What follows belongs to an exercise in optimizing a design on an open flow for small area; a production flow would make more cautious choices.
At most, simulation tests tie the RTL to the original design; equivalence was not proved.
Some runs may be left out. An edit can pass the tests and still lose a function that they never use.
No functional check of the RTL was part of runs 2 to 11.
No driver is modelled on the clock port, so clocking that relies on it looks cheaper here than on a real chip.

$ cat flow/run.sh
#!/bin/bash
# Standard ORFS layout (standard.sh), with two knobs changed:
#  - port buffers use the smallest buffer cell (buf_1) instead of the default pick;
#  - clock tree synthesis without dummy loads, with its own buffer list and sink clusters.
set -euo pipefail
cd "$(dirname "$0")/.."
bash standard.sh \
  "BUFFER_PORTS_ARGS=-buffer_cell sky130_fd_sc_hd__buf_1" \
  "CTS_ARGS=-sink_clustering_enable -repair_clock_nets -dont_use_dummy_load -buf_list sky130_fd_sc_hd__clkbuf_8 -sink_clustering_size 20 -sink_clustering_max_diameter 80" \
  finish > standard_flow.log 2>&1
$ cat standard.sh
#!/bin/bash
# synth_recipe.tcl (not shown) runs the flow's synth.tcl, then flattens the netlist and writes it again
# the make line also repeats each setting of config.mk as NAME=value (left out here)
make -C /OpenROAD-flow-scripts/flow DESIGN_CONFIG=/design/flow/config.mk WORK_HOME=/design/flow/orfs CLKGATE_MAP_FILE= SYNTH_SCRIPT=/design/flow/synth_recipe.tcl "${@:-finish}"
$ cat config.mk
export PLATFORM = sky130hd
export DESIGN_NAME = Fifo
export DESIGN_NICKNAME = Fifo
export VERILOG_FILES = /design/flow/design.v
export SDC_FILE = /design/flow/constraint.sdc
export NUM_CORES = 4
export LEC_CHECK = 0
export CAP_MARGIN = 0
export CORE_MARGIN = 2
export CORE_UTILIZATION = 65
export SLEW_MARGIN = 0
export SYNTH_HIERARCHICAL = 1
$ cat constraint.sdc
create_clock -name core_clock -period 5.0 [get_ports {clk_i}]
set_input_delay 1.0000 -clock core_clock [delete_from_list [all_inputs] [get_ports {clk_i}]]
set_output_delay 1.0000 -clock core_clock [all_outputs]
set_load 0.01 [all_outputs]
$ cat design.v
`default_nettype none
`timescale 1ns/1ps
module Fifo #(
    parameter LEN = 10,
    parameter SIZE = 32
) (
    input logic clk_i,
    input logic rst_i,
    input logic valid_i,
    input logic ready_i,
    input logic[SIZE-1:0] data_i,
    output logic[SIZE-1:0] data_o,
    output logic valid_o,
    output logic is_full_o
);
localparam JW = LEN / 2;
logic [JW-1:0] cnt;
logic [SIZE-1:0] fifo [LEN-1:0];
logic [LEN-1:0] occ;
logic [LEN-1:0] cnt_dec;
wire wr = valid_i;
wire rd = ~valid_i & ready_i;
assign is_full_o = &occ;
always_comb begin
    for (int k = 0; k < LEN; k++) begin
        if (k == 0)
            cnt_dec[k] = ~cnt[JW-1] & ~cnt[0];
        else if (k < JW)
            cnt_dec[k] = cnt[k-1] & ~cnt[k];
        else if (k == JW)
            cnt_dec[k] = cnt[JW-1] & cnt[0];
        else
            cnt_dec[k] = ~cnt[k-JW-1] & cnt[k-JW];
    end
end
always_ff @(posedge clk_i) begin
    if (rst_i == 1'b0) begin
        cnt <= '0;
        valid_o <= 1'b0;
    end else begin
        valid_o <= rd;
        if (wr)
            cnt <= {cnt[JW-2:0], ~cnt[JW-1]};
        else if (rd)
            cnt <= {~cnt[0], cnt[JW-1:1]};
    end
end
always_ff @(posedge clk_i) begin
    for (int p = 0; p < LEN; p++)
        if (!rst_i || wr || (rd && cnt_dec[(p + 1) % LEN]))
            occ[p] <= rst_i && wr && (p == 0 ? 1'b1 : occ[(p + LEN - 1) % LEN]);
end
always_ff @(posedge clk_i) begin
    if (wr) begin
        fifo[0] <= data_i;
        for (int p = 1; p < LEN; p++)
            fifo[p] <= fifo[p-1];
    end
end
for (genvar b = 0; b < SIZE; b++) begin : g_rd
    logic [LEN-1:0] col;
    for (genvar i = 0; i < LEN; i++) begin : g_col
        assign col[i] = fifo[i][b];
    end
    FifoReadBit #(.LEN(LEN)) u_rd (.sel_i(cnt_dec), .d_i(col), .q_o(data_o[b]));
end
endmodule
module FifoReadBit #(
    parameter LEN = 10
) (
    input logic [LEN-1:0] sel_i,
    input logic [LEN-1:0] d_i,
    output logic q_o
);
logic [3:0] n;
FifoAoi3 u_g0 (.s_i(sel_i[2:0]), .d_i(d_i[2:0]), .n_o(n[0]));
FifoAoi3 u_g1 (.s_i(sel_i[5:3]), .d_i(d_i[5:3]), .n_o(n[1]));
FifoAoi3 u_g2 (.s_i(sel_i[8:6]), .d_i(d_i[8:6]), .n_o(n[2]));
assign n[3] = ~(sel_i[9] & d_i[9]);
assign q_o = ~&n;
endmodule
module FifoAoi3 (
    input logic [2:0] s_i,
    input logic [2:0] d_i,
    output logic n_o
);
assign n_o = ~|(s_i & d_i);
endmodule
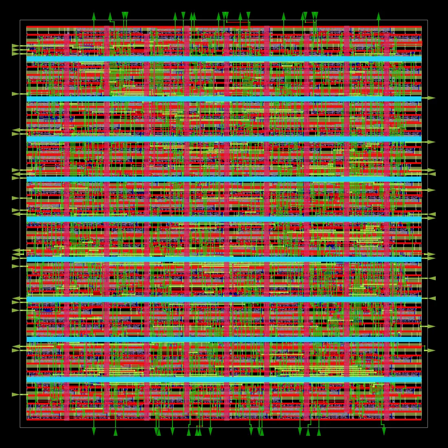
**Above:** run 1 (finished layout with every layer on).
Util after Layout: 70.9%
Die ar.: 19,100 um^2

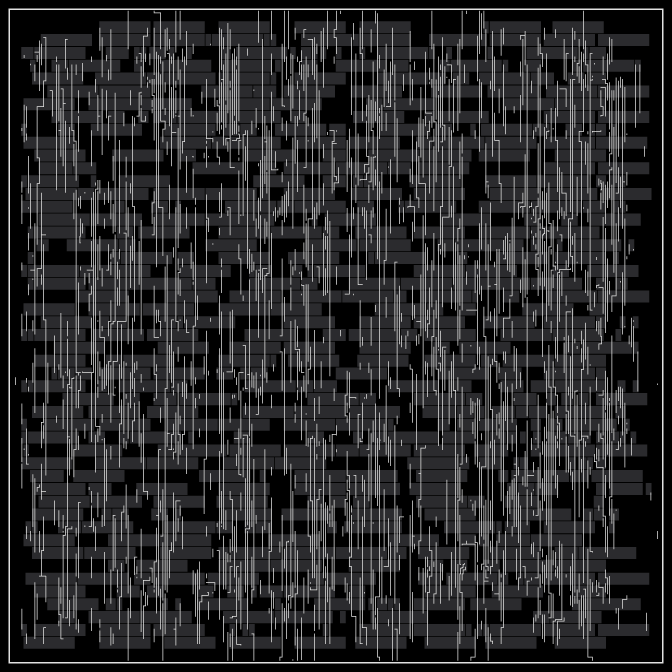
**Above:** run 1 (M2 wires).
nets with wire on the layer: 621
main direction: vertical
longest straight run: 54.4 um
share of all routed wire: 49%

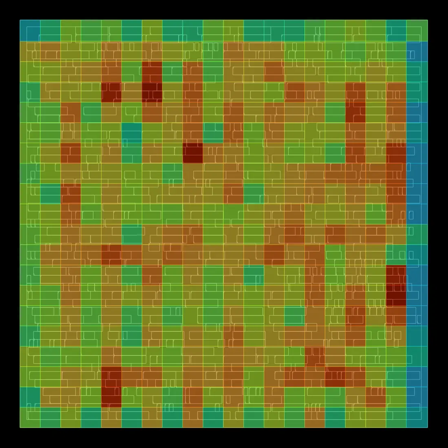
**Above:** run 1 (congestion heat map).
Top Usage Layer GRT: met2
All-Layer GR Usage: 23.2%
GR Util met1: 35.1%
met2 usage: 36.6%
drt wl/cell: 25.8 um

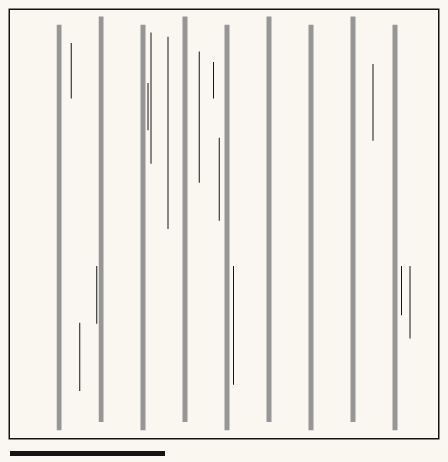
**Above:** run 1 (M4 wires).
Bar = 50 um. Supply wires on this layer in grey.
longest straight run: 61.9 um
nets with wire on the layer: 9

==> impl_metrics.env, run 1 <==
export IMPL_post_cts_buffers=0
export IMPL_status="complete, no violations"
export IMPL_yosysSeqAreaShare_pct=85.5
export IMPL_crit_path_max_incr_delay_ns=1.01
export IMPL_synth_flop_cell="edfxtp_1"
export IMPL_synth_xor_xnor_area_share_pct=0
export IMPL_pin_count=70
export IMPL_maxCapViolations=0
export IMPL_synth_warnings=8
export IMPL_grt_max_degree=106
export IMPL_dpl_cell_area_um2=12400
export IMPL_cp_num_buf_inv=1
export IMPL_worstHoldPathType="reg2reg"
export IMPL_routed_via_density=7.08
export IMPL_critPathKind="reg2out"
export IMPL_dr_first_iter_drc_count=1143
export IMPL_initial_core_util_pct=65.7
export IMPL_die_x_um=138
export IMPL_finalCriticalPeriod_ns=3.80
export IMPL_first_pass_iters=10
export IMPL_final_cell_mix="330 x edfxtp_1, 96 x a222oi_1, 68 x buf_1, 37 x nand2_1, 34 x nand4_1"
export IMPL_grt_pass1_wl_mm=34.9
export IMPL_fmax_mhz=263
export IMPL_synthMuxAreaShare_pct=0.416
export IMPL_tightest_slew_ns=1.17
export IMPL_clock_path_buffers=3
export IMPL_synthAdderAreaFrac_pct=0
export IMPL_path_cells="nor2b_4 -> a222oi_1 -> nand4_1 -> buf_1"
export IMPL_cts_max_level=1
export IMPL_crit_family="simple AND/OR/NAND/NOR gates"
export IMPL_port_buffers=69
export IMPL_setup_tns_final_ns=0
export IMPL_multi_input_area_um2=1730
export IMPL_n_fill_cell=1118
export IMPL_netlist_instances=560
export IMPL_r2r_start="cnt[3]$_SDFFE_PN0P_"
export IMPL_hold_viol=0
export IMPL_synth_seq_cells=336
export IMPL_antenna_left=0
export IMPL_setup_violations=0
export IMPL_hpwlAfterDp_mm=11.8
export IMPL_fin_nets=686
export IMPL_synth_avg_cell_area_um2=20.9
export IMPL_design_area_um2=12600
export IMPL_dr_total_vias=6210
export IMPL_cpMaxStageDelayCell="nor2b_4"
export IMPL_worstSkewPairLatency_ns=0.54
export IMPL_clk_pin_slew_ns=0.12
export IMPL_routed_wl_mm=22.7
export IMPL_critPathRequiredTime_ns=4.00
run 1: synth_stat cells (2+ instances only):
cell        n  share of area (%)
a21o_1      4               0.26
nor2b_1     8               0.43
nor2_1      2              0.064
o211a_1     4               0.34
mux2_1      2               0.19
clkbuf_1    4               0.13
and3_1     10               0.53
nand2_1    37                1.2
dfxtp_1     6                1.0
nand4_1    34                1.8
and2_1      3               0.16
nand2b_1    5               0.27
o21ai_1     5               0.21
a222oi_1   96                8.2
edfxtp_1  330                 85
run 1: layout make-up:
class,instances,share of cell area (%)
clock buffers,20,2.18
inverters,1,0.0297
multi-input cells,217,13.7
flip-flops and latches,336,79.3
well taps,229,2.27
repair buffers,74,2.57
run 1: cells by family (layout without fill, tap and decap cells):
logic type,count (synthesis),after routing
simple gates,103,103
mux,4,4
buf+inv,7,95
compound gates,110,110
flops,336,336
run 1: final timing paths:
check / to / slack (ns) / depth (start not counted)
min reg2reg: fifo[2][14]$_DFFE_PP_ / 0.44 / 0
max reg2reg: occ[7]$_DFFE_PP_ / 2.90 / 2
max: data_o[22] / 1.20 / 4
min: fifo[2][14]$_DFFE_PP_ / 0.44 / 0
run 1: worst register-to-register path, cell delays in order (launching register included):
cell     delay, ns
dfxtp_1       0.58
nor2b_4       1.02
a21o_1        0.24
run 1: per-module statistics from Yosys, one instance, submodules excluded, excerpt:
| module | area (um^2) | copies in the design |
|---|---|---|
| Fifo | 10400 | 1 |
| FifoAoi3 | 10.0 | 96 |
run 1: registers in the layout (all words and copies together) (netlist names):
signal   cells
fifo       320
occ         10
cnt          5
valid_o      1
run 1: per-stage QoR:
step / instances / setup WS (ns)
2_1_floorplan: 560 / 1.98
3_3_place_gp: 857 / 1.87
3_5_place_dp: 857 / 1.83
4_1_cts: 877 / 1.23
5_1_grt: 877 / 1.11
6_report: 877 / 1.20
run 1: routing by layer:
layer | vias up | wire length, um | track usage (%)
met5 | - | 0 | 0
met4 | 0 | 358 | 5.42
met3 | 29 | 2420 | 3.91
met2 | 347 | 11000 | 36.6
met1 | 3155 | 8870 | 35.1
li1 | 2679 | - | -
**Run 1: cell sizes after repair**

Bar = 50 um.
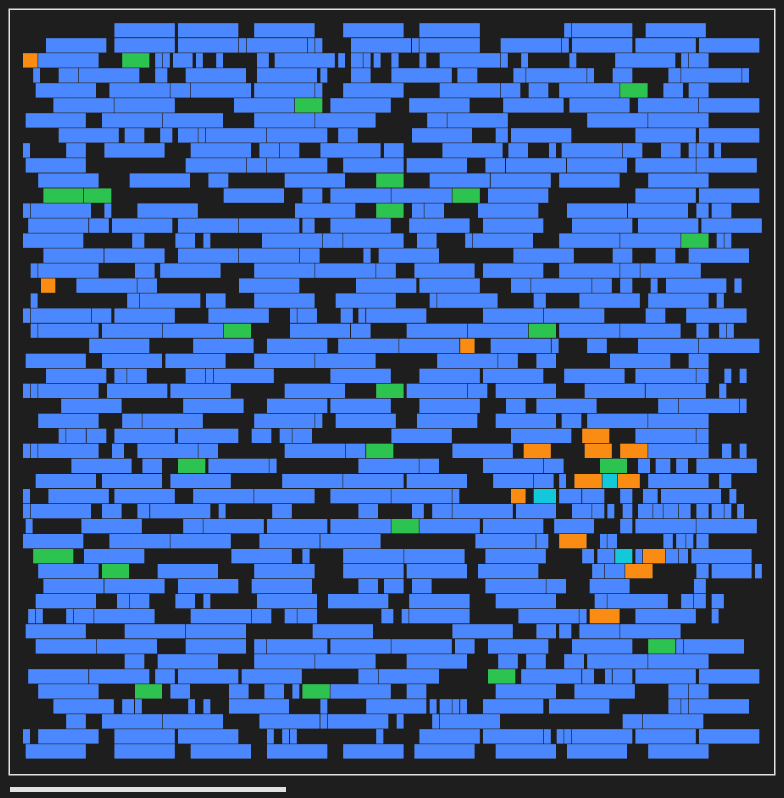

==> run 2, diff against run 1 <==
--- a/design.v
+++ b/design.v
@@ -49,4 +49,4 @@
     for (int p = 0; p < LEN; p++)
-        if (!rst_i || wr || (rd && cnt_dec[(p + 1) % LEN]))
-            occ[p] <= rst_i && wr && (p == 0 ? 1'b1 : occ[(p + LEN - 1) % LEN]);
+        occ[p] <= rst_i && (wr ? (p == 0 ? 1'b1 : occ[(p + LEN - 1) % LEN])
+                               : (occ[p] && !(ready_i && cnt_dec[(p + 1) % LEN])));
 end
--- a/flow/run.sh
+++ b/flow/run.sh
@@ -8,3 +8,3 @@
   "BUFFER_PORTS_ARGS=-buffer_cell sky130_fd_sc_hd__buf_1" \
-  "CTS_ARGS=-sink_clustering_enable -repair_clock_nets -dont_use_dummy_load -buf_list sky130_fd_sc_hd__clkbuf_8 -sink_clustering_size 20 -sink_clustering_max_diameter 80" \
+  "CTS_ARGS=-sink_clustering_enable -repair_clock_nets -dont_use_dummy_load -buf_list sky130_fd_sc_hd__clkbuf_8 -sink_clustering_size 20 -sink_clustering_max_diameter 60" \
   finish > standard_flow.log 2>&1
--- a/config.mk
+++ b/config.mk
@@ -9,3 +9,3 @@
 export CORE_MARGIN = 2
-export CORE_UTILIZATION = 65
+export CORE_UTILIZATION = 70
 export SLEW_MARGIN = 0
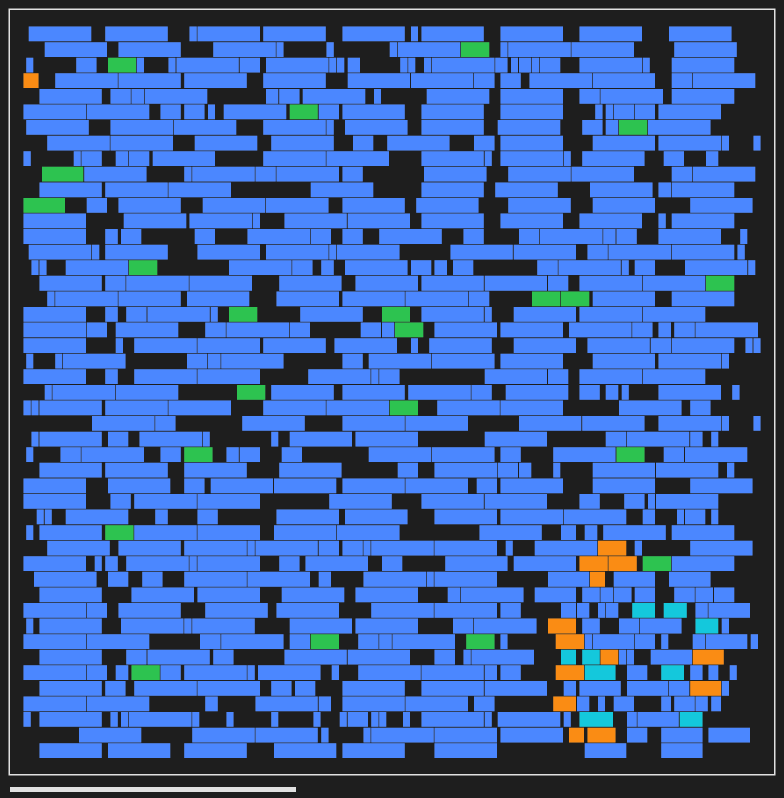
**Above:** run 2 (cell sizes after repair).
Bar = 50 um.
| colour | size | cells | share | most used |
|---|---|---|---|---|
| cyan | x2 | 9 | 1.4% | mux2_2 |
| orange | x3 and x4 | 14 | 2.2% | nor2b_4 |
| green | x6 and larger | 22 | 3.4% | clkbuf_8 |
| blue | x1 and smaller | 602 | 93% | edfxtp_1 |

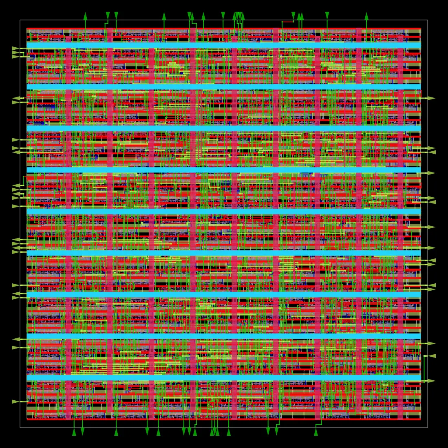
**Above:** run 2 (finished layout with every layer on).
DIE WIDTH: 133 um
Die ar.: 17,800 um^2
Util after Layout: 76.5%

==> impl_metrics.env, run 2 <==
export IMPL_hold_path_startpoint="fifo[4][15]$_DFFE_PP_"
export IMPL_largest_register_ffs=320
export IMPL_grt_pass1_wl_mm=33.8
export IMPL_final_common_cell="edfxtp_1"
export IMPL_antenna_found_initial=0
export IMPL_path_cells="nor2b_4 -> a222oi_1 -> nand4_1 -> buf_1"
export IMPL_yosys_area_top_type_share_pct=82.0
export IMPL_startpoint_type="register"
export IMPL_worstSkewPairLatency_ns=0.56
export IMPL_antenna_left=0
export IMPL_worstPathMaxFanout=32
export IMPL_cts_sinks=336
export IMPL_area_growth_pct=7.45
export IMPL_netlist_instances=559
export IMPL_pin_count=70
export IMPL_post_cts_buffers=0
export IMPL_core_area_um2=16500
export IMPL_finalCriticalPeriod_ns=3.74
export IMPL_place_ws_ns=1.86
export IMPL_status="complete, no violations"
export IMPL_synth_avg_cell_area_um2=21.0
export IMPL_dpl_cell_area_um2=12300
export IMPL_synthAdderAreaFrac_pct=0
export IMPL_final_cell_mix="320 x edfxtp_1, 96 x a222oi_1, 68 x buf_1, 37 x nand2_1, 34 x nand4_1"
export IMPL_yosysMostFrequentCell="edfxtp_1"
export IMPL_routed_via_density=7.20
export IMPL_reg2regPathDepth=2
export IMPL_critPathKind="reg2out"
export IMPL_crit_family="simple AND/OR/NAND/NOR gates"
export IMPL_dp_cells=847
export IMPL_setup_violations=0
export IMPL_r2r_end="occ[0]$_DFF_P_"
export IMPL_cpMaxStageDelayCell="nor2b_4"
export IMPL_hpwlAfterDp_mm=11.6
export IMPL_clock_path_buffers=3
export IMPL_synthTopCellsByCount="320 x edfxtp_1, 96 x a222oi_1, 37 x nand2_1"
export IMPL_initial_core_util_pct=71.2
export IMPL_crit_path_max_incr_delay_ns=0.94
export IMPL_port_buffers=69
export IMPL_synth_top_area_cell="edfxtp_1"
export IMPL_critPathRequiredTime_ns=4.00
export IMPL_synthMuxAreaShare_pct=0.908
export IMPL_dr_first_iter_drc_count=1147
export IMPL_row_count=47
export IMPL_maxCapViolations=0
export IMPL_fin_skew_ns=0.0367
export IMPL_setup_slack_ns=1.26
export IMPL_hold_viol=0
export IMPL_min_to="fifo[5][15]$_DFFE_PP_"
export IMPL_tightest_slew_ns=1.14
export IMPL_synth_top_family_by_area="compound AO/OA/AOI/OAI gates"
export IMPL_synth_area_leaders="edfxtp_1 82%, a222oi_1 8.2%, dfxtp_1 2.7%, nand4_1 1.8%, nand2_1 1.2%"
export IMPL_cts_max_level=1
export IMPL_routed_wl_mm=22.2
export IMPL_synthSimpleGateAreaFrac_pct=4.41
export IMPL_design_area_um2=12600
export IMPL_drive_gt1_share_pct=6.96
export IMPL_synth_flop_cell="edfxtp_1"
export IMPL_dr_total_vias=6241
export IMPL_grt_max_degree=125
export IMPL_gp_congestion=0.757
export IMPL_largestRegisters="fifo x320, occ x10, cnt x5"
export IMPL_instances_no_fill=867
export IMPL_hold_path_depth=0
export IMPL_first_pass_iters=6
export IMPL_synth_seq_cells=336
export IMPL_max_flop_register="fifo"
export IMPL_syn_area_um2=11700
export IMPL_rrSetupSlack_ns=3.23
export IMPL_yosysSeqAreaShare_pct=84.7
export IMPL_worstHoldPathType="reg2reg"
export IMPL_clk_pin_slew_ns=0.12
export IMPL_diodes=0
export IMPL_cts_buffers=20
export IMPL_synth_warnings=8
export IMPL_cp_num_buf_inv=1
export IMPL_fin_nets=685
export IMPL_fmax_mhz=268
export IMPL_synth_xor_xnor_area_share_pct=0
export IMPL_r2r_start="cnt[0]$_SDFFE_PN0P_"
export IMPL_setup_tns_final_ns=0
export IMPL_grt_remaining_overflow=0
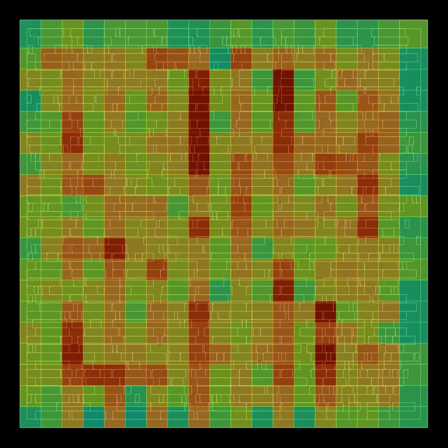
**Above:** run 2 (congestion heat map).
met3 usage: 4.45%
All-Layer GR Usage: 24.6%
GR Util met1: 37.8%
drt wl/cell: 25.6 um
met2 usage: 37.9%

[run 2: cell count changes in the layout (fill, tap and decap cells not counted), sizes merged, moves of 5 or more]
cell / previous run / this run
a311oi: 0 / 5
and3: 10 / 1
dfxtp: 6 / 16
edfxtp: 330 / 320
o311a: 0 / 7
[run 2: worst reg2reg max path: cells and delay by family (launching register included)]
| family | cells | cell delay, ns |
|---|---|---|
| DFF | 1 | 0.61 |
| AOI/OAI and AO/OA | 1 | 0.17 |
| and+or+nand+nor | 1 | 0.86 |
[run 2: cell type report]
class                      count  area (um^2)
sequential                   336         9930
multi-input combinational    216         1790
tap                          220          275
inverter                       2         7.51
fill                         911         3870
timing repair buffer          73          318
clock buffer                  20          275
[run 2: metal layers]
metal	up-vias	wire, um	track usage [%]
met4	0	435	6.62
met1	3094	8780	37.8
met2	418	10600	37.9
li1	2689	-	-
met3	40	2320	4.45
met5	-	0	0
[run 2: cell families after synthesis]
logic type             count (synthesis)
AO/OA/AOI/OAI                        111
buffers and inverters                  7
flip-flops                           336
multiplexers                           9
AND/OR/NAND/NOR                       96
[run 2: how the worst max path moves through the flow]
| stage | from | endpoint | depth (start not counted) | slack, ns |
|---|---|---|---|---|
| after global placement | cnt[3]$_SDFFE_PN0P_ | data_o[22] | 4 | 1.86 |
| after floorplan | cnt[2]$_SDFFE_PN0P_ | data_o[0] | 3 | 2.03 |
| after CTS | cnt[3]$_SDFFE_PN0P_ | data_o[22] | 4 | 1.25 |
| after detailed placement | cnt[3]$_SDFFE_PN0P_ | data_o[22] | 4 | 1.86 |
| final | cnt[2]$_SDFFE_PN0P_ | data_o[31] | 4 | 1.26 |
| after global routing | cnt[2]$_SDFFE_PN0P_ | data_o[31] | 4 | 1.14 |
[run 2: per-module statistics from Yosys (local to each module, per instance), excerpt]
| module | area [um^2] | times used |
|---|---|---|
| Fifo | 10400 | 1 |
| FifoAoi3 | 10.0 | 96 |
**Run 2: M2 wires**

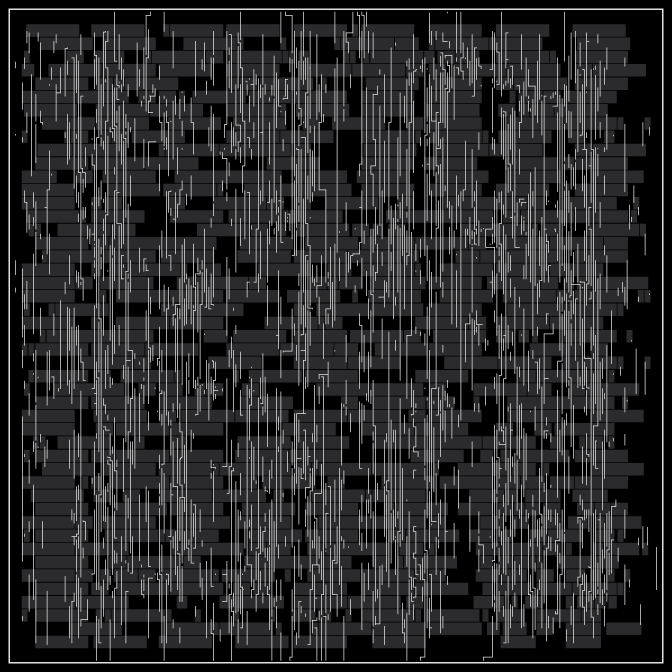

==> run 3, diff against run 2 <==
--- a/config.mk
+++ b/config.mk
@@ -9,3 +9,4 @@
 export CORE_MARGIN = 2
-export CORE_UTILIZATION = 70
+export CORE_UTILIZATION = 76
+export PLACE_DENSITY = 0.84
 export SLEW_MARGIN = 0
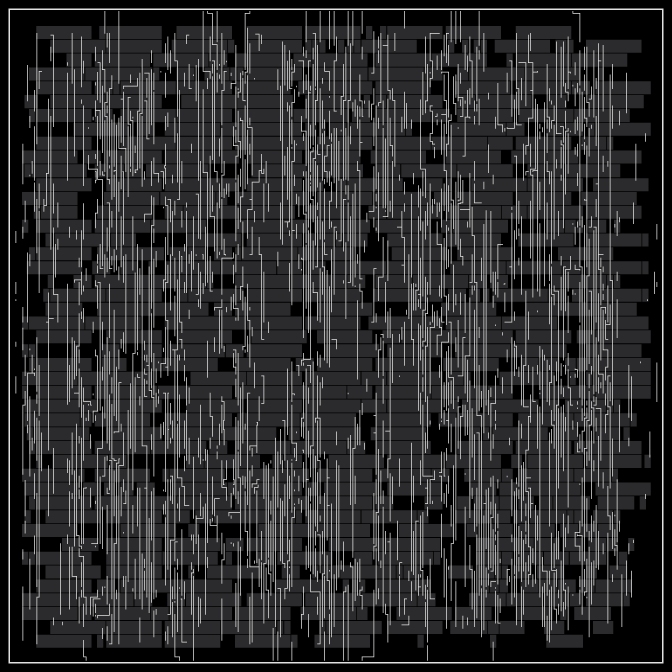
**Above:** run 3 (M2 wires).
met2 usage: 42.3%
final WL: 22.4 mm
Vias: 6,334

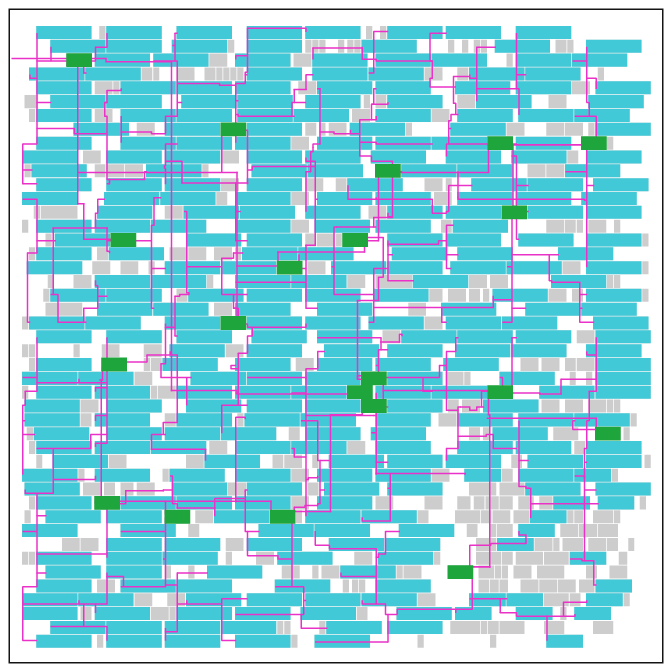
**Above:** run 3 (clock wires, drivers and flops).
[cyan] flip-flops | count: 336
[green] clock-net drivers | count: 20
[magenta] clock wires | length: 2,870 um
flops lie: all over the die
routed clock nets: 21
Clock Latency Late Sink: 0.53 ns

==> impl_metrics.env, run 3 <==
export IMPL_final_cell_mix="320 x edfxtp_1, 96 x a222oi_1, 68 x buf_1, 37 x nand2_1, 34 x nand4_1"
export IMPL_row_count=45
export IMPL_synth_warnings=8
export IMPL_netlist_instances=559
export IMPL_startpoint_type="register"
export IMPL_rrSetupSlack_ns=3.29
export IMPL_synth_top_area_cell="edfxtp_1"
export IMPL_clk_pin_slew_ns=0.12
export IMPL_final_max_slew_viol_count=0
export IMPL_synth_edf_count=320
export IMPL_r2r_start="cnt[4]$_SDFFE_PN0P_"
export IMPL_cts_sinks=336
export IMPL_status="complete, no violations"
export IMPL_grt_pass1_wl_mm=34.3
export IMPL_rsz0062_at_grt="no"
export IMPL_synth_seq_cells=336
export IMPL_path_cells="nor2b_4 -> a222oi_1 -> nand4_1 -> buf_1"
export IMPL_first_pass_iters=9
export IMPL_die_x_um=128
export IMPL_finalCriticalPeriod_ns=3.75
export IMPL_cts_tree="done"
export IMPL_hold_viol=0
export IMPL_largest_register_ffs=320
export IMPL_synth_avg_cell_area_um2=21.0
export IMPL_critPathKind="reg2out"
export IMPL_hpwlAfterDp_mm=12.3
export IMPL_max_flop_register="fifo"
export IMPL_dr_first_iter_drc_count=1506
export IMPL_min_to="fifo[5][4]$_DFFE_PP_"
export IMPL_syn_area_um2=11700
export IMPL_hold_path_depth=0
export IMPL_synth_compound_area_share_pct=9.46
export IMPL_antenna_found_initial=0
export IMPL_crit_path_max_incr_delay_ns=0.95
export IMPL_area_growth_pct=7.32
export IMPL_cts_buffers=20
export IMPL_fmax_mhz=267
export IMPL_maxCapViolations=0
export IMPL_hold_path_startpoint="fifo[4][4]$_DFFE_PP_"
export IMPL_initial_core_util_pct=77.4
export IMPL_worstPathMaxFanout=32
export IMPL_synth_area_leaders="edfxtp_1 82%, a222oi_1 8.2%, dfxtp_1 2.7%, nand4_1 1.8%, nand2_1 1.2%"
export IMPL_design_area_um2=12600
export IMPL_setup_tns_final_ns=0
export IMPL_wl_per_cell_um=26.8
export IMPL_core_area_um2=15100
export IMPL_cpMaxStageDelayCell="nor2b_4"
export IMPL_post_route_period_util_pct=74.9
export IMPL_cts_resized=0
export IMPL_drive_gt1_share_pct=6.93
export IMPL_die_y_um=128
export IMPL_synthAdderAreaFrac_pct=0
export IMPL_routed_via_density=7.57
export IMPL_grt_max_degree=138
export IMPL_yosys_area_top_type_share_pct=82.0
export IMPL_critPathRequiredTime_ns=4.00
export IMPL_gp_congestion=0.780
export IMPL_crit_path_end_kind="output pin"
export IMPL_setup_violations=0
export IMPL_grt_remaining_overflow=0
export IMPL_r2r_end="occ[9]$_DFF_P_"
export IMPL_yosysSeqAreaShare_pct=84.7
export IMPL_synth_top_family_by_area="compound AO/OA/AOI/OAI gates"
export IMPL_largestRegisters="fifo x320, occ x10, cnt x5"
export IMPL_final_common_cell="edfxtp_1"
export IMPL_post_cts_buffers=0
export IMPL_crit_arrival_ns=2.75
export IMPL_track_usage_pct=27.6
export IMPL_synthMuxAreaShare_pct=0.908
export IMPL_crit_family="simple AND/OR/NAND/NOR gates"
export IMPL_yosysMostFrequentCell="edfxtp_1"
export IMPL_pin_count=70
export IMPL_dieArea_um2=16400
export IMPL_synth_xor_xnor_area_share_pct=0
export IMPL_cts_max_level=1
export IMPL_clock_path_buffers=3
export IMPL_fin_skew_ns=0.0254
export IMPL_synthSimpleGateAreaFrac_pct=4.41
export IMPL_port_buffers=69
export IMPL_worstHoldPathType="reg2reg"
export IMPL_n_fill_cell=682
export IMPL_tightest_slew_ns=1.11
export IMPL_diodes=0
export IMPL_dpl_cell_area_um2=12300
export IMPL_synth_flop_cell="edfxtp_1"
export IMPL_antenna_left=0
export IMPL_cp_num_buf_inv=1
export IMPL_fin_nets=687
export IMPL_synthTopCellsByCount="320 x edfxtp_1, 96 x a222oi_1, 37 x nand2_1"
export IMPL_reg2regPathDepth=2
export IMPL_syn_nets=595
export IMPL_grt_pass1_vias=6297
export IMPL_synth_cell_types=31
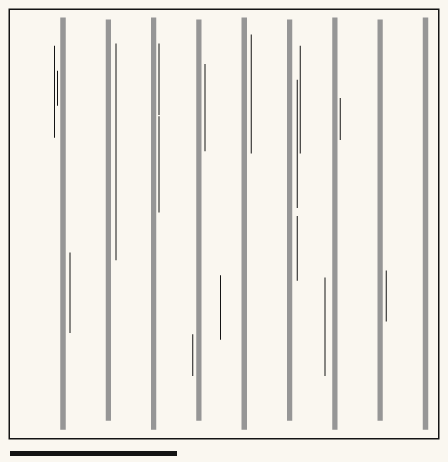
**Above:** run 3 (M4 wires).
Bar = 50 um. Supply wires on this layer in grey.
longest straight run: 64.6 um
wire length on this layer: 413 um

==> run 3: area by class of cell <==
| class | count | area, um^2 | area share [%] |
|---|---|---|---|
| Timing Repair Buffer | 75 | 345 | 2.75 |
| Multi-Input combinational cell | 216 | 1780 | 14.2 |
| Clock buffer | 20 | 275 | 2.19 |
| Sequential cell | 336 | 9930 | 78.9 |
| Inverter | 2 | 7.51 | 0.0597 |
| Tap cell | 188 | 235 | 1.87 |
==> run 3: layer usage <==
layer  global-route usage (%)  vias up  wire [um]
met3                     3.92       36       2450
met5                        0        -          0
met1                     42.6     3128       8710
met4                     9.50        0        413
met2                     42.3      482      10800
li1                         -     2688          -
==> run 3: cell families after synthesis <==
kind of cell	Yosys count
flip-flops	336
AO/OA/AOI/OAI	111
AND/OR/NAND/NOR	96
multiplexers	9
buffers and inverters	7
==> run 3: per-stage QoR <==
step / hold slack, ns / setup WS (ns) / instances / util (%)
floorplan: 0.425 / 2.03 / 559 / -
global placement: 0.430 / 1.88 / 817 / 81.2
detailed placement: 0.434 / 1.87 / 817 / 81.2
CTS: 0.448 / 1.29 / 837 / 83.0
global route: 0.455 / 1.15 / 837 / 83.0
finish: 0.453 / 1.25 / 837 / 83.0
==> run 3: worst max-delay path by stage <==
stage / from / endpoint / slack [ns] / depth (start not counted)
CTS: cnt[2]$_SDFFE_PN0P_ / data_o[20] / 1.29 / 4
finish: cnt[2]$_SDFFE_PN0P_ / data_o[20] / 1.25 / 4
detailed placement: cnt[2]$_SDFFE_PN0P_ / data_o[20] / 1.87 / 4
floorplan: cnt[2]$_SDFFE_PN0P_ / data_o[0] / 2.03 / 3
global route: cnt[3]$_SDFFE_PN0P_ / data_o[20] / 1.15 / 4
global placement: cnt[2]$_SDFFE_PN0P_ / data_o[20] / 1.88 / 4
==> run 3: Yosys stat by module (local to each module, per instance), excerpt <==
| module | flops+latches | area [um^2] |
|---|---|---|
| FifoAoi3 | 0 | 10.0 |
| Fifo | 336 | 10400 |
**Run 3: congestion heat map**

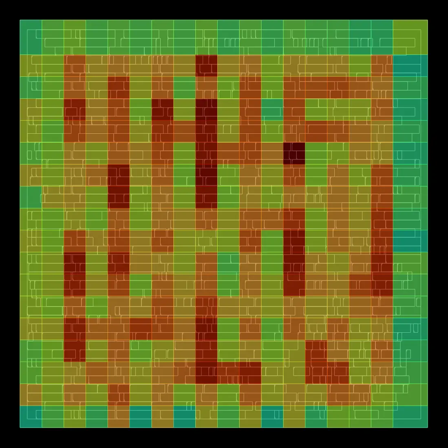

==> run 4, diff against run 3 <==
--- a/flow/run.sh
+++ b/flow/run.sh
@@ -8,3 +8,3 @@
   "BUFFER_PORTS_ARGS=-buffer_cell sky130_fd_sc_hd__buf_1" \
-  "CTS_ARGS=-sink_clustering_enable -repair_clock_nets -dont_use_dummy_load -buf_list sky130_fd_sc_hd__clkbuf_8 -sink_clustering_size 20 -sink_clustering_max_diameter 60" \
+  "CTS_ARGS=-sink_clustering_enable -repair_clock_nets -dont_use_dummy_load -buf_list sky130_fd_sc_hd__clkbuf_16 -sink_clustering_size 40 -sink_clustering_max_diameter 50" \
   finish > standard_flow.log 2>&1
--- a/config.mk
+++ b/config.mk
@@ -9,4 +9,3 @@
 export CORE_MARGIN = 2
-export CORE_UTILIZATION = 76
-export PLACE_DENSITY = 0.84
+export CORE_UTILIZATION = 70
 export SLEW_MARGIN = 0
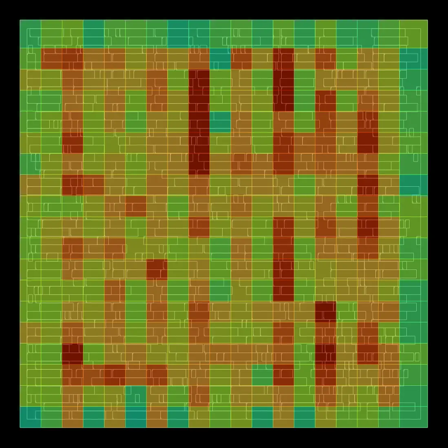
**Above:** run 4 (congestion heat map).
GR Util met1: 38.1%
Util after Layout: 78.9%
met2 usage: 40.5%
drt wl/cell: 26.3 um
met3 usage: 4.38%

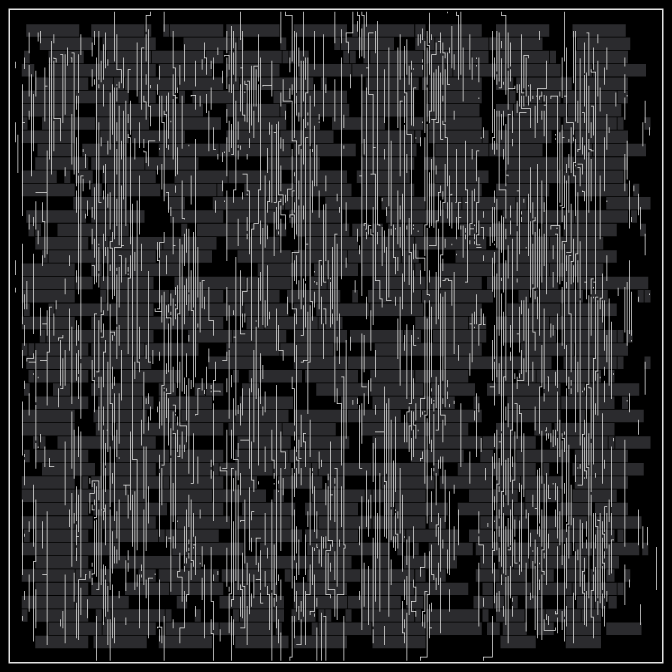
**Above:** run 4 (M2 wires).
share of all routed wire: 49%
longest straight run: 52.3 um
wire length on this layer: 11,200 um
nets with wire on the layer: 648

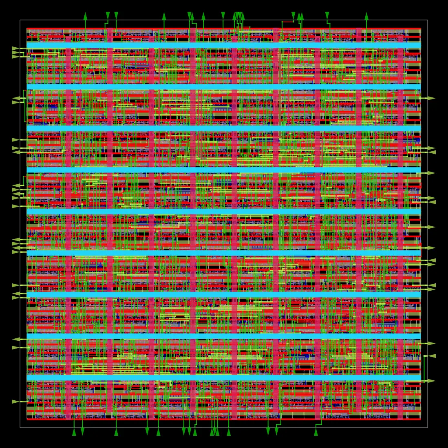
**Above:** run 4 (finished layout with every layer on).
row count: 47
# IOs: 70
post-route cell area: 13,000 um^2
Die Ht: 133 um
Layout Cells excl Fill: 874

==> impl_metrics.env, run 4 <==
export IMPL_maxCapViolations=0
export IMPL_synthTopCellsByCount="320 x edfxtp_1, 96 x a222oi_1, 37 x nand2_1"
export IMPL_synth_top_area_cell="edfxtp_1"
export IMPL_synth_area_leaders="edfxtp_1 82%, a222oi_1 8.2%, dfxtp_1 2.7%, nand4_1 1.8%, nand2_1 1.2%"
export IMPL_antenna_left=0
export IMPL_n_fill_cell=858
export IMPL_syn_nets=595
export IMPL_netlist_instances=559
export IMPL_setup_tns_final_ns=0
export IMPL_port_buffers=69
export IMPL_gp_congestion=0.757
export IMPL_hold_path_depth=0
export IMPL_setup_violations=0
export IMPL_status="complete, no violations"
export IMPL_post_route_period_util_pct=73.2
export IMPL_crit_path_end_kind="output pin"
export IMPL_worstPathMaxFanout=32
export IMPL_syn_area_um2=11700
export IMPL_track_usage_pct=25.6
export IMPL_fin_skew_ns=0.0374
export IMPL_synth_seq_cells=336
export IMPL_reg2regPathDepth=2
export IMPL_area_growth_pct=10.9
export IMPL_synth_avg_cell_area_um2=21.0
export IMPL_wl_met1_mm=9.17
export IMPL_antenna_found_initial=0
export IMPL_r2r_end="occ[0]$_DFF_P_"
export IMPL_drive_gt1_share_pct=7.95
export IMPL_fin_nets=692
export IMPL_clk_pin_slew_ns=0.08
export IMPL_cts_buffers=27
export IMPL_hold_buffers=0
export IMPL_largestRegisters="fifo x320, occ x10, cnt x5"
export IMPL_first_pass_iters=9
export IMPL_final_max_slew_viol_count=0
export IMPL_diodes=0
export IMPL_fmax_mhz=273
export IMPL_dr_total_vias=6332
export IMPL_dr_first_iter_drc_count=1251
export IMPL_remaining_drc_errors=0
export IMPL_async_flop_share_pct=0
export IMPL_cts_max_level=1
export IMPL_crit_start="cnt[2]$_SDFFE_PN0P_"
export IMPL_clockRootBuffer="clkbuf_16"
export IMPL_yosysMostFrequentCell="edfxtp_1"
export IMPL_grt_max_degree=125
export IMPL_grt_pass1_vias=6173
export IMPL_cts_resized=0
export IMPL_tightest_slew_ns=1.16
export IMPL_worstHoldPathType="reg2reg"
export IMPL_hold_viol=0
export IMPL_largest_register_ffs=320
export IMPL_dieArea_um2=17800
export IMPL_hold_path_startpoint="fifo[5][19]$_DFFE_PP_"
export IMPL_startpoint_type="register"
export IMPL_final_cell_mix="320 x edfxtp_1, 96 x a222oi_1, 68 x buf_1, 37 x nand2_1, 34 x nand4_1"
export IMPL_cts_sinks=336
export IMPL_cts_tree="done"
export IMPL_yosysSeqAreaShare_pct=84.7
export IMPL_final_common_cell="edfxtp_1"
export IMPL_dr_wl_met3_mm=2.18
export IMPL_routed_via_density=7.24
export IMPL_critPathKind="reg2out"
export IMPL_rsz0062_at_grt="no"
export IMPL_clock_path_buffers=3
export IMPL_hpwlAfterDp_mm=11.6
export IMPL_dp_cells=847
export IMPL_topRoutingLayerUsed="met4"
export IMPL_grt_remaining_overflow=0
export IMPL_grt_pass1_wl_mm=35.0
export IMPL_crit_arrival_ns=2.66
export IMPL_synth_edf_count=320
export IMPL_max_flop_register="fifo"
export IMPL_critPathRequiredTime_ns=4.00
export IMPL_multi_input_area_um2=1790
export IMPL_met2_length_mm=11.2
export IMPL_synth_warnings=8
export IMPL_seqCellArea_um2=9930
export IMPL_post_cts_buffers=0
export IMPL_worstSkewPairLatency_ns=0.55
export IMPL_finalCriticalPeriod_ns=3.66
export IMPL_hold_worst_slack_ns=0.414
export IMPL_synth_flop_cell="edfxtp_1"
export IMPL_routed_wl_mm=23.0
export IMPL_r2r_start="cnt[0]$_SDFFE_PN0P_"
export IMPL_min_to="fifo[6][19]$_DFFE_PP_"
export IMPL_die_x_um=133
export IMPL_initial_core_util_pct=71.2
export IMPL_yosys_area_top_type_share_pct=82.0
export IMPL_core_area_um2=16500
export IMPL_rrSetupSlack_ns=3.21
export IMPL_max_slew_margin_rel_pct=22.3
export IMPL_synth_cell_types=31
[run 4: cell counts after synthesis]
No cell type changed its count.
[run 4: cell families after synthesis]
logic type             count (synthesis)  synth area share (%)
muxes                                  9                 0.908
and+or+nand+nor                       96                  4.41
AOI/OAI and AO/OA                    111                  9.46
DFF                                  336                  84.7
buffers and inverters                  7                 0.491
[run 4: how the worst max path moves through the flow]
stage                       to  slack, ns  cells after the start
detailed placement  data_o[22]       1.86                      4
floorplan            data_o[0]       2.03                      3
global route        data_o[31]       1.22                      4
CTS                 data_o[16]       1.32                      4
global placement    data_o[22]       1.86                      4
finish              data_o[18]       1.34                      4
[run 4: metrics by stage]
step | instance area [um^2] | setup slack [ns]
final | 13000 | 1.34
after global routing | 13000 | 1.22
after CTS | 13000 | 1.32
after detailed placement | 12300 | 1.86
after global placement | 12300 | 1.86
after floorplan | 11700 | 2.03
[run 4: final cells by class]
class / count / area share, %
Tap cell: 220 / 2.12
Multi-Input combinational cell: 216 / 13.8
Sequential cell: 336 / 76.4
Clock buffer: 27 / 5.20
Inverter: 2 / 0.0578
Timing Repair Buffer: 73 / 2.45
[run 4: Yosys stat by module, one instance, submodules excluded, excerpt]
module	area, um^2	times used
FifoAoi3	10.0	96
Fifo	10400	1
[run 4: routing by layer]
metal | up-vias | GRT usage, %
li1 | 2708 | -
met1 | 3191 | 38.1
met2 | 396 | 40.5
met3 | 37 | 4.38
met4 | 0 | 7.27
met5 | - | 0
[run 4: worst max-delay path: stages (launching register included)]
cell	delay, ns
dfxtp_1	0.58
nor2b_4	0.92
a222oi_1	0.31
nand4_1	0.17
buf_1	0.16
**Run 4: cell sizes after repair**

Bar = 50 um.
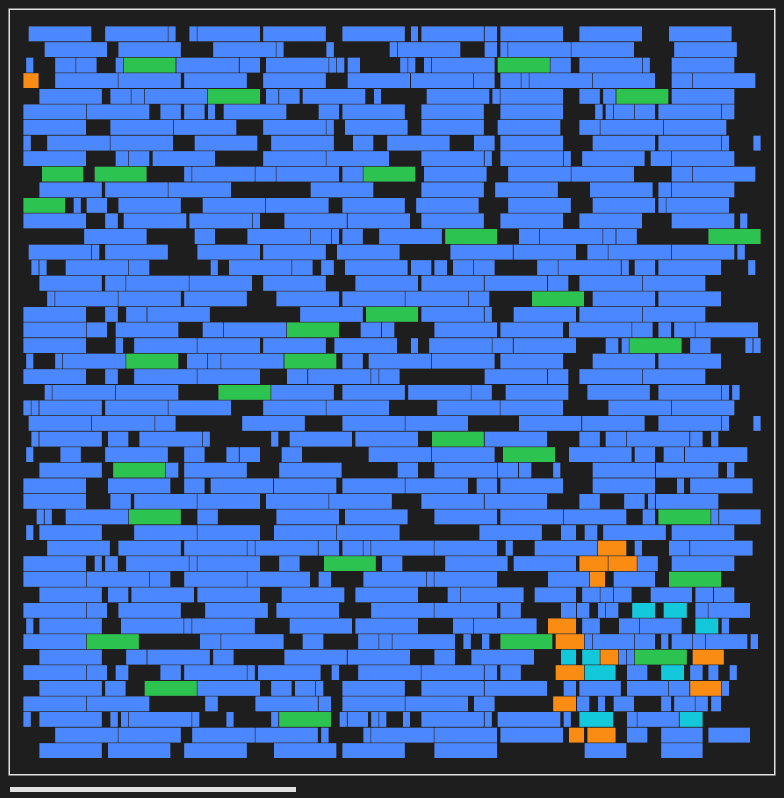

==> run 5, diff against run 4 <==
--- a/flow/run.sh
+++ b/flow/run.sh
@@ -8,3 +8,3 @@
   "BUFFER_PORTS_ARGS=-buffer_cell sky130_fd_sc_hd__buf_1" \
-  "CTS_ARGS=-sink_clustering_enable -repair_clock_nets -dont_use_dummy_load -buf_list sky130_fd_sc_hd__clkbuf_16 -sink_clustering_size 40 -sink_clustering_max_diameter 50" \
+  "CTS_ARGS=-sink_clustering_enable -repair_clock_nets -dont_use_dummy_load -buf_list {sky130_fd_sc_hd__clkbuf_8 sky130_fd_sc_hd__clkbuf_16} -sink_clustering_size 30 -sink_clustering_max_diameter 80" \
   finish > standard_flow.log 2>&1
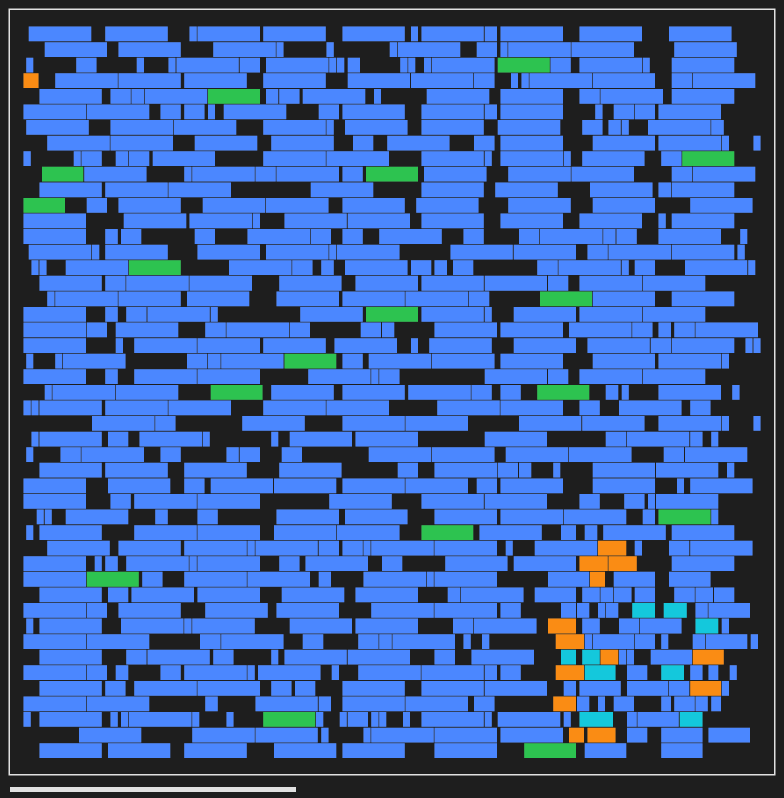
**Above:** run 5 (cell sizes after repair).
Bar = 50 um.
area delta synth->final: 8.31%
Buffers excl. clock: 73
Final WS setup: 1.34 ns
post-route cell area: 12,700 um^2

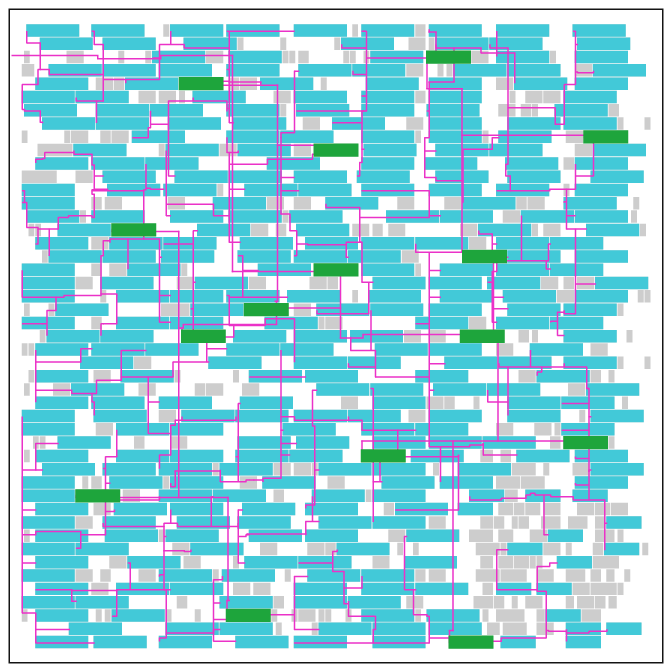
**Above:** run 5 (clock wires, drivers and flops).
[cyan] flip-flops | count: 336
[magenta] clock wires | length: 2,900 um
[green] clock-net drivers | count: 15
routed clock nets: 16
Worst Skew: 0.0241 ns
Clock Latency Late Sink: 0.50 ns

==> impl_metrics.env, run 5 <==
export IMPL_status="complete, no violations"
export IMPL_setup_tns_final_ns=0
export IMPL_synth_avg_cell_area_um2=21.0
export IMPL_synth_edf_count=320
export IMPL_netlist_instances=559
export IMPL_grt_max_degree=125
export IMPL_clk_pin_slew_ns=0.10
export IMPL_synth_flop_cell="edfxtp_1"
export IMPL_grt_pass1_wl_mm=33.8
export IMPL_synthTopCellsByCount="320 x edfxtp_1, 96 x a222oi_1, 37 x nand2_1"
export IMPL_worstPathMaxFanout=32
export IMPL_hold_path_startpoint="fifo[2][7]$_DFFE_PP_"
export IMPL_die_x_um=133
export IMPL_reg2regPathDepth=2
export IMPL_cts_resized=0
export IMPL_use_met1_pct=37.2
export IMPL_max_slew_margin_rel_pct=24.7
export IMPL_gr_max_usage_layer="met2"
export IMPL_wl_per_cell_um=25.7
export IMPL_synth_compound_area_share_pct=9.46
export IMPL_pin_count=70
export IMPL_grt_pass1_vias=5961
export IMPL_final_cell_mix="320 x edfxtp_1, 96 x a222oi_1, 68 x buf_1, 37 x nand2_1, 34 x nand4_1"
export IMPL_r2r_start="cnt[0]$_SDFFE_PN0P_"
export IMPL_largestRegisters="fifo x320, occ x10, cnt x5"
export IMPL_synthAdderAreaFrac_pct=0
export IMPL_min_to="fifo[3][7]$_DFFE_PP_"
export IMPL_critPathKind="reg2out"
export IMPL_die_y_um=133
export IMPL_critPathRequiredTime_ns=4.00
export IMPL_diodes=0
export IMPL_synthMuxAreaShare_pct=0.908
export IMPL_cts_tree="done"
export IMPL_n_fill_cell=899
export IMPL_dr_first_iter_drc_count=1163
export IMPL_hold_buffers=0
export IMPL_yosys_area_top_type_share_pct=82.0
export IMPL_final_max_slew_viol_count=0
export IMPL_finalCriticalPeriod_ns=3.66
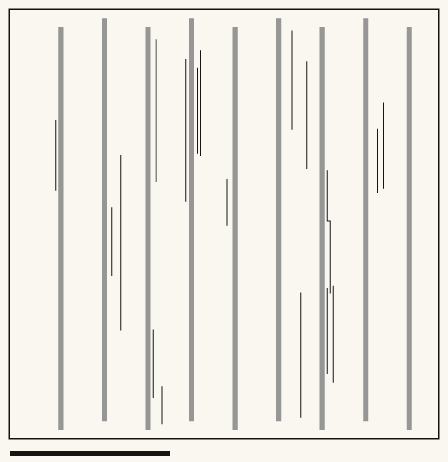
**Above:** run 5 (M4 wires).
Bar = 50 um. Supply wires on this layer in grey.
wire length on this layer: 536 um
main direction: vertical
nets with wire on the layer: 12
share of all routed wire: 2.4%

[run 5: cell count changes in the layout (fill, tap and decap cells not counted), sizes merged]
cell / change
clkbuf: -12
[run 5: area by class of cell]
type | instances | area, um^2 | area share [%]
multi-input cells | 216 | 1790 | 14.1
inverters | 2 | 7.51 | 0.0591
clock buffers | 15 | 375 | 2.96
repair buffers | 73 | 318 | 2.50
flip-flops and latches | 336 | 9930 | 78.2
well taps | 220 | 275 | 2.17
[run 5: metrics by stage]
| stage | cells | area, um^2 | setup WS, ns | utilization [%] |
|---|---|---|---|---|
| 2_1_floorplan | 559 | 11700 | 2.03 | - |
| 6_report | 862 | 12700 | 1.34 | 77.1 |
| 5_1_grt | 862 | 12700 | 1.24 | 77.1 |
| 4_1_cts | 862 | 12700 | 1.34 | 77.1 |
| 3_5_place_dp | 847 | 12300 | 1.86 | 74.8 |
| 3_3_place_gp | 847 | 12300 | 1.86 | 74.8 |
[run 5: routing by layer]
layer	vias up	share of wire, %
li1	2680	-
met1	3143	41
met2	385	47
met3	42	9.1
met4	0	2.4
met5	-	0
[run 5: cell families after synthesis]
family	Yosys count
flip-flops	336
multiplexers	9
AO/OA/AOI/OAI	111
AND/OR/NAND/NOR	96
buffers and inverters	7
[run 5: worst max-delay path, cell delays in order (launching register included)]
cell and delay, ns:
dfxtp_1 0.62, nor2b_4 0.92, a222oi_1 0.29, nand4_1 0.18
buf_1 0.17
[run 5: Yosys stat by module (local to each module, per instance), a selection]
| module | area [um^2] | cells |
|---|---|---|
| FifoAoi3 | 10.0 | 1 |
| Fifo | 10400 | 399 |
[run 5: how the worst max path moves through the flow]
stage | to | slack (ns) | cells past startpoint
floorplan | data_o[0] | 2.03 | 3
global placement | data_o[22] | 1.86 | 4
detailed placement | data_o[22] | 1.86 | 4
CTS | data_o[16] | 1.34 | 4
global route | data_o[31] | 1.24 | 4
finish | data_o[16] | 1.34 | 4
**Run 5: congestion heat map**

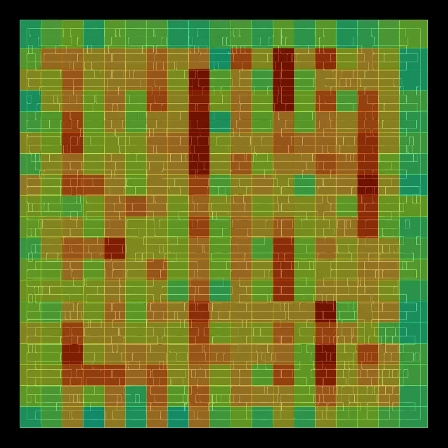

==> run 6, diff against run 5 <==
==> flow/run.sh (replaced) <==
#!/bin/bash
# Standard ORFS layout (standard.sh), with three knobs changed:
#  - port buffers use the smallest buffer cell (buf_1) instead of the default pick;
#  - clock tree synthesis without dummy loads, with its own buffer list and sink clusters;
#  - after clock tree synthesis, cells with slack to spare are sized down (post_cts.tcl).
set -euo pipefail
cd "$(dirname "$0")/.."
bash standard.sh \
  "BUFFER_PORTS_ARGS=-buffer_cell sky130_fd_sc_hd__buf_1" \
  "CTS_ARGS=-sink_clustering_enable -repair_clock_nets -dont_use_dummy_load -buf_list sky130_fd_sc_hd__clkbuf_8 -sink_clustering_size 20 -sink_clustering_max_diameter 60" \
  "POST_CTS_TCL=$PWD/flow/post_cts.tcl" \
  finish > standard_flow.log 2>&1
==> flow/post_cts.tcl (new file) <==
# After clock tree synthesis and its timing repair: size down cells on paths
# with timing slack to spare, then legalise the placement again.
estimate_parasitics -placement
repair_timing -setup -recover_power 100
detailed_placement
check_placement -verbose
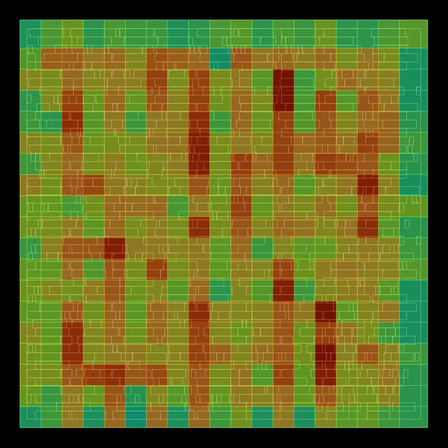
**Above:** run 6 (congestion heat map).
drt wl/cell: 25.4 um
Util after Layout: 76.6%
met2 usage: 38.0%
met3 usage: 4.41%
GR Util met1: 37.7%

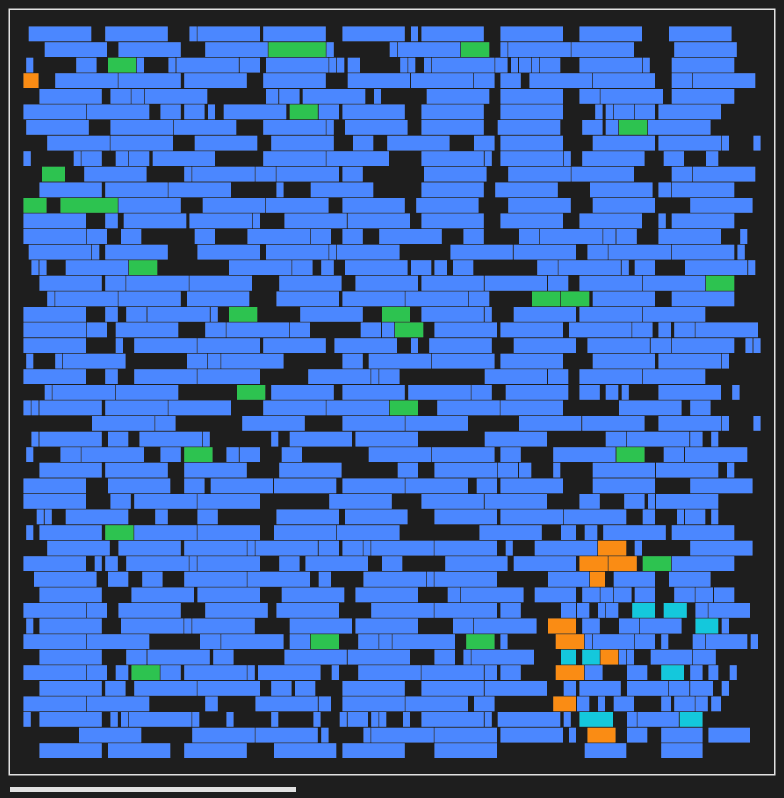
**Above:** run 6 (cell sizes after repair).
Bar = 50 um.
| colour | size | cells | share | most used |
|---|---|---|---|---|
| green | x6 and larger | 24 | 3.7% | clkbuf_8 |
| cyan | x2 | 8 | 1.2% | mux2_2 |
| orange | x3 and x4 | 11 | 1.7% | nor2b_4 |
| blue | x1 and smaller | 606 | 93% | edfxtp_1 |

==> impl_metrics.env, run 6 <==
export IMPL_synth_area_leaders="edfxtp_1 82%, a222oi_1 8.2%, dfxtp_1 2.7%, nand4_1 1.8%, nand2_1 1.2%"
export IMPL_finalCriticalPeriod_ns=3.74
export IMPL_largest_register_ffs=320
export IMPL_cpMaxStageDelayCell="nor2b_4"
export IMPL_die_y_um=133
export IMPL_track_usage_pct=24.6
export IMPL_initial_core_util_pct=71.2
export IMPL_dieArea_um2=17800
export IMPL_max_flop_register="fifo"
export IMPL_rsz0062_at_grt="no"
export IMPL_drive_gt1_share_pct=6.63
export IMPL_gr_max_usage_layer="met2"
export IMPL_worstHoldPathType="reg2reg"
export IMPL_setup_tns_final_ns=0
export IMPL_hpwlAfterDp_mm=11.6
export IMPL_core_area_um2=16500
export IMPL_status="complete, no violations"
export IMPL_fmax_mhz=268
export IMPL_pin_count=70
export IMPL_crit_path_end_kind="output pin"
export IMPL_crit_arrival_ns=2.74
export IMPL_async_flop_share_pct=0
export IMPL_hold_path_depth=0
export IMPL_yosysSeqAreaShare_pct=84.7
export IMPL_synth_top_area_cell="edfxtp_1"
export IMPL_yosys_area_top_type_share_pct=82.0
export IMPL_netlist_instances=559
export IMPL_hold_path_startpoint="fifo[7][2]$_DFFE_PP_"
export IMPL_antenna_found_initial=0
export IMPL_seqCellArea_um2=9930
export IMPL_syn_area_um2=11700
export IMPL_clk_pin_slew_ns=0.12
export IMPL_cts_sinks=336
export IMPL_area_growth_pct=7.62
export IMPL_grt_pass1_vias=5966
export IMPL_dr_total_vias=6243
export IMPL_path_cells="nor2b_4 -> a222oi_1 -> nand4_1 -> buf_1"
export IMPL_worstPathMaxFanout=32
export IMPL_critPathKind="reg2out"
export IMPL_setup_violations=0
export IMPL_dp_cells=847
export IMPL_synth_avg_cell_area_um2=21.0
export IMPL_syn_nets=595
export IMPL_fin_skew_ns=0.0288
export IMPL_cts_tree="done"
export IMPL_die_x_um=133
export IMPL_tightest_slew_ns=1.17
export IMPL_antenna_left=0
export IMPL_crit_path_max_incr_delay_ns=0.94
export IMPL_synth_flop_cell="edfxtp_1"
export IMPL_worstSkewPairLatency_ns=0.55
export IMPL_port_buffers=69
export IMPL_r2r_end="occ[0]$_DFF_P_"
export IMPL_synth_cell_types=31
export IMPL_diodes=0
export IMPL_critPathRequiredTime_ns=4.00
export IMPL_row_count=47
export IMPL_rrSetupSlack_ns=3.22
export IMPL_grt_max_degree=125
export IMPL_startpoint_type="register"
export IMPL_min_to="fifo[8][2]$_DFFE_PP_"
export IMPL_synth_edf_count=320
export IMPL_dr_first_iter_drc_count=1176
export IMPL_final_common_cell="edfxtp_1"
export IMPL_yosysMostFrequentCell="edfxtp_1"
export IMPL_hold_viol=0
export IMPL_synth_seq_cells=336
export IMPL_routed_via_density=7.18
export IMPL_gp_congestion=0.757
export IMPL_maxCapViolations=0
export IMPL_n_fill_cell=912
export IMPL_final_cell_mix="320 x edfxtp_1, 96 x a222oi_1, 68 x buf_1, 37 x nand2_1, 34 x nand4_1"
export IMPL_reg2regPathDepth=2
export IMPL_synth_warnings=8
export IMPL_grt_pass1_wl_mm=33.8
export IMPL_multi_input_area_um2=1770
export IMPL_grt_remaining_overflow=0
export IMPL_r2r_start="cnt[0]$_SDFFE_PN0P_"
export IMPL_largestRegisters="fifo x320, occ x10, cnt x5"
export IMPL_hold_worst_slack_ns=0.460
export IMPL_synthTopCellsByCount="320 x edfxtp_1, 96 x a222oi_1, 37 x nand2_1"
export IMPL_max_slew_margin_rel_pct=21.8
export IMPL_post_route_period_util_pct=74.7
export IMPL_remaining_drc_errors=0
export IMPL_first_pass_iters=6
export IMPL_final_max_slew_viol_count=0
export IMPL_fin_nets=687
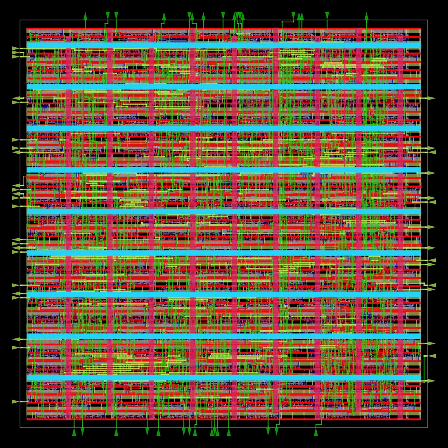
**Above:** run 6 (finished layout with every layer on).
post-route cell area: 12,600 um^2
final WL: 22.1 mm
Layout Cells excl Fill: 869

==> run 6: changes by cell type in the layout (fill, tap and decap cells not counted), moves of 2 or more <==
cell,previous run,this run
clkbuf_8,0,20
mux2_4,2,0
mux2_1,0,2
buf_6,0,2
buf_16,0,2
buf_12,2,0
clkbuf_16,15,0
==> run 6: cells by family after synthesis <==
group	Yosys count	synth area share (%)
compound gates	111	9.46
buf+inv	7	0.491
flops	336	84.7
mux	9	0.908
simple gates	96	4.41
==> run 6: critical path, delay by kind of cell (launching register included) <==
kind / cells / cell delay (ns)
simple gates: 2 / 1.10
compound gates: 1 / 0.34
buf+inv: 1 / 0.16
flops: 1 / 0.60
==> run 6: how the worst max path moves through the flow <==
| stage | from | end | slack (ns) | cells after the start |
|---|---|---|---|---|
| after floorplan | cnt[2]$_SDFFE_PN0P_ | data_o[0] | 2.03 | 3 |
| after global placement | cnt[3]$_SDFFE_PN0P_ | data_o[22] | 1.86 | 4 |
| after detailed placement | cnt[3]$_SDFFE_PN0P_ | data_o[22] | 1.86 | 4 |
| after global routing | cnt[2]$_SDFFE_PN0P_ | data_o[31] | 1.14 | 4 |
| final | cnt[2]$_SDFFE_PN0P_ | data_o[1] | 1.26 | 4 |
==> run 6: per-module statistics from Yosys (local to each module, per instance), excerpt <==
module    cells inside  area, um^2  flip-flops and latches  times used
FifoAoi3             1        10.0                       0          96
Fifo               399       10400                     336           1
==> run 6: stage by stage <==
step,setup WS [ns],instance area [um^2],util [%]
6_report,1.26,12600,76.6
2_1_floorplan,2.03,11700,-
5_1_grt,1.14,12600,76.6
3_3_place_gp,1.86,12300,74.8
3_5_place_dp,1.86,12300,74.8
==> run 6: metal layers <==
layer	up-vias	wire, um	part of all wire (%)
met1	3115	8750	40
met4	0	275	1.2
met5	-	0	0
met3	27	2350	11
met2	412	10700	48
li1	2689	-	-
==> run 6: layout make-up <==
type                       count  share of cell area, %
multi-input combinational    216                   14.1
tap                          220                   2.18
sequential                   336                   78.7
timing repair buffer          75                   2.79
clock buffer                  20                   2.18
inverter                       2                 0.0595
**Run 6: M2 wires**

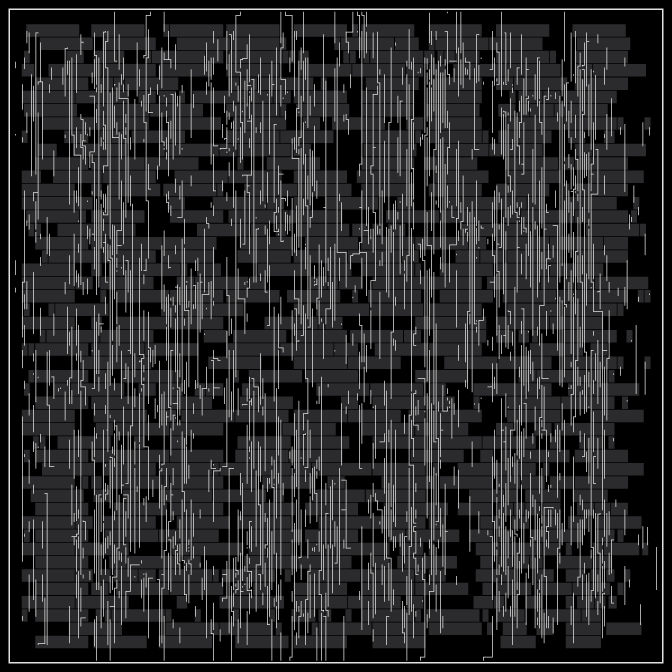

==> run 7, diff against run 6 <==
==> design.v (replaced) <==
`default_nettype none
`timescale 1ns/1ps
module Fifo #(
    parameter LEN = 10,
    parameter SIZE = 32
) (
    input logic clk_i,
    input logic rst_i,
    input logic valid_i,
    input logic ready_i,
    input logic[SIZE-1:0] data_i,
    output logic[SIZE-1:0] data_o,
    output logic valid_o,
    output logic is_full_o
);
localparam PTR_BIT = 32;
logic [PTR_BIT-1:0] w_ptr, r_ptr;
logic [SIZE-1:0] fifo [LEN-1:0];
logic [LEN-1:0] data_stored;
assign is_full_o = & (data_stored);
always_ff @( posedge clk_i ) begin
    if (rst_i == 1'b0) begin
        w_ptr <= '0;
        r_ptr <= '0;
        data_stored <= '0;
        data_o <= '0;
        valid_o <= 1'b0;
    end else begin
        valid_o <= 1'b0;
        if (valid_i == 1'b1) begin  
            w_ptr <= (w_ptr < LEN-1) ? w_ptr + 'd1 : '0;
            fifo[w_ptr] <= data_i;
            data_stored[w_ptr] <= 1'b1;
        end else if (ready_i == 1'b1) begin  
            r_ptr <= (r_ptr < LEN-1) ? r_ptr + 'd1 : '0;
            data_o <= fifo[r_ptr];
            data_stored[r_ptr] <= 1'b0;
            valid_o <= 1'b1;
        end else begin
            r_ptr <= r_ptr;
            w_ptr <= w_ptr;
        end
    end
end
endmodule
==> run.sh (new file) <==
#!/bin/bash
# synth_recipe.tcl (not shown) runs the flow's synth.tcl, then flattens the netlist and writes it again
# the make line also repeats each setting of config.mk as NAME=value (left out here)
make -C /OpenROAD-flow-scripts/flow DESIGN_CONFIG=/design/flow/config.mk WORK_HOME=/design/flow/orfs CLKGATE_MAP_FILE= SYNTH_SCRIPT=/design/flow/synth_recipe.tcl finish
--- a/config.mk
+++ b/config.mk
@@ -7,6 +7,5 @@
 export LEC_CHECK = 0
-export CAP_MARGIN = 0
+export CAP_MARGIN = 20
 export CORE_MARGIN = 2
-export CORE_UTILIZATION = 70
-export SLEW_MARGIN = 0
-export SYNTH_HIERARCHICAL = 1
+export CORE_UTILIZATION = 40
+export SLEW_MARGIN = 20
removed: flow/run.sh
removed: flow/post_cts.tcl
removed: standard.sh
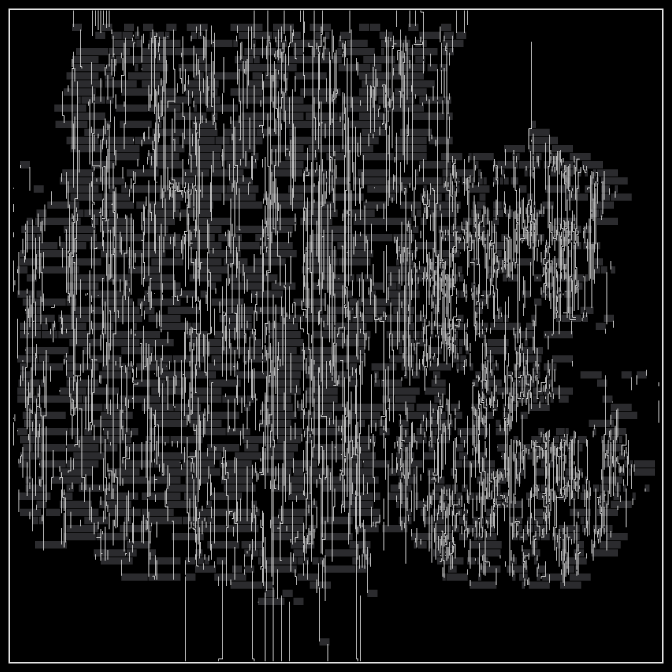
**Above:** run 7 (M2 wires).
share of all routed wire: 46%
nets with wire on the layer: 1,205
main direction: vertical
longest straight run: 72.2 um
wire length on this layer: 19,400 um

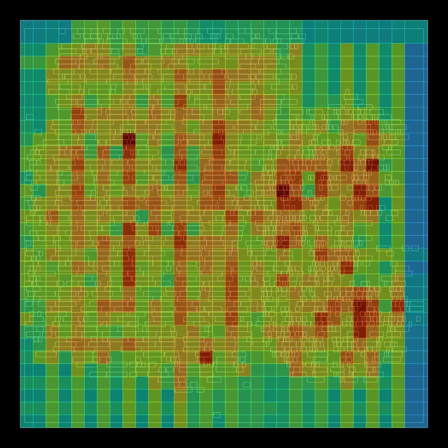
**Above:** run 7 (congestion heat map).
met3 usage: 3.10%
GR Util met1: 25.6%
met2 usage: 28.1%

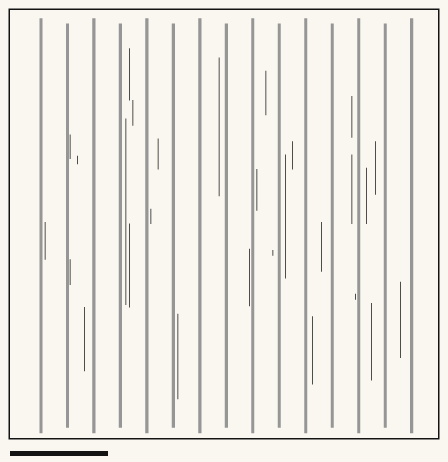
**Above:** run 7 (M4 wires).
Bar = 50 um. Supply wires on this layer in grey.
longest straight run: 95.2 um
main direction: vertical
wire length on this layer: 802 um
share of all routed wire: 1.9%

==> impl_metrics.env, run 7 <==
export IMPL_synth_flop_cell="edfxtp_1"
export IMPL_syn_nets=1418
export IMPL_final_common_cell="edfxtp_1"
export IMPL_finalCriticalPeriod_ns=3.85
export IMPL_cts_sinks=427
export IMPL_pin_count=70
export IMPL_fmax_mhz=260
export IMPL_multi_input_area_um2=6370
export IMPL_crit_path_max_incr_delay_ns=0.65
export IMPL_synth_warnings=1
export IMPL_synth_area_leaders="edfxtp_1 52%, dfxtp_1 12%, mux4_2 7.8%, a211oi_1 2.7%, nor2_1 2.4%"
export IMPL_worstSkewPairLatency_ns=0.59
export IMPL_yosys_area_top_type_share_pct=51.8
export IMPL_tightest_slew_ns=1.10
export IMPL_final_max_slew_viol_count=0
export IMPL_die_x_um=219
export IMPL_first_pass_iters=5
export IMPL_wl_per_cell_um=20.6
export IMPL_syn_area_um2=18500
export IMPL_die_y_um=219
export IMPL_fin_nets=1448
export IMPL_max_flop_register="fifo"
export IMPL_hold_viol=0
export IMPL_cts_tree="done"
export IMPL_grt_pass1_wl_mm=66.7
export IMPL_synth_avg_cell_area_um2=13.5
export IMPL_track_usage_pct=17.9
export IMPL_max_slew_margin_rel_pct=26.5
export IMPL_n_fill_cell=3970
export IMPL_antenna_found_initial=4
export IMPL_hold_path_startpoint="data_stored[4]$_SDFFE_PN0P_"
export IMPL_gp_congestion=0.834
export IMPL_seqCellArea_um2=11800
export IMPL_hpwlAfterDp_mm=24.2
export IMPL_routed_via_density=5.63
export IMPL_r2r_start="w_ptr[8]$_SDFFE_PN0P_"
export IMPL_grt_pass1_vias=11600
export IMPL_dr_total_vias=11500
export IMPL_synth_cell_types=76
export IMPL_critPathRequiredTime_ns=5.50
export IMPL_grt_max_degree=80
export IMPL_port_buffers=69
export IMPL_grt_remaining_overflow=0
export IMPL_drive_gt1_share_pct=13.1
export IMPL_fin_skew_ns=0.0312
export IMPL_synth_top_area_cell="edfxtp_1"
export IMPL_yosysSeqAreaShare_pct=63.4
export IMPL_dieArea_um2=48100
export IMPL_yosysMostFrequentCell="edfxtp_1"
export IMPL_netlist_instances=1375
export IMPL_synth_seq_cells=427
export IMPL_path_cells="nor4_2 -> nand4_1 -> nor4_2 -> a21boi_0 -> a211oi_1 -> o22ai_1 -> nor4_2 -> nand4_1 -> a21oi_1"
export IMPL_core_area_um2=45600
export IMPL_worstHoldPathType="reg2reg"
export IMPL_maxCapViolations=0
export IMPL_clk_pin_slew_ns=0.06
export IMPL_synth_edf_count=320
export IMPL_cp_num_buf_inv=0
export IMPL_setup_violations=0
export IMPL_setup_tns_final_ns=0
export IMPL_row_count=78
export IMPL_crit_arrival_ns=4.35
export IMPL_worstPathMaxFanout=15
export IMPL_status="complete, no violations"
export IMPL_dr_first_iter_drc_count=967
export IMPL_critPathKind="reg2reg"
export IMPL_area_growth_pct=14.7
export IMPL_async_flop_share_pct=0
## run 7: tightest hold or removal path: stages (launching register included)
cell     delay, ns
dfxtp_1       0.31
nand2_1       0.05
a21oi_1       0.05
## run 7: area by class of cell
cell class,count,area share (%)
diodes,2,0.0235
well taps,600,3.53
clock buffers,61,5.76
clock inverters,20,1.28
inverters,13,0.229
flip-flops and latches,427,55.3
multi-input cells,832,30.0
repair buffers,87,3.95
## run 7: through the flow
stage	utilization [%]	area [um^2]	setup WS, ns
2_1_floorplan	-	18500	1.68
3_3_place_gp	43.3	19800	1.20
3_5_place_dp	43.3	19800	1.19
4_1_cts	46.6	21200	1.21
5_1_grt	46.7	21300	0.694
6_report	46.7	21300	1.15
## run 7: routing by layer
| layer | vias up | GRT usage [%] | wire length, um |
|---|---|---|---|
| met2 | 250 | 28.1 | 19400 |
| met1 | 5791 | 25.6 | 20000 |
| li1 | 5390 | - | - |
| met3 | 67 | 3.10 | 1970 |
| met5 | - | 0 | 27 |
| met4 | 4 | 5.05 | 801 |
## run 7: kinds of logic (layout without fill, tap and decap cells)
| group | after synthesis | after routing | synth area share [%] |
|---|---|---|---|
| DFF | 427 | 427 | 63.4 |
| and+or+nand+nor | 439 | 439 | 13.0 |
| other | 0 | 2 | 0 |
| adders and majority gates | 7 | 7 | 0.472 |
| muxes | 103 | 103 | 9.88 |
| buffers and inverters | 116 | 181 | 2.43 |
| AOI/OAI and AO/OA | 233 | 233 | 8.53 |
| xor gates and xnor gates | 50 | 50 | 2.36 |
## run 7: final timing paths
path | to | slack [ns] | cells after the start
hold reg to reg | data_stored[4]$_SDFFE_PN0P_ | 0.45 | 2
setup / recovery | data_stored[1]$_SDFFE_PN0P_ | 1.15 | 9
setup reg to reg | data_stored[1]$_SDFFE_PN0P_ | 1.15 | 9
hold / removal | data_stored[4]$_SDFFE_PN0P_ | 0.45 | 2
**Run 7: clock wires, drivers and flops**

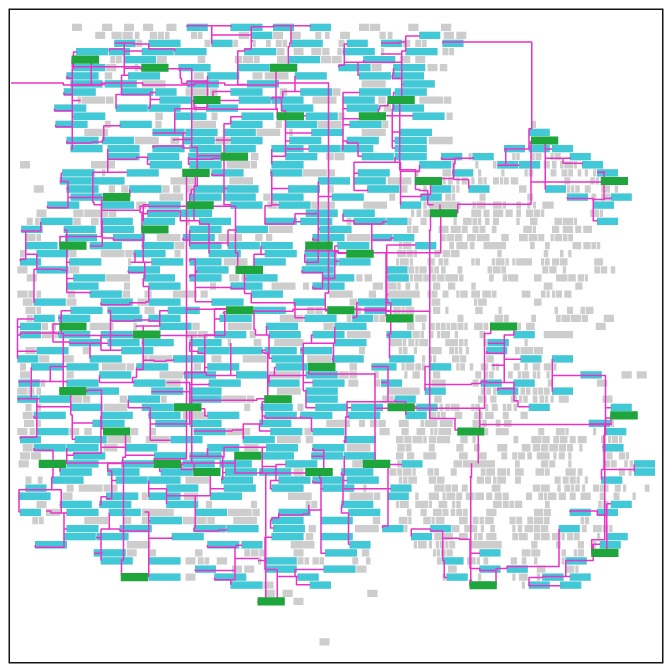

==> run 8, diff against run 7 <==
==> design.v (replaced) <==
`default_nettype none
`timescale 1ns/1ps
module Fifo #(
    parameter LEN = 10,
    parameter SIZE = 32
) (
    input logic clk_i,
    input logic rst_i,
    input logic valid_i,
    input logic ready_i,
    input logic[SIZE-1:0] data_i,
    output logic[SIZE-1:0] data_o,
    output logic valid_o,
    output logic is_full_o
);
localparam PTR_BIT = $clog2(LEN);
logic [PTR_BIT-1:0] w_ptr, r_ptr;
logic [SIZE-1:0] fifo [LEN-1:0];
logic [LEN-1:0] data_stored;
logic [LEN-1:0] w_dec, r_dec;
wire wr = valid_i;
wire rd = ~valid_i & ready_i;
assign is_full_o = &data_stored;
always_comb begin
    for (int i = 0; i < LEN; i++) begin
        w_dec[i] = (w_ptr == PTR_BIT'(i));
        r_dec[i] = (r_ptr == PTR_BIT'(i));
    end
end
always_ff @(posedge clk_i) begin
    if (rst_i == 1'b0) begin
        w_ptr <= '0;
        r_ptr <= '0;
        data_stored <= '0;
        valid_o <= 1'b0;
    end else begin
        valid_o <= rd;
        if (wr) begin
            w_ptr <= (w_ptr == PTR_BIT'(LEN-1)) ? '0 : w_ptr + 1'b1;
            data_stored <= data_stored | w_dec;
        end else if (rd) begin
            r_ptr <= (r_ptr == PTR_BIT'(LEN-1)) ? '0 : r_ptr + 1'b1;
            data_stored <= data_stored & ~r_dec;
        end
    end
end
always_ff @(posedge clk_i) begin
    for (int i = 0; i < LEN; i++)
        if (wr && w_dec[i]) fifo[i] <= data_i;
end
always_comb begin
    data_o = '0;
    for (int i = 0; i < LEN; i++)
        if (r_dec[(i + 1) % LEN]) data_o = data_o | fifo[i];
end
endmodule
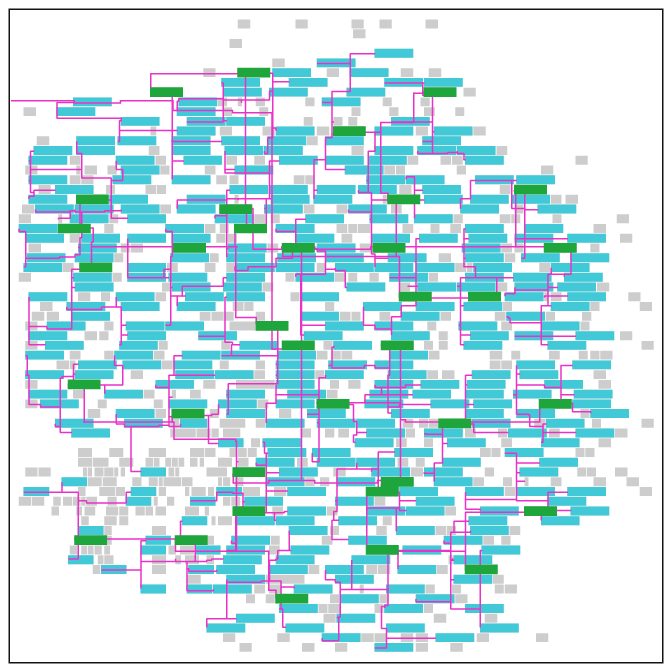
**Above:** run 8 (clock wires, drivers and flops).
[green] clock-net drivers | count: 35
[cyan] flip-flops | count: 339
[magenta] clock wires | length: 3,610 um
flops lie: all over the die
routed clock nets: 36

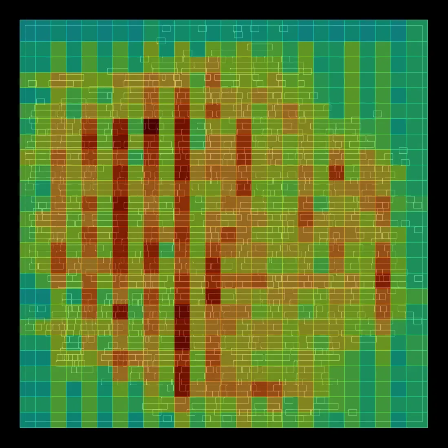
**Above:** run 8 (congestion heat map).
drt wl/cell: 24.8 um
met2 usage: 29.4%
All-Layer GR Usage: 18.1%

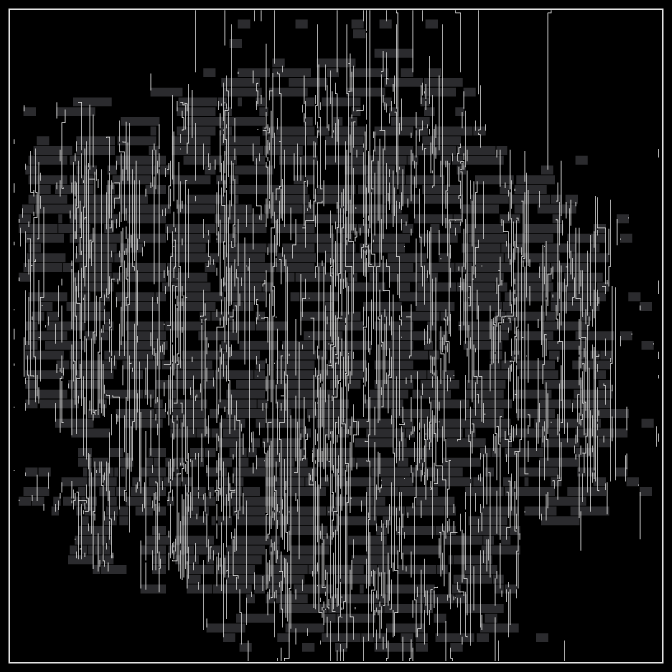
**Above:** run 8 (M2 wires).
final WL: 29.9 mm
Vias: 7,011

==> impl_metrics.env, run 8 <==
export IMPL_die_x_um=182
export IMPL_max_flop_register="fifo"
export IMPL_die_y_um=182
export IMPL_worstHoldPathType="reg2reg"
export IMPL_cts_sinks=339
export IMPL_tightest_slew_ns=0.769
export IMPL_yosysSeqAreaShare_pct=78.8
export IMPL_synth_edf_count=320
export IMPL_drive_gt1_share_pct=13.4
export IMPL_hpwlAfterDp_mm=15.9
export IMPL_row_count=65
export IMPL_final_common_cell="edfxtp_1"
export IMPL_yosysMostFrequentCell="edfxtp_1"
export IMPL_finalCriticalPeriod_ns=4.27
export IMPL_dpl_cell_area_um2=14000
export IMPL_synth_avg_cell_area_um2=18.1
export IMPL_utilization_pct=47.8
export IMPL_port_buffers=69
export IMPL_maxCapViolations=0
export IMPL_crit_arrival_ns=3.27
export IMPL_hold_viol=0
export IMPL_area_growth_pct=18.3
export IMPL_critPathRequiredTime_ns=4.00
export IMPL_setup_violations=0
export IMPL_worstSkewPairLatency_ns=0.51
export IMPL_cts_tree="done"
export IMPL_core_area_um2=31400
export IMPL_syn_nets=736
export IMPL_netlist_instances=700
export IMPL_synth_area_leaders="edfxtp_1 76%, a22o_1 6.6%, a22oi_1 3.8%, dfxtp_1 3.0%, a222oi_1 2.5%"
export IMPL_fmax_mhz=234
export IMPL_rrSetupSlack_ns=2.90
export IMPL_fin_nets=817
export IMPL_fin_skew_ns=0.0146
export IMPL_first_pass_iters=5
export IMPL_max_slew_margin_rel_pct=48.6
export IMPL_synth_cell_types=32
export IMPL_dieArea_um2=33100
export IMPL_min_to="w_ptr[0]$_SDFFE_PN0P_"
export IMPL_synth_warnings=2
export IMPL_dr_first_iter_drc_count=720
export IMPL_grt_pass1_wl_mm=44.4
export IMPL_hold_path_startpoint="w_ptr[0]$_SDFFE_PN0P_"
export IMPL_reg2regPathDepth=3
export IMPL_path_cells="nor2b_4 -> buf_4 -> a22o_1 -> a222oi_1 -> o211ai_1 -> clkdlybuf4s50_1"
export IMPL_routed_via_density=5.82
export IMPL_syn_area_um2=12700
export IMPL_status="complete, no violations"
export IMPL_final_max_slew_viol_count=0
==> run 8: cell count changes after synthesis, moves of 38 or more <==
cell and change:
a211oi_1 -67, clkbuf_1 -75, dfxtp_1 -88, nor2_1 -106
mux4_2 -64, nand2_1 -41, mux2i_1 -38, a21oi_1 -65
a22oi_1 +62, a22o_1 +96
==> run 8: how the worst max path moves through the flow <==
| stage | from | end | slack (ns) | cells after the start |
|---|---|---|---|---|
| 2_1_floorplan | valid_i | data_stored[1]$_SDFFE_PN0P_ | 0.07 | 3 |
| 3_3_place_gp | r_ptr[1]$_SDFFE_PN0P_ | data_o[1] | 1.31 | 6 |
| 3_5_place_dp | r_ptr[1]$_SDFFE_PN0P_ | data_o[19] | 1.30 | 6 |
| 4_1_cts | r_ptr[1]$_SDFFE_PN0P_ | data_o[19] | 0.74 | 6 |
| 5_1_grt | r_ptr[1]$_SDFFE_PN0P_ | data_o[1] | 0.57 | 6 |
| 6_report | r_ptr[1]$_SDFFE_PN0P_ | data_o[6] | 0.73 | 6 |
==> run 8: logic make-up (layout without fill, tap and decap cells) <==
kind of cell,Yosys count,in the layout,share of synthesized area (%)
AO/OA/AOI/OAI,244,244,16.2
XOR/XNOR,3,3,0.207
buffers and inverters,54,155,2.33
flip-flops,339,339,78.8
other,0,2,0
AND/OR/NAND/NOR,60,60,2.52
==> run 8: layer usage <==
layer / track usage (%) / routed length, um / vias to the layer above
met2: 29.4 / 14500 / 252
met3: 3.21 / 2030 / 51
met1: 24.5 / 12700 / 3567
met5: 0 / 0 / -
li1: - / - / 3141
met4: 6.65 / 675 / 0
==> run 8: critical path, delay by kind of cell (launching register included) <==
family	cells	cell delay [ns]
buffers and inverters	2	1.03
AND/OR/NAND/NOR	1	0.63
flip-flops	1	0.62
AO/OA/AOI/OAI	3	0.46
==> run 8: area by class of cell <==
type                       instances  area (um^2)
clock inverter                    16          145
timing repair buffer              97          938
tap                              402          503
sequential                       339         9990
inverter                           1         3.75
antenna                            2         5.00
fill                            2640        16400
multi-input combinational        307         2520
clock buffer                      41          898
**Run 8: finished layout with every layer on**

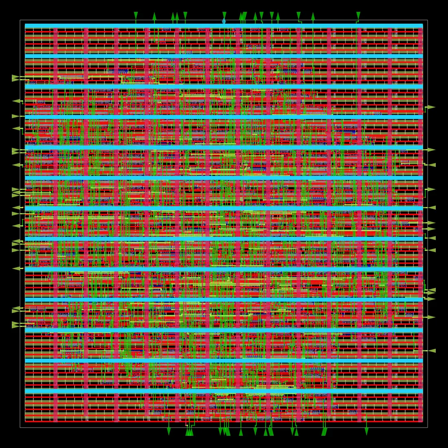

==> run 9, diff against run 8 <==
--- a/design.v
+++ b/design.v
@@ -16,6 +16,7 @@
 localparam PTR_BIT = $clog2(LEN);
-logic [PTR_BIT-1:0] w_ptr, r_ptr;
+logic [PTR_BIT-1:0] w_ptr;
+logic [LEN-1:0] r_oh;
 logic [SIZE-1:0] fifo [LEN-1:0];
 logic [LEN-1:0] data_stored;
-logic [LEN-1:0] w_dec, r_dec;
+logic [LEN-1:0] w_dec;
 wire wr = valid_i;
@@ -26,3 +27,2 @@
         w_dec[i] = (w_ptr == PTR_BIT'(i));
-        r_dec[i] = (r_ptr == PTR_BIT'(i));
     end
@@ -32,3 +32,3 @@
         w_ptr <= '0;
-        r_ptr <= '0;
+        r_oh <= LEN'(1);
         data_stored <= '0;
@@ -41,4 +41,4 @@
         end else if (rd) begin
-            r_ptr <= (r_ptr == PTR_BIT'(LEN-1)) ? '0 : r_ptr + 1'b1;
-            data_stored <= data_stored & ~r_dec;
+            r_oh <= {r_oh[LEN-2:0], r_oh[LEN-1]};
+            data_stored <= data_stored & ~r_oh;
         end
@@ -53,3 +53,3 @@
     for (int i = 0; i < LEN; i++)
-        if (r_dec[(i + 1) % LEN]) data_o = data_o | fifo[i];
+        if (r_oh[(i + 1) % LEN]) data_o = data_o | fifo[i];
 end
--- a/config.mk
+++ b/config.mk
@@ -10,2 +10,3 @@
 export CORE_UTILIZATION = 40
+export CTS_BUF_LIST = sky130_fd_sc_hd__clkbuf_4
 export SLEW_MARGIN = 20
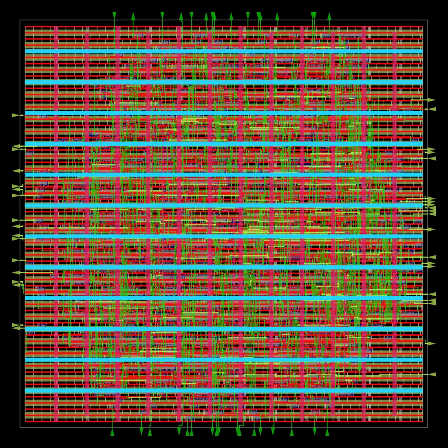
**Above:** run 9 (finished layout with every layer on).
DIE WIDTH: 180 um
Die Ht: 180 um

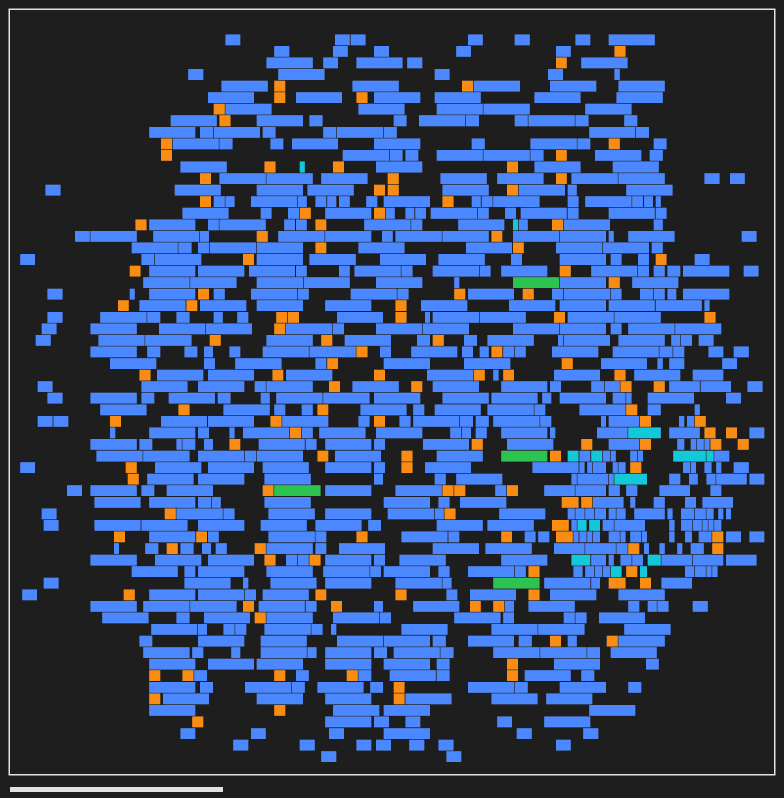
**Above:** run 9 (cell sizes after repair).
Bar = 50 um.
| colour | size | cells | share |
|---|---|---|---|
| orange | x3 and x4 | 137 | 16% |
| cyan | x2 | 14 | 1.6% |
| blue | x1 and smaller | 704 | 82% |
| green | x6 and larger | 4 | 0.47% |

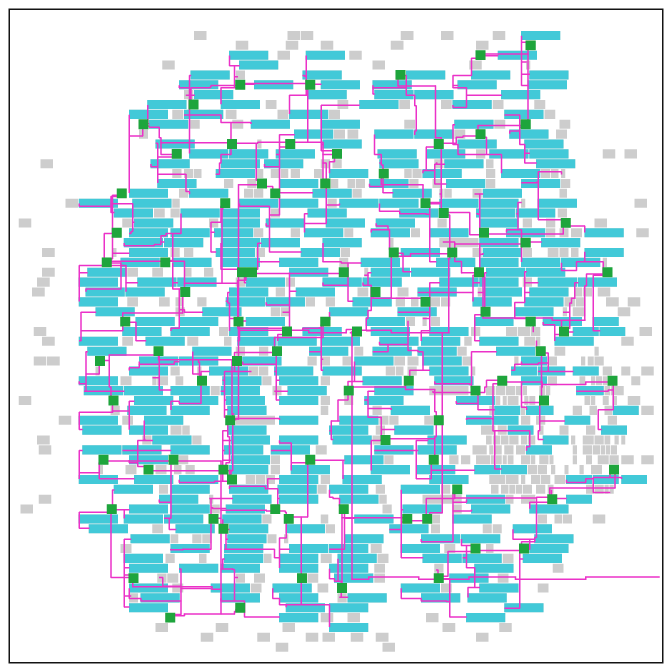
**Above:** run 9 (clock wires, drivers and flops).
[magenta] clock wires | length: 4,230 um
[cyan] flip-flops | count: 345
[green] clock-net drivers | count: 88
flops lie: all over the die
routed clock nets: 89

==> impl_metrics.env, run 9 <==
export IMPL_hold_viol=0
export IMPL_routed_wl_mm=28.1
export IMPL_path_cells="buf_4 -> a22o_1 -> a221oi_1 -> nand4_1 -> clkdlybuf4s50_1"
export IMPL_final_max_slew_viol_count=0
export IMPL_yosysSeqAreaShare_pct=81.8
export IMPL_status="complete, no violations"
export IMPL_dr_total_vias=7059
export IMPL_routed_via_density=5.62
export IMPL_synth_edf_count=320
export IMPL_grtUsageMet2_pct=27.4
export IMPL_grt_pass1_wl_mm=42.6
export IMPL_hpwlAfterDp_mm=14.8
export IMPL_r2r_end="fifo[8][19]$_DFFE_PP_"
export IMPL_crit_start="r_oh[5]$_SDFFE_PN0P_"
export IMPL_synth_avg_cell_area_um2=18.2
export IMPL_row_count=64
export IMPL_dr_first_iter_drc_count=599
export IMPL_cp_num_cells=5
export IMPL_first_pass_iters=5
export IMPL_area_growth_pct=17.7
export IMPL_endpoint="data_o[30]"
export IMPL_fin_nets=837
export IMPL_maxCapViolations=0
export IMPL_dieArea_um2=32300
export IMPL_synth_area_leaders="edfxtp_1 78%, a22oi_1 6.1%, dfxtp_1 4.1%, a221oi_1 2.3%, a22o_1 2.3%"
export IMPL_cp_num_buf_inv=2
export IMPL_yosysMostFrequentCell="edfxtp_1"
export IMPL_max_slew_margin_rel_pct=29.7
export IMPL_met3_usage_pct=4.13
export IMPL_netlist_instances=678
export IMPL_crit_arrival_ns=2.83
export IMPL_rrSetupSlack_ns=2.72
export IMPL_setup_violations=0
export IMPL_port_buffers=69
export IMPL_fin_skew_ns=0.0276
export IMPL_syn_nets=714
export IMPL_finalCriticalPeriod_ns=3.83
export IMPL_core_area_um2=30500
export IMPL_reg2regPathDepth=4
export IMPL_gr_max_usage_layer="met2"
export IMPL_track_usage_pct=17.3
export IMPL_worstSkewPairLatency_ns=0.69
export IMPL_drive_gt1_share_pct=18.0
export IMPL_worstHoldPathType="reg2reg"
export IMPL_fmax_mhz=261
export IMPL_use_met1_pct=23.2
export IMPL_wl_per_cell_um=22.4
export IMPL_syn_area_um2=12400
export IMPL_final_common_cell="edfxtp_1"
run 9: cell count changes after synthesis, sizes merged, moves of 9 or more:
cell    before  now
a22o        96   32
buf         39   15
o221a        9    0
a221oi       0   32
a22oi       64  100
a21oi        2   14
clkbuf      14   34
nand4        2   35
a222oi      32    0
o211ai      32    0
run 9: cell families (layout without fill, tap and decap cells):
family,count (synthesis),in the layout,synth area share (%)
DFF,345,345,81.8
AOI/OAI and AO/OA,185,185,11.6
and+or+nand+nor,93,93,4.31
buffers and inverters,53,234,2.07
xor gates and xnor gates,1,1,0.0709
muxes,1,1,0.0810
other,0,1,0
run 9: cell type report:
cell class	count	area, um^2	area share, %
Sequential cell	345	10100	69.5
Tap cell	396	495	3.41
Clock buffer	120	901	6.19
Clock inverter	28	213	1.46
Timing Repair Buffer	82	788	5.42
Inverter	4	15.0	0.103
Multi-Input combinational cell	280	2020	13.9
Antenna cell	1	2.50	0.0172
run 9: layer usage:
layer | wire length (um) | part of all wire [%]
met2 | 13300 | 47
met4 | 559 | 2.0
met1 | 12300 | 44
met3 | 2030 | 7.2
met5 | 0 | 0
run 9: metrics by stage:
| step | instances | instance area [um^2] | worst slack, ns | utilization (%) |
|---|---|---|---|---|
| 6_report | 1256 | 14500 | 1.17 | 47.7 |
| 5_1_grt | 1256 | 14500 | 1.05 | 47.7 |
| 3_5_place_dp | 1107 | 13400 | 1.39 | 44.0 |
| 2_1_floorplan | 678 | 12400 | 2.13 | - |
| 4_1_cts | 1255 | 14500 | 1.13 | 47.7 |
| 3_3_place_gp | 1107 | 13400 | 1.58 | 44.0 |
run 9: worst min-delay path, stage by stage (launching register included):
cell	delay, ns
dfxtp_1	0.31
nand2_1	0.05
a21oi_1	0.06
run 9: how the worst min path moves through the flow:
stage,start,endpoint
2_1_floorplan,data_stored[9]$_SDFFE_PN0P_,data_stored[9]$_SDFFE_PN0P_
3_3_place_gp,data_stored[9]$_SDFFE_PN0P_,data_stored[9]$_SDFFE_PN0P_
3_5_place_dp,data_stored[1]$_SDFFE_PN0P_,data_stored[1]$_SDFFE_PN0P_
4_1_cts,data_stored[1]$_SDFFE_PN0P_,data_stored[1]$_SDFFE_PN0P_
5_1_grt,data_stored[9]$_SDFFE_PN0P_,data_stored[9]$_SDFFE_PN0P_
6_report,data_stored[9]$_SDFFE_PN0P_,data_stored[9]$_SDFFE_PN0P_
**Run 9: M2 wires**

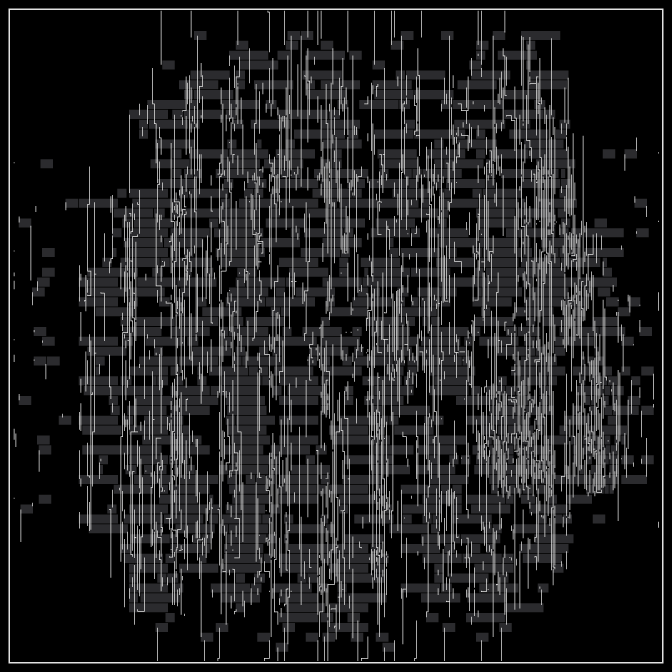

==> run 10, diff against run 9 <==
--- a/config.mk
+++ b/config.mk
@@ -10,3 +10,3 @@
 export CORE_UTILIZATION = 40
-export CTS_BUF_LIST = sky130_fd_sc_hd__clkbuf_4
+export CTS_BUF_LIST = sky130_fd_sc_hd__clkbuf_8
 export SLEW_MARGIN = 20
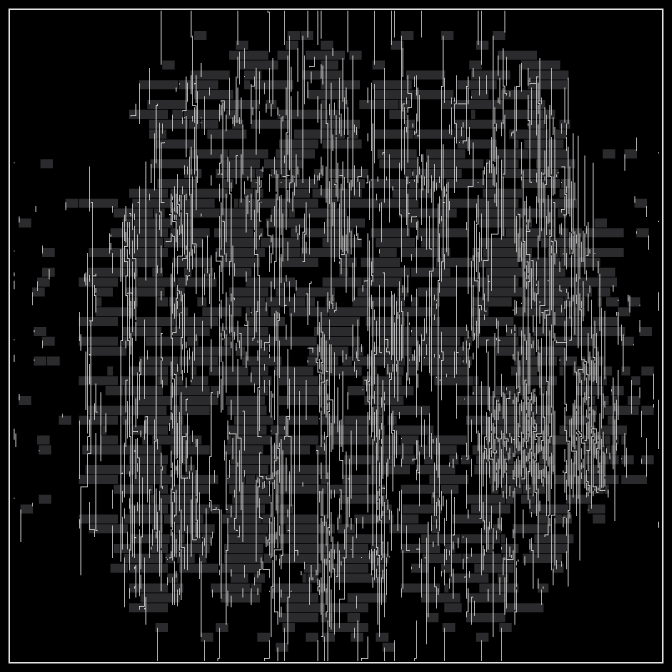
**Above:** run 10 (M2 wires).
nets with wire on the layer: 685
share of all routed wire: 48%

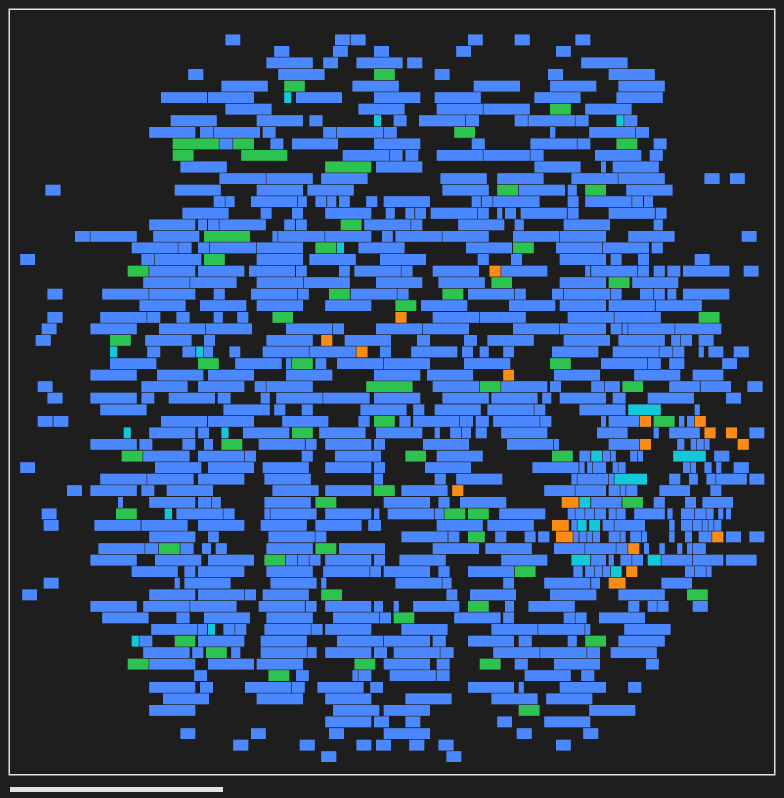
**Above:** run 10 (cell sizes after repair).
Bar = 50 um.
| colour | size | cells | share | most used |
|---|---|---|---|---|
| green | x6 and larger | 62 | 7.7% | clkbuf_8 |
| cyan | x2 | 21 | 2.6% | clkinv_2 |
| orange | x3 and x4 | 19 | 2.4% | buf_4 |
| blue | x1 and smaller | 706 | 87% | edfxtp_1 |
post-route cell area: 14,500 um^2
Buffers excl. clock: 82
Final WS setup: 1.29 ns

==> impl_metrics.env, run 10 <==
export IMPL_status="complete, no violations"
export IMPL_tightest_slew_ns=1.05
export IMPL_setup_violations=0
export IMPL_diodes=0
export IMPL_maxCapViolations=0
export IMPL_pin_count=70
export IMPL_cts_buffers=54
export IMPL_cts_resized=0
export IMPL_syn_nets=714
export IMPL_routed_via_density=5.65
export IMPL_worstSkewPairLatency_ns=0.57
export IMPL_n_fill_cell=2515
export IMPL_hpwlAfterDp_mm=14.8
export IMPL_yosysMostFrequentCell="edfxtp_1"
export IMPL_dr_first_iter_drc_count=595
export IMPL_dieArea_um2=32300
export IMPL_remaining_drc_errors=0
export IMPL_cpMaxStageDelayCell="dfxtp_1"
export IMPL_crit_path_end_kind="output pin"
export IMPL_dp_cells=1107
export IMPL_yosysSeqAreaShare_pct=81.8
export IMPL_utilization_pct=47.6
export IMPL_worstHoldPathType="reg2reg"
export IMPL_core_area_um2=30500
export IMPL_hold_buffers=0
export IMPL_dpl_cell_area_um2=13400
export IMPL_max_slew_margin_rel_pct=30.1
export IMPL_cts_sinks=345
export IMPL_synth_area_leaders="edfxtp_1 78%, a22oi_1 6.1%, dfxtp_1 4.1%, a221oi_1 2.3%, a22o_1 2.3%"
export IMPL_synth_edf_count=320
export IMPL_synth_cell_types=33
export IMPL_track_usage_pct=16.8
export IMPL_grt_pass1_wl_mm=41.7
export IMPL_synth_top_area_cell="edfxtp_1"
export IMPL_die_y_um=180
export IMPL_final_common_cell="edfxtp_1"
export IMPL_clk_pin_slew_ns=0.06
export IMPL_die_x_um=180
export IMPL_crit_arrival_ns=2.71
export IMPL_largestRegisters="fifo x320, data_stored x10, r_oh x10"
export IMPL_finalCriticalPeriod_ns=3.71
export IMPL_fin_skew_ns=0.0121
export IMPL_fin_nets=803
export IMPL_final_max_slew_viol_count=0
export IMPL_syn_area_um2=12400
export IMPL_antenna_left=0
export IMPL_largest_register_ffs=320
export IMPL_cp_num_buf_inv=2
export IMPL_initial_core_util_pct=40.5
export IMPL_first_pass_iters=5
export IMPL_rsz0062_at_grt="no"
export IMPL_synth_warnings=2
export IMPL_synth_seq_cells=345
export IMPL_setup_tns_final_ns=0
export IMPL_startpoint_type="register"
export IMPL_final_cell_mix="320 x edfxtp_1, 100 x a22oi_1, 69 x clkdlybuf4s50_1, 56 x clkbuf_8, 35 x nand4_1"
export IMPL_netlist_instances=678
export IMPL_fmax_mhz=269
export IMPL_hold_worst_slack_ns=0.475
export IMPL_wl_per_cell_um=22.9
export IMPL_area_growth_pct=17.5
export IMPL_synth_avg_cell_area_um2=18.2
export IMPL_cts_max_level=2
export IMPL_grt_pass1_vias=7085
export IMPL_path_cells="buf_4 -> a22o_1 -> a221oi_1 -> nand4_1 -> clkdlybuf4s50_1"
export IMPL_hold_viol=0
export IMPL_grt_remaining_overflow=0
export IMPL_port_buffers=69
export IMPL_drive_gt1_share_pct=12.6
export IMPL_crit_family="buffers and inverters"
export IMPL_place_ws_ns=1.39
export IMPL_dr_total_vias=6801
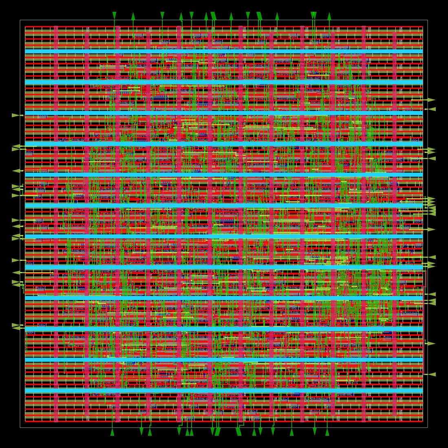
**Above:** run 10 (finished layout with every layer on).
row count: 64
final WL: 27.6 mm
Layout Cells excl Fill: 1,204

==> run 10: cell counts after synthesis <==
Identical to the previous run, type by type.
==> run 10: logic make-up after synthesis <==
group                     Yosys count  share of synthesized area, %
muxes                               1                        0.0810
AOI/OAI and AO/OA                 185                          11.6
and+or+nand+nor                    93                          4.31
DFF                               345                          81.8
xor gates and xnor gates            1                        0.0709
buffers and inverters              53                          2.07
==> run 10: final timing paths <==
| check | end | cells after the start | startpoint | slack [ns] |
|---|---|---|---|---|
| worst min register to register | data_stored[9]$_SDFFE_PN0P_ | 2 | data_stored[9]$_SDFFE_PN0P_ | 0.47 |
| worst max register to register | fifo[8][19]$_DFFE_PP_ | 4 | w_ptr[1]$_SDFFE_PN0P_ | 2.76 |
| worst min-delay path | data_stored[9]$_SDFFE_PN0P_ | 2 | data_stored[9]$_SDFFE_PN0P_ | 0.47 |
| worst max-delay path | data_o[30] | 5 | r_oh[5]$_SDFFE_PN0P_ | 1.29 |
==> run 10: tightest hold or removal path: stages (launching register included) <==
cell,delay (ns)
dfxtp_1,0.31
nand2_1,0.05
a21oi_1,0.06
==> run 10: metal layers <==
layer	track usage, %	up-vias	share of wire, %
met5	0	-	0
met4	5.11	0	2.1
met3	3.53	59	6.3
met2	26.7	270	48
met1	23.3	3466	44
li1	-	3006	-
==> run 10: area by class of cell <==
| class | count | area (um^2) | share of cell area [%] |
|---|---|---|---|
| clock buffers | 56 | 771 | 5.31 |
| clock inverters | 41 | 314 | 2.16 |
| repair buffers | 82 | 788 | 5.43 |
| well taps | 396 | 495 | 3.41 |
| inverters | 4 | 15.0 | 0.103 |
| multi-input cells | 280 | 2020 | 13.9 |
| flip-flops and latches | 345 | 10100 | 69.7 |
**Run 10: clock wires, drivers and flops**

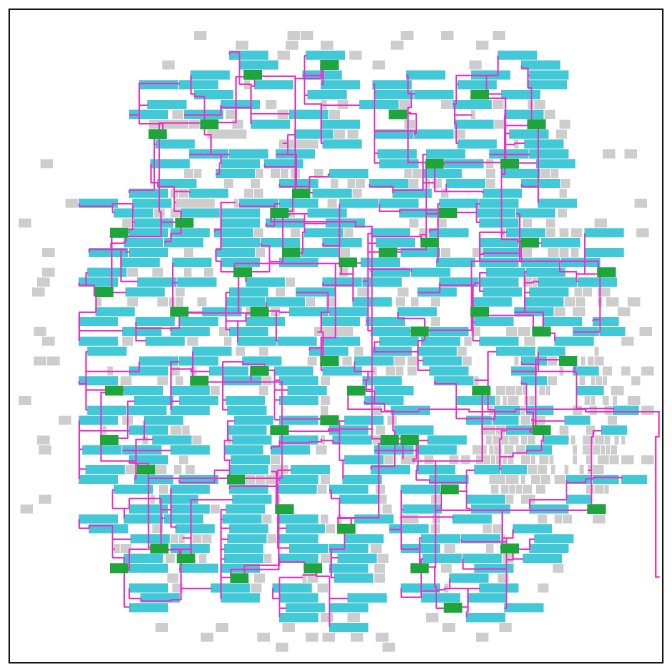

==> run 11, diff against run 10 <==
==> flow/run.sh (new file) <==
#!/bin/bash
# Standard ORFS layout (standard.sh), with two knobs changed:
#  - port buffers use the smallest buffer cell (buf_1) instead of the default pick;
#  - clock tree synthesis without dummy loads, with larger sink clusters.
set -euo pipefail
cd "$(dirname "$0")/.."
bash standard.sh \
  "BUFFER_PORTS_ARGS=-buffer_cell sky130_fd_sc_hd__buf_1" \
  "CTS_ARGS=-sink_clustering_enable -repair_clock_nets -dont_use_dummy_load -buf_list sky130_fd_sc_hd__clkbuf_8" \
  finish > standard_flow.log 2>&1
==> standard.sh (new file) <==
#!/bin/bash
# synth_recipe.tcl (not shown) runs the flow's synth.tcl, then flattens the netlist and writes it again
# the make line also repeats each setting of config.mk as NAME=value (left out here)
make -C /OpenROAD-flow-scripts/flow DESIGN_CONFIG=/design/flow/config.mk WORK_HOME=/design/flow/orfs CLKGATE_MAP_FILE= SYNTH_SCRIPT=/design/flow/synth_recipe.tcl "${@:-finish}"
--- a/config.mk
+++ b/config.mk
@@ -10,3 +10,2 @@
 export CORE_UTILIZATION = 40
-export CTS_BUF_LIST = sky130_fd_sc_hd__clkbuf_8
 export SLEW_MARGIN = 20
removed: run.sh
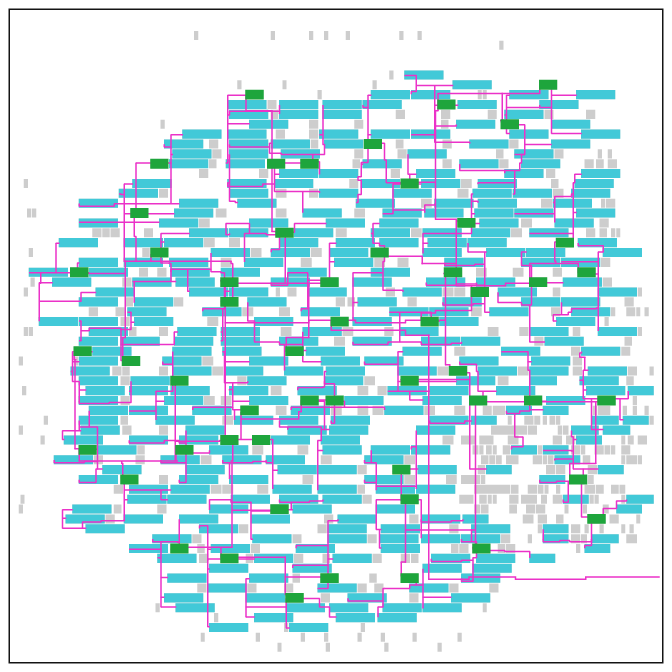
**Above:** run 11 (clock wires, drivers and flops).
[magenta] clock wires | length: 3,770 um
[cyan] flip-flops | count: 345
[green] clock-net drivers | count: 53
routed clock nets: 54
Clock Latency Late Sink: 0.56 ns
Worst Skew: 0.0463 ns

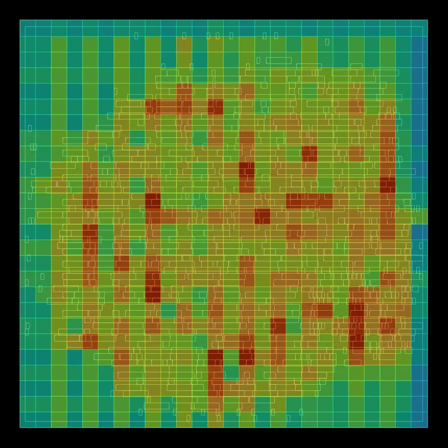
**Above:** run 11 (congestion heat map).
GR Util met1: 22.6%
met3 usage: 3.22%

==> impl_metrics.env, run 11 <==
export IMPL_crit_arrival_ns=2.28
export IMPL_hold_path_depth=2
export IMPL_fin_nets=798
export IMPL_synth_avg_cell_area_um2=18.2
export IMPL_setup_tns_final_ns=0
export IMPL_finalCriticalPeriod_ns=3.28
export IMPL_synth_top_area_cell="edfxtp_1"
export IMPL_r2r_end="fifo[9][22]$_DFFE_PP_"
export IMPL_cts_sinks=345
export IMPL_hold_worst_slack_ns=0.480
export IMPL_dr_wl_met3_mm=1.48
export IMPL_min_to="r_oh[1]$_SDFFE_PN0P_"
export IMPL_die_y_um=180
export IMPL_cts_max_level=2
export IMPL_grt_pass1_wl_mm=40.6
export IMPL_hold_viol=0
export IMPL_n_fill_cell=2606
export IMPL_status="complete, no violations"
export IMPL_synth_area_leaders="edfxtp_1 78%, a22oi_1 6.1%, dfxtp_1 4.1%, a221oi_1 2.3%, a22o_1 2.3%"
export IMPL_clk_pin_slew_ns=0.05
export IMPL_syn_area_um2=12400
export IMPL_synth_warnings=2
export IMPL_cts_buffers=53
export IMPL_max_slew_margin_rel_pct=31.7
export IMPL_final_cell_mix="320 x edfxtp_1, 100 x a22oi_1, 69 x buf_1, 53 x clkbuf_8, 35 x nand4_1"
export IMPL_tightest_slew_ns=1.02
export IMPL_final_max_slew_viol_count=0
export IMPL_wl_per_cell_um=23.0
export IMPL_largestRegisters="fifo x320, data_stored x10, r_oh x10"
export IMPL_topRoutingLayerUsed="met4"
export IMPL_cts_resized=0
export IMPL_r2r_start="w_ptr[1]$_SDFFE_PN0P_"
export IMPL_rrSetupSlack_ns=2.59
export IMPL_cpMaxStageDelayCell="dfxtp_1"
export IMPL_dr_first_iter_drc_count=414
export IMPL_dp_cells=1101
export IMPL_row_count=64
export IMPL_core_area_um2=30500
export IMPL_reg2regPathDepth=4
export IMPL_port_buffers=69
export IMPL_synth_cell_types=33
export IMPL_syn_nets=714
export IMPL_hold_buffers=0
export IMPL_grt_pass1_vias=6821
export IMPL_area_growth_pct=11.3
export IMPL_synth_edf_count=320
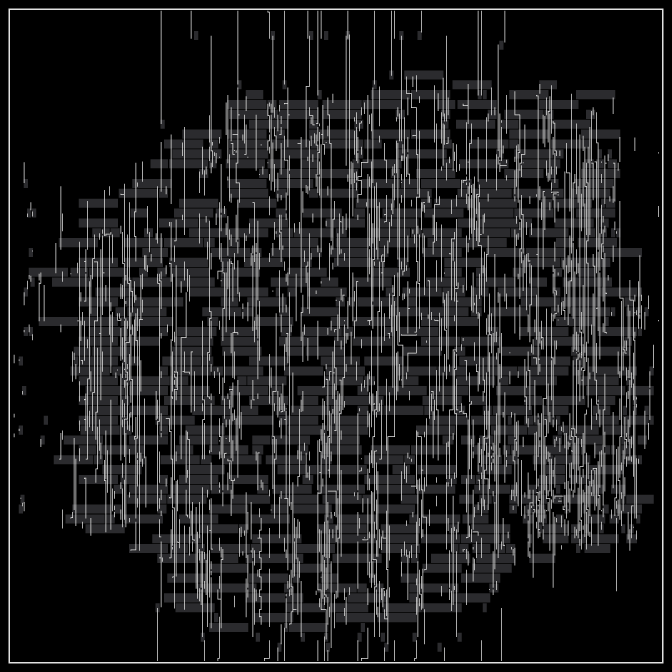
**Above:** run 11 (M2 wires).
longest straight run: 76.8 um
wire length on this layer: 12,400 um
nets with wire on the layer: 689
share of all routed wire: 47%
final WL: 26.6 mm
met2 usage: 25.9%
Vias: 6,618

## run 11: changes by cell type in the layout (fill, tap and decap cells not counted), moves of 2 or more
| cell | change |
|---|---|
| clkinv_2 | -11 |
| clkdlybuf4s50_1 | -69 |
| dfxtp_1 | -3 |
| bufinv_16 | -5 |
| clkinv_1 | -6 |
| clkinvlp_4 | -2 |
| dfxtp_2 | +3 |
| buf_16 | +2 |
| buf_1 | +69 |
| buf_4 | -6 |
| clkbuf_8 | -3 |
| inv_1 | -16 |
## run 11: critical path: cells and delay by family (launching register included)
kind            cells  cell delay, ns
simple gates        1            0.16
flops               1            0.78
buf+inv             2            0.64
compound gates      1            0.17
## run 11: logic make-up (layout without fill, tap and decap cells)
family | count (synthesis) | after routing | share of synthesized area, %
muxes | 1 | 1 | 0.0810
buffers and inverters | 53 | 135 | 2.07
DFF | 345 | 345 | 81.8
other | 0 | 1 | 0
and+or+nand+nor | 93 | 93 | 4.31
AOI/OAI and AO/OA | 185 | 185 | 11.6
xor gates and xnor gates | 1 | 1 | 0.0709
## run 11: area by class of cell
| class | instances | area [um^2] | share of cell area, % |
|---|---|---|---|
| Inverter | 4 | 15.0 | 0.109 |
| Timing Repair Buffer | 78 | 367 | 2.67 |
| Clock buffer | 53 | 729 | 5.31 |
| Multi-Input combinational cell | 280 | 2020 | 14.7 |
| Antenna cell | 1 | 2.50 | 0.0182 |
| Sequential cell | 345 | 10100 | 73.6 |
| Tap cell | 396 | 495 | 3.60 |
## run 11: stage by stage
| stage | util (%) | setup WS [ns] |
|---|---|---|
| after floorplan | - | 2.13 |
| after global placement | 42.5 | 1.69 |
| after detailed placement | 42.5 | 1.66 |
| after CTS | 44.9 | 1.65 |
| after global routing | 45.0 | 1.57 |
| final | 45.1 | 1.72 |

==> gallery <==
Clock wires, drivers and flops.
picture 1
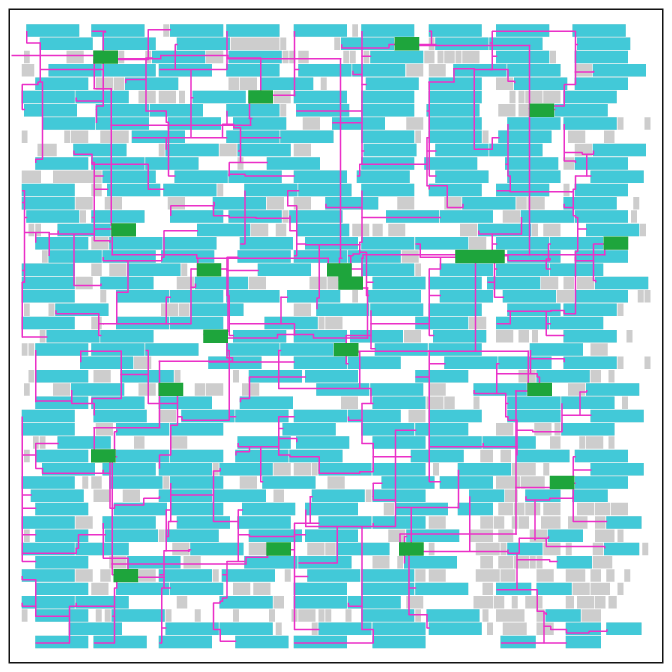
picture 2
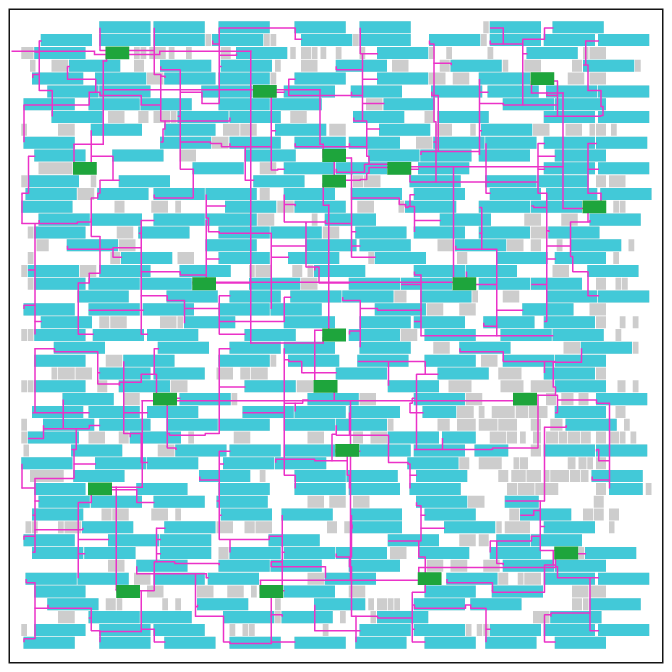
- picture 2 = run 1
- picture 1 = run 6

Key to picture 2:
[magenta] clock wires | length: 3,160 um
[cyan] flip-flops | count: 336
[green] clock-net drivers | count: 20
routed clock nets: 21


==> notes/layouts.md <==
Pictures saved along the way, in no particular order.

Finished layout with every layer on.
panel A
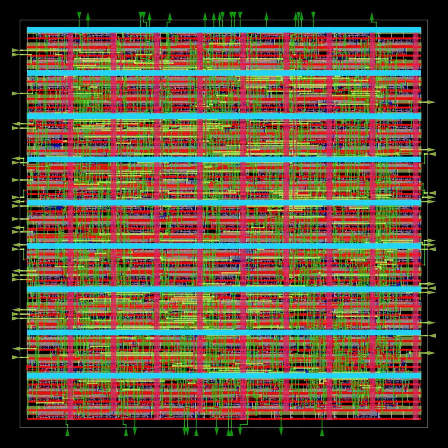
panel B
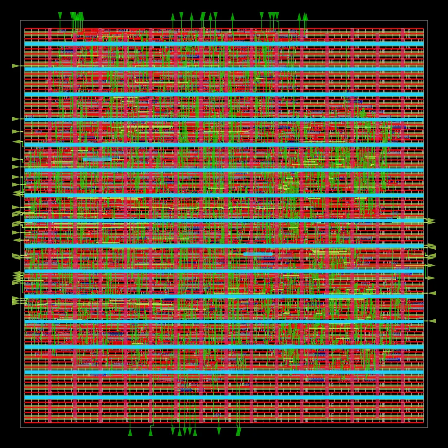
panel C
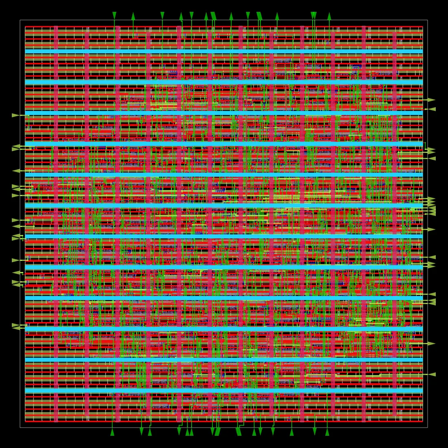
The one with the fewest cells is panel A.
The one with the smallest die is panel A.
panel C -> run 11
panel A -> run 3
panel B -> run 7

==> re-timing with driven ports <==
How much do the figures lean on ideal ports? The routed layouts below were timed once more, with nothing changed but the port constraints.
Step 1, drivers: a clkbuf_16 drives clk_i and a buf_2 each remaining input, both assumed.
Step 2, shift: input delay + t, output delay - t, t = (earliest + latest rising clock arrival at the registers) / 2. This alone moves slack from input paths to output paths.
a / b / c = ideal / step 1 / step 2; a / b = the first two.
run | t (ns) | slack for setup (ns) | worst setup path at the end | worst slew at a driven data input, ns
run 1 | 0.575 | 1.199 / 1.158 / 1.732 | register to output | 0.06
run 2 | 0.574 | 1.264 / 1.228 / 1.801 | register to output | 0.04
run 3 | 0.556 | 1.254 / 1.212 / 1.768 | register to output | 0.04
run 4 | 0.568 | 1.338 / 1.295 / 1.863 | register to output | 0.04
run 5 | 0.524 | 1.342 / 1.301 / 1.825 | register to output | 0.04
run 6 | 0.572 | 1.264 / 1.226 / 1.421 | input to register | 0.04
run 7 | 0.632 | 1.148 / 1.148 / 1.148 | register to register | 0.11
run 8 | 0.546 | 0.733 / 0.684 / 1.231 | register to output | 0.07
run 9 | 0.707 | 1.165 / 1.124 / 1.361 | input to register | 0.04
run 10 | 0.609 | 1.289 / 1.250 / 1.363 | input to register | 0.04
run 11 | 0.582 | 1.721 / 1.675 / 1.743 | input to register | 0.07
After both steps every run listed still meets setup and hold.
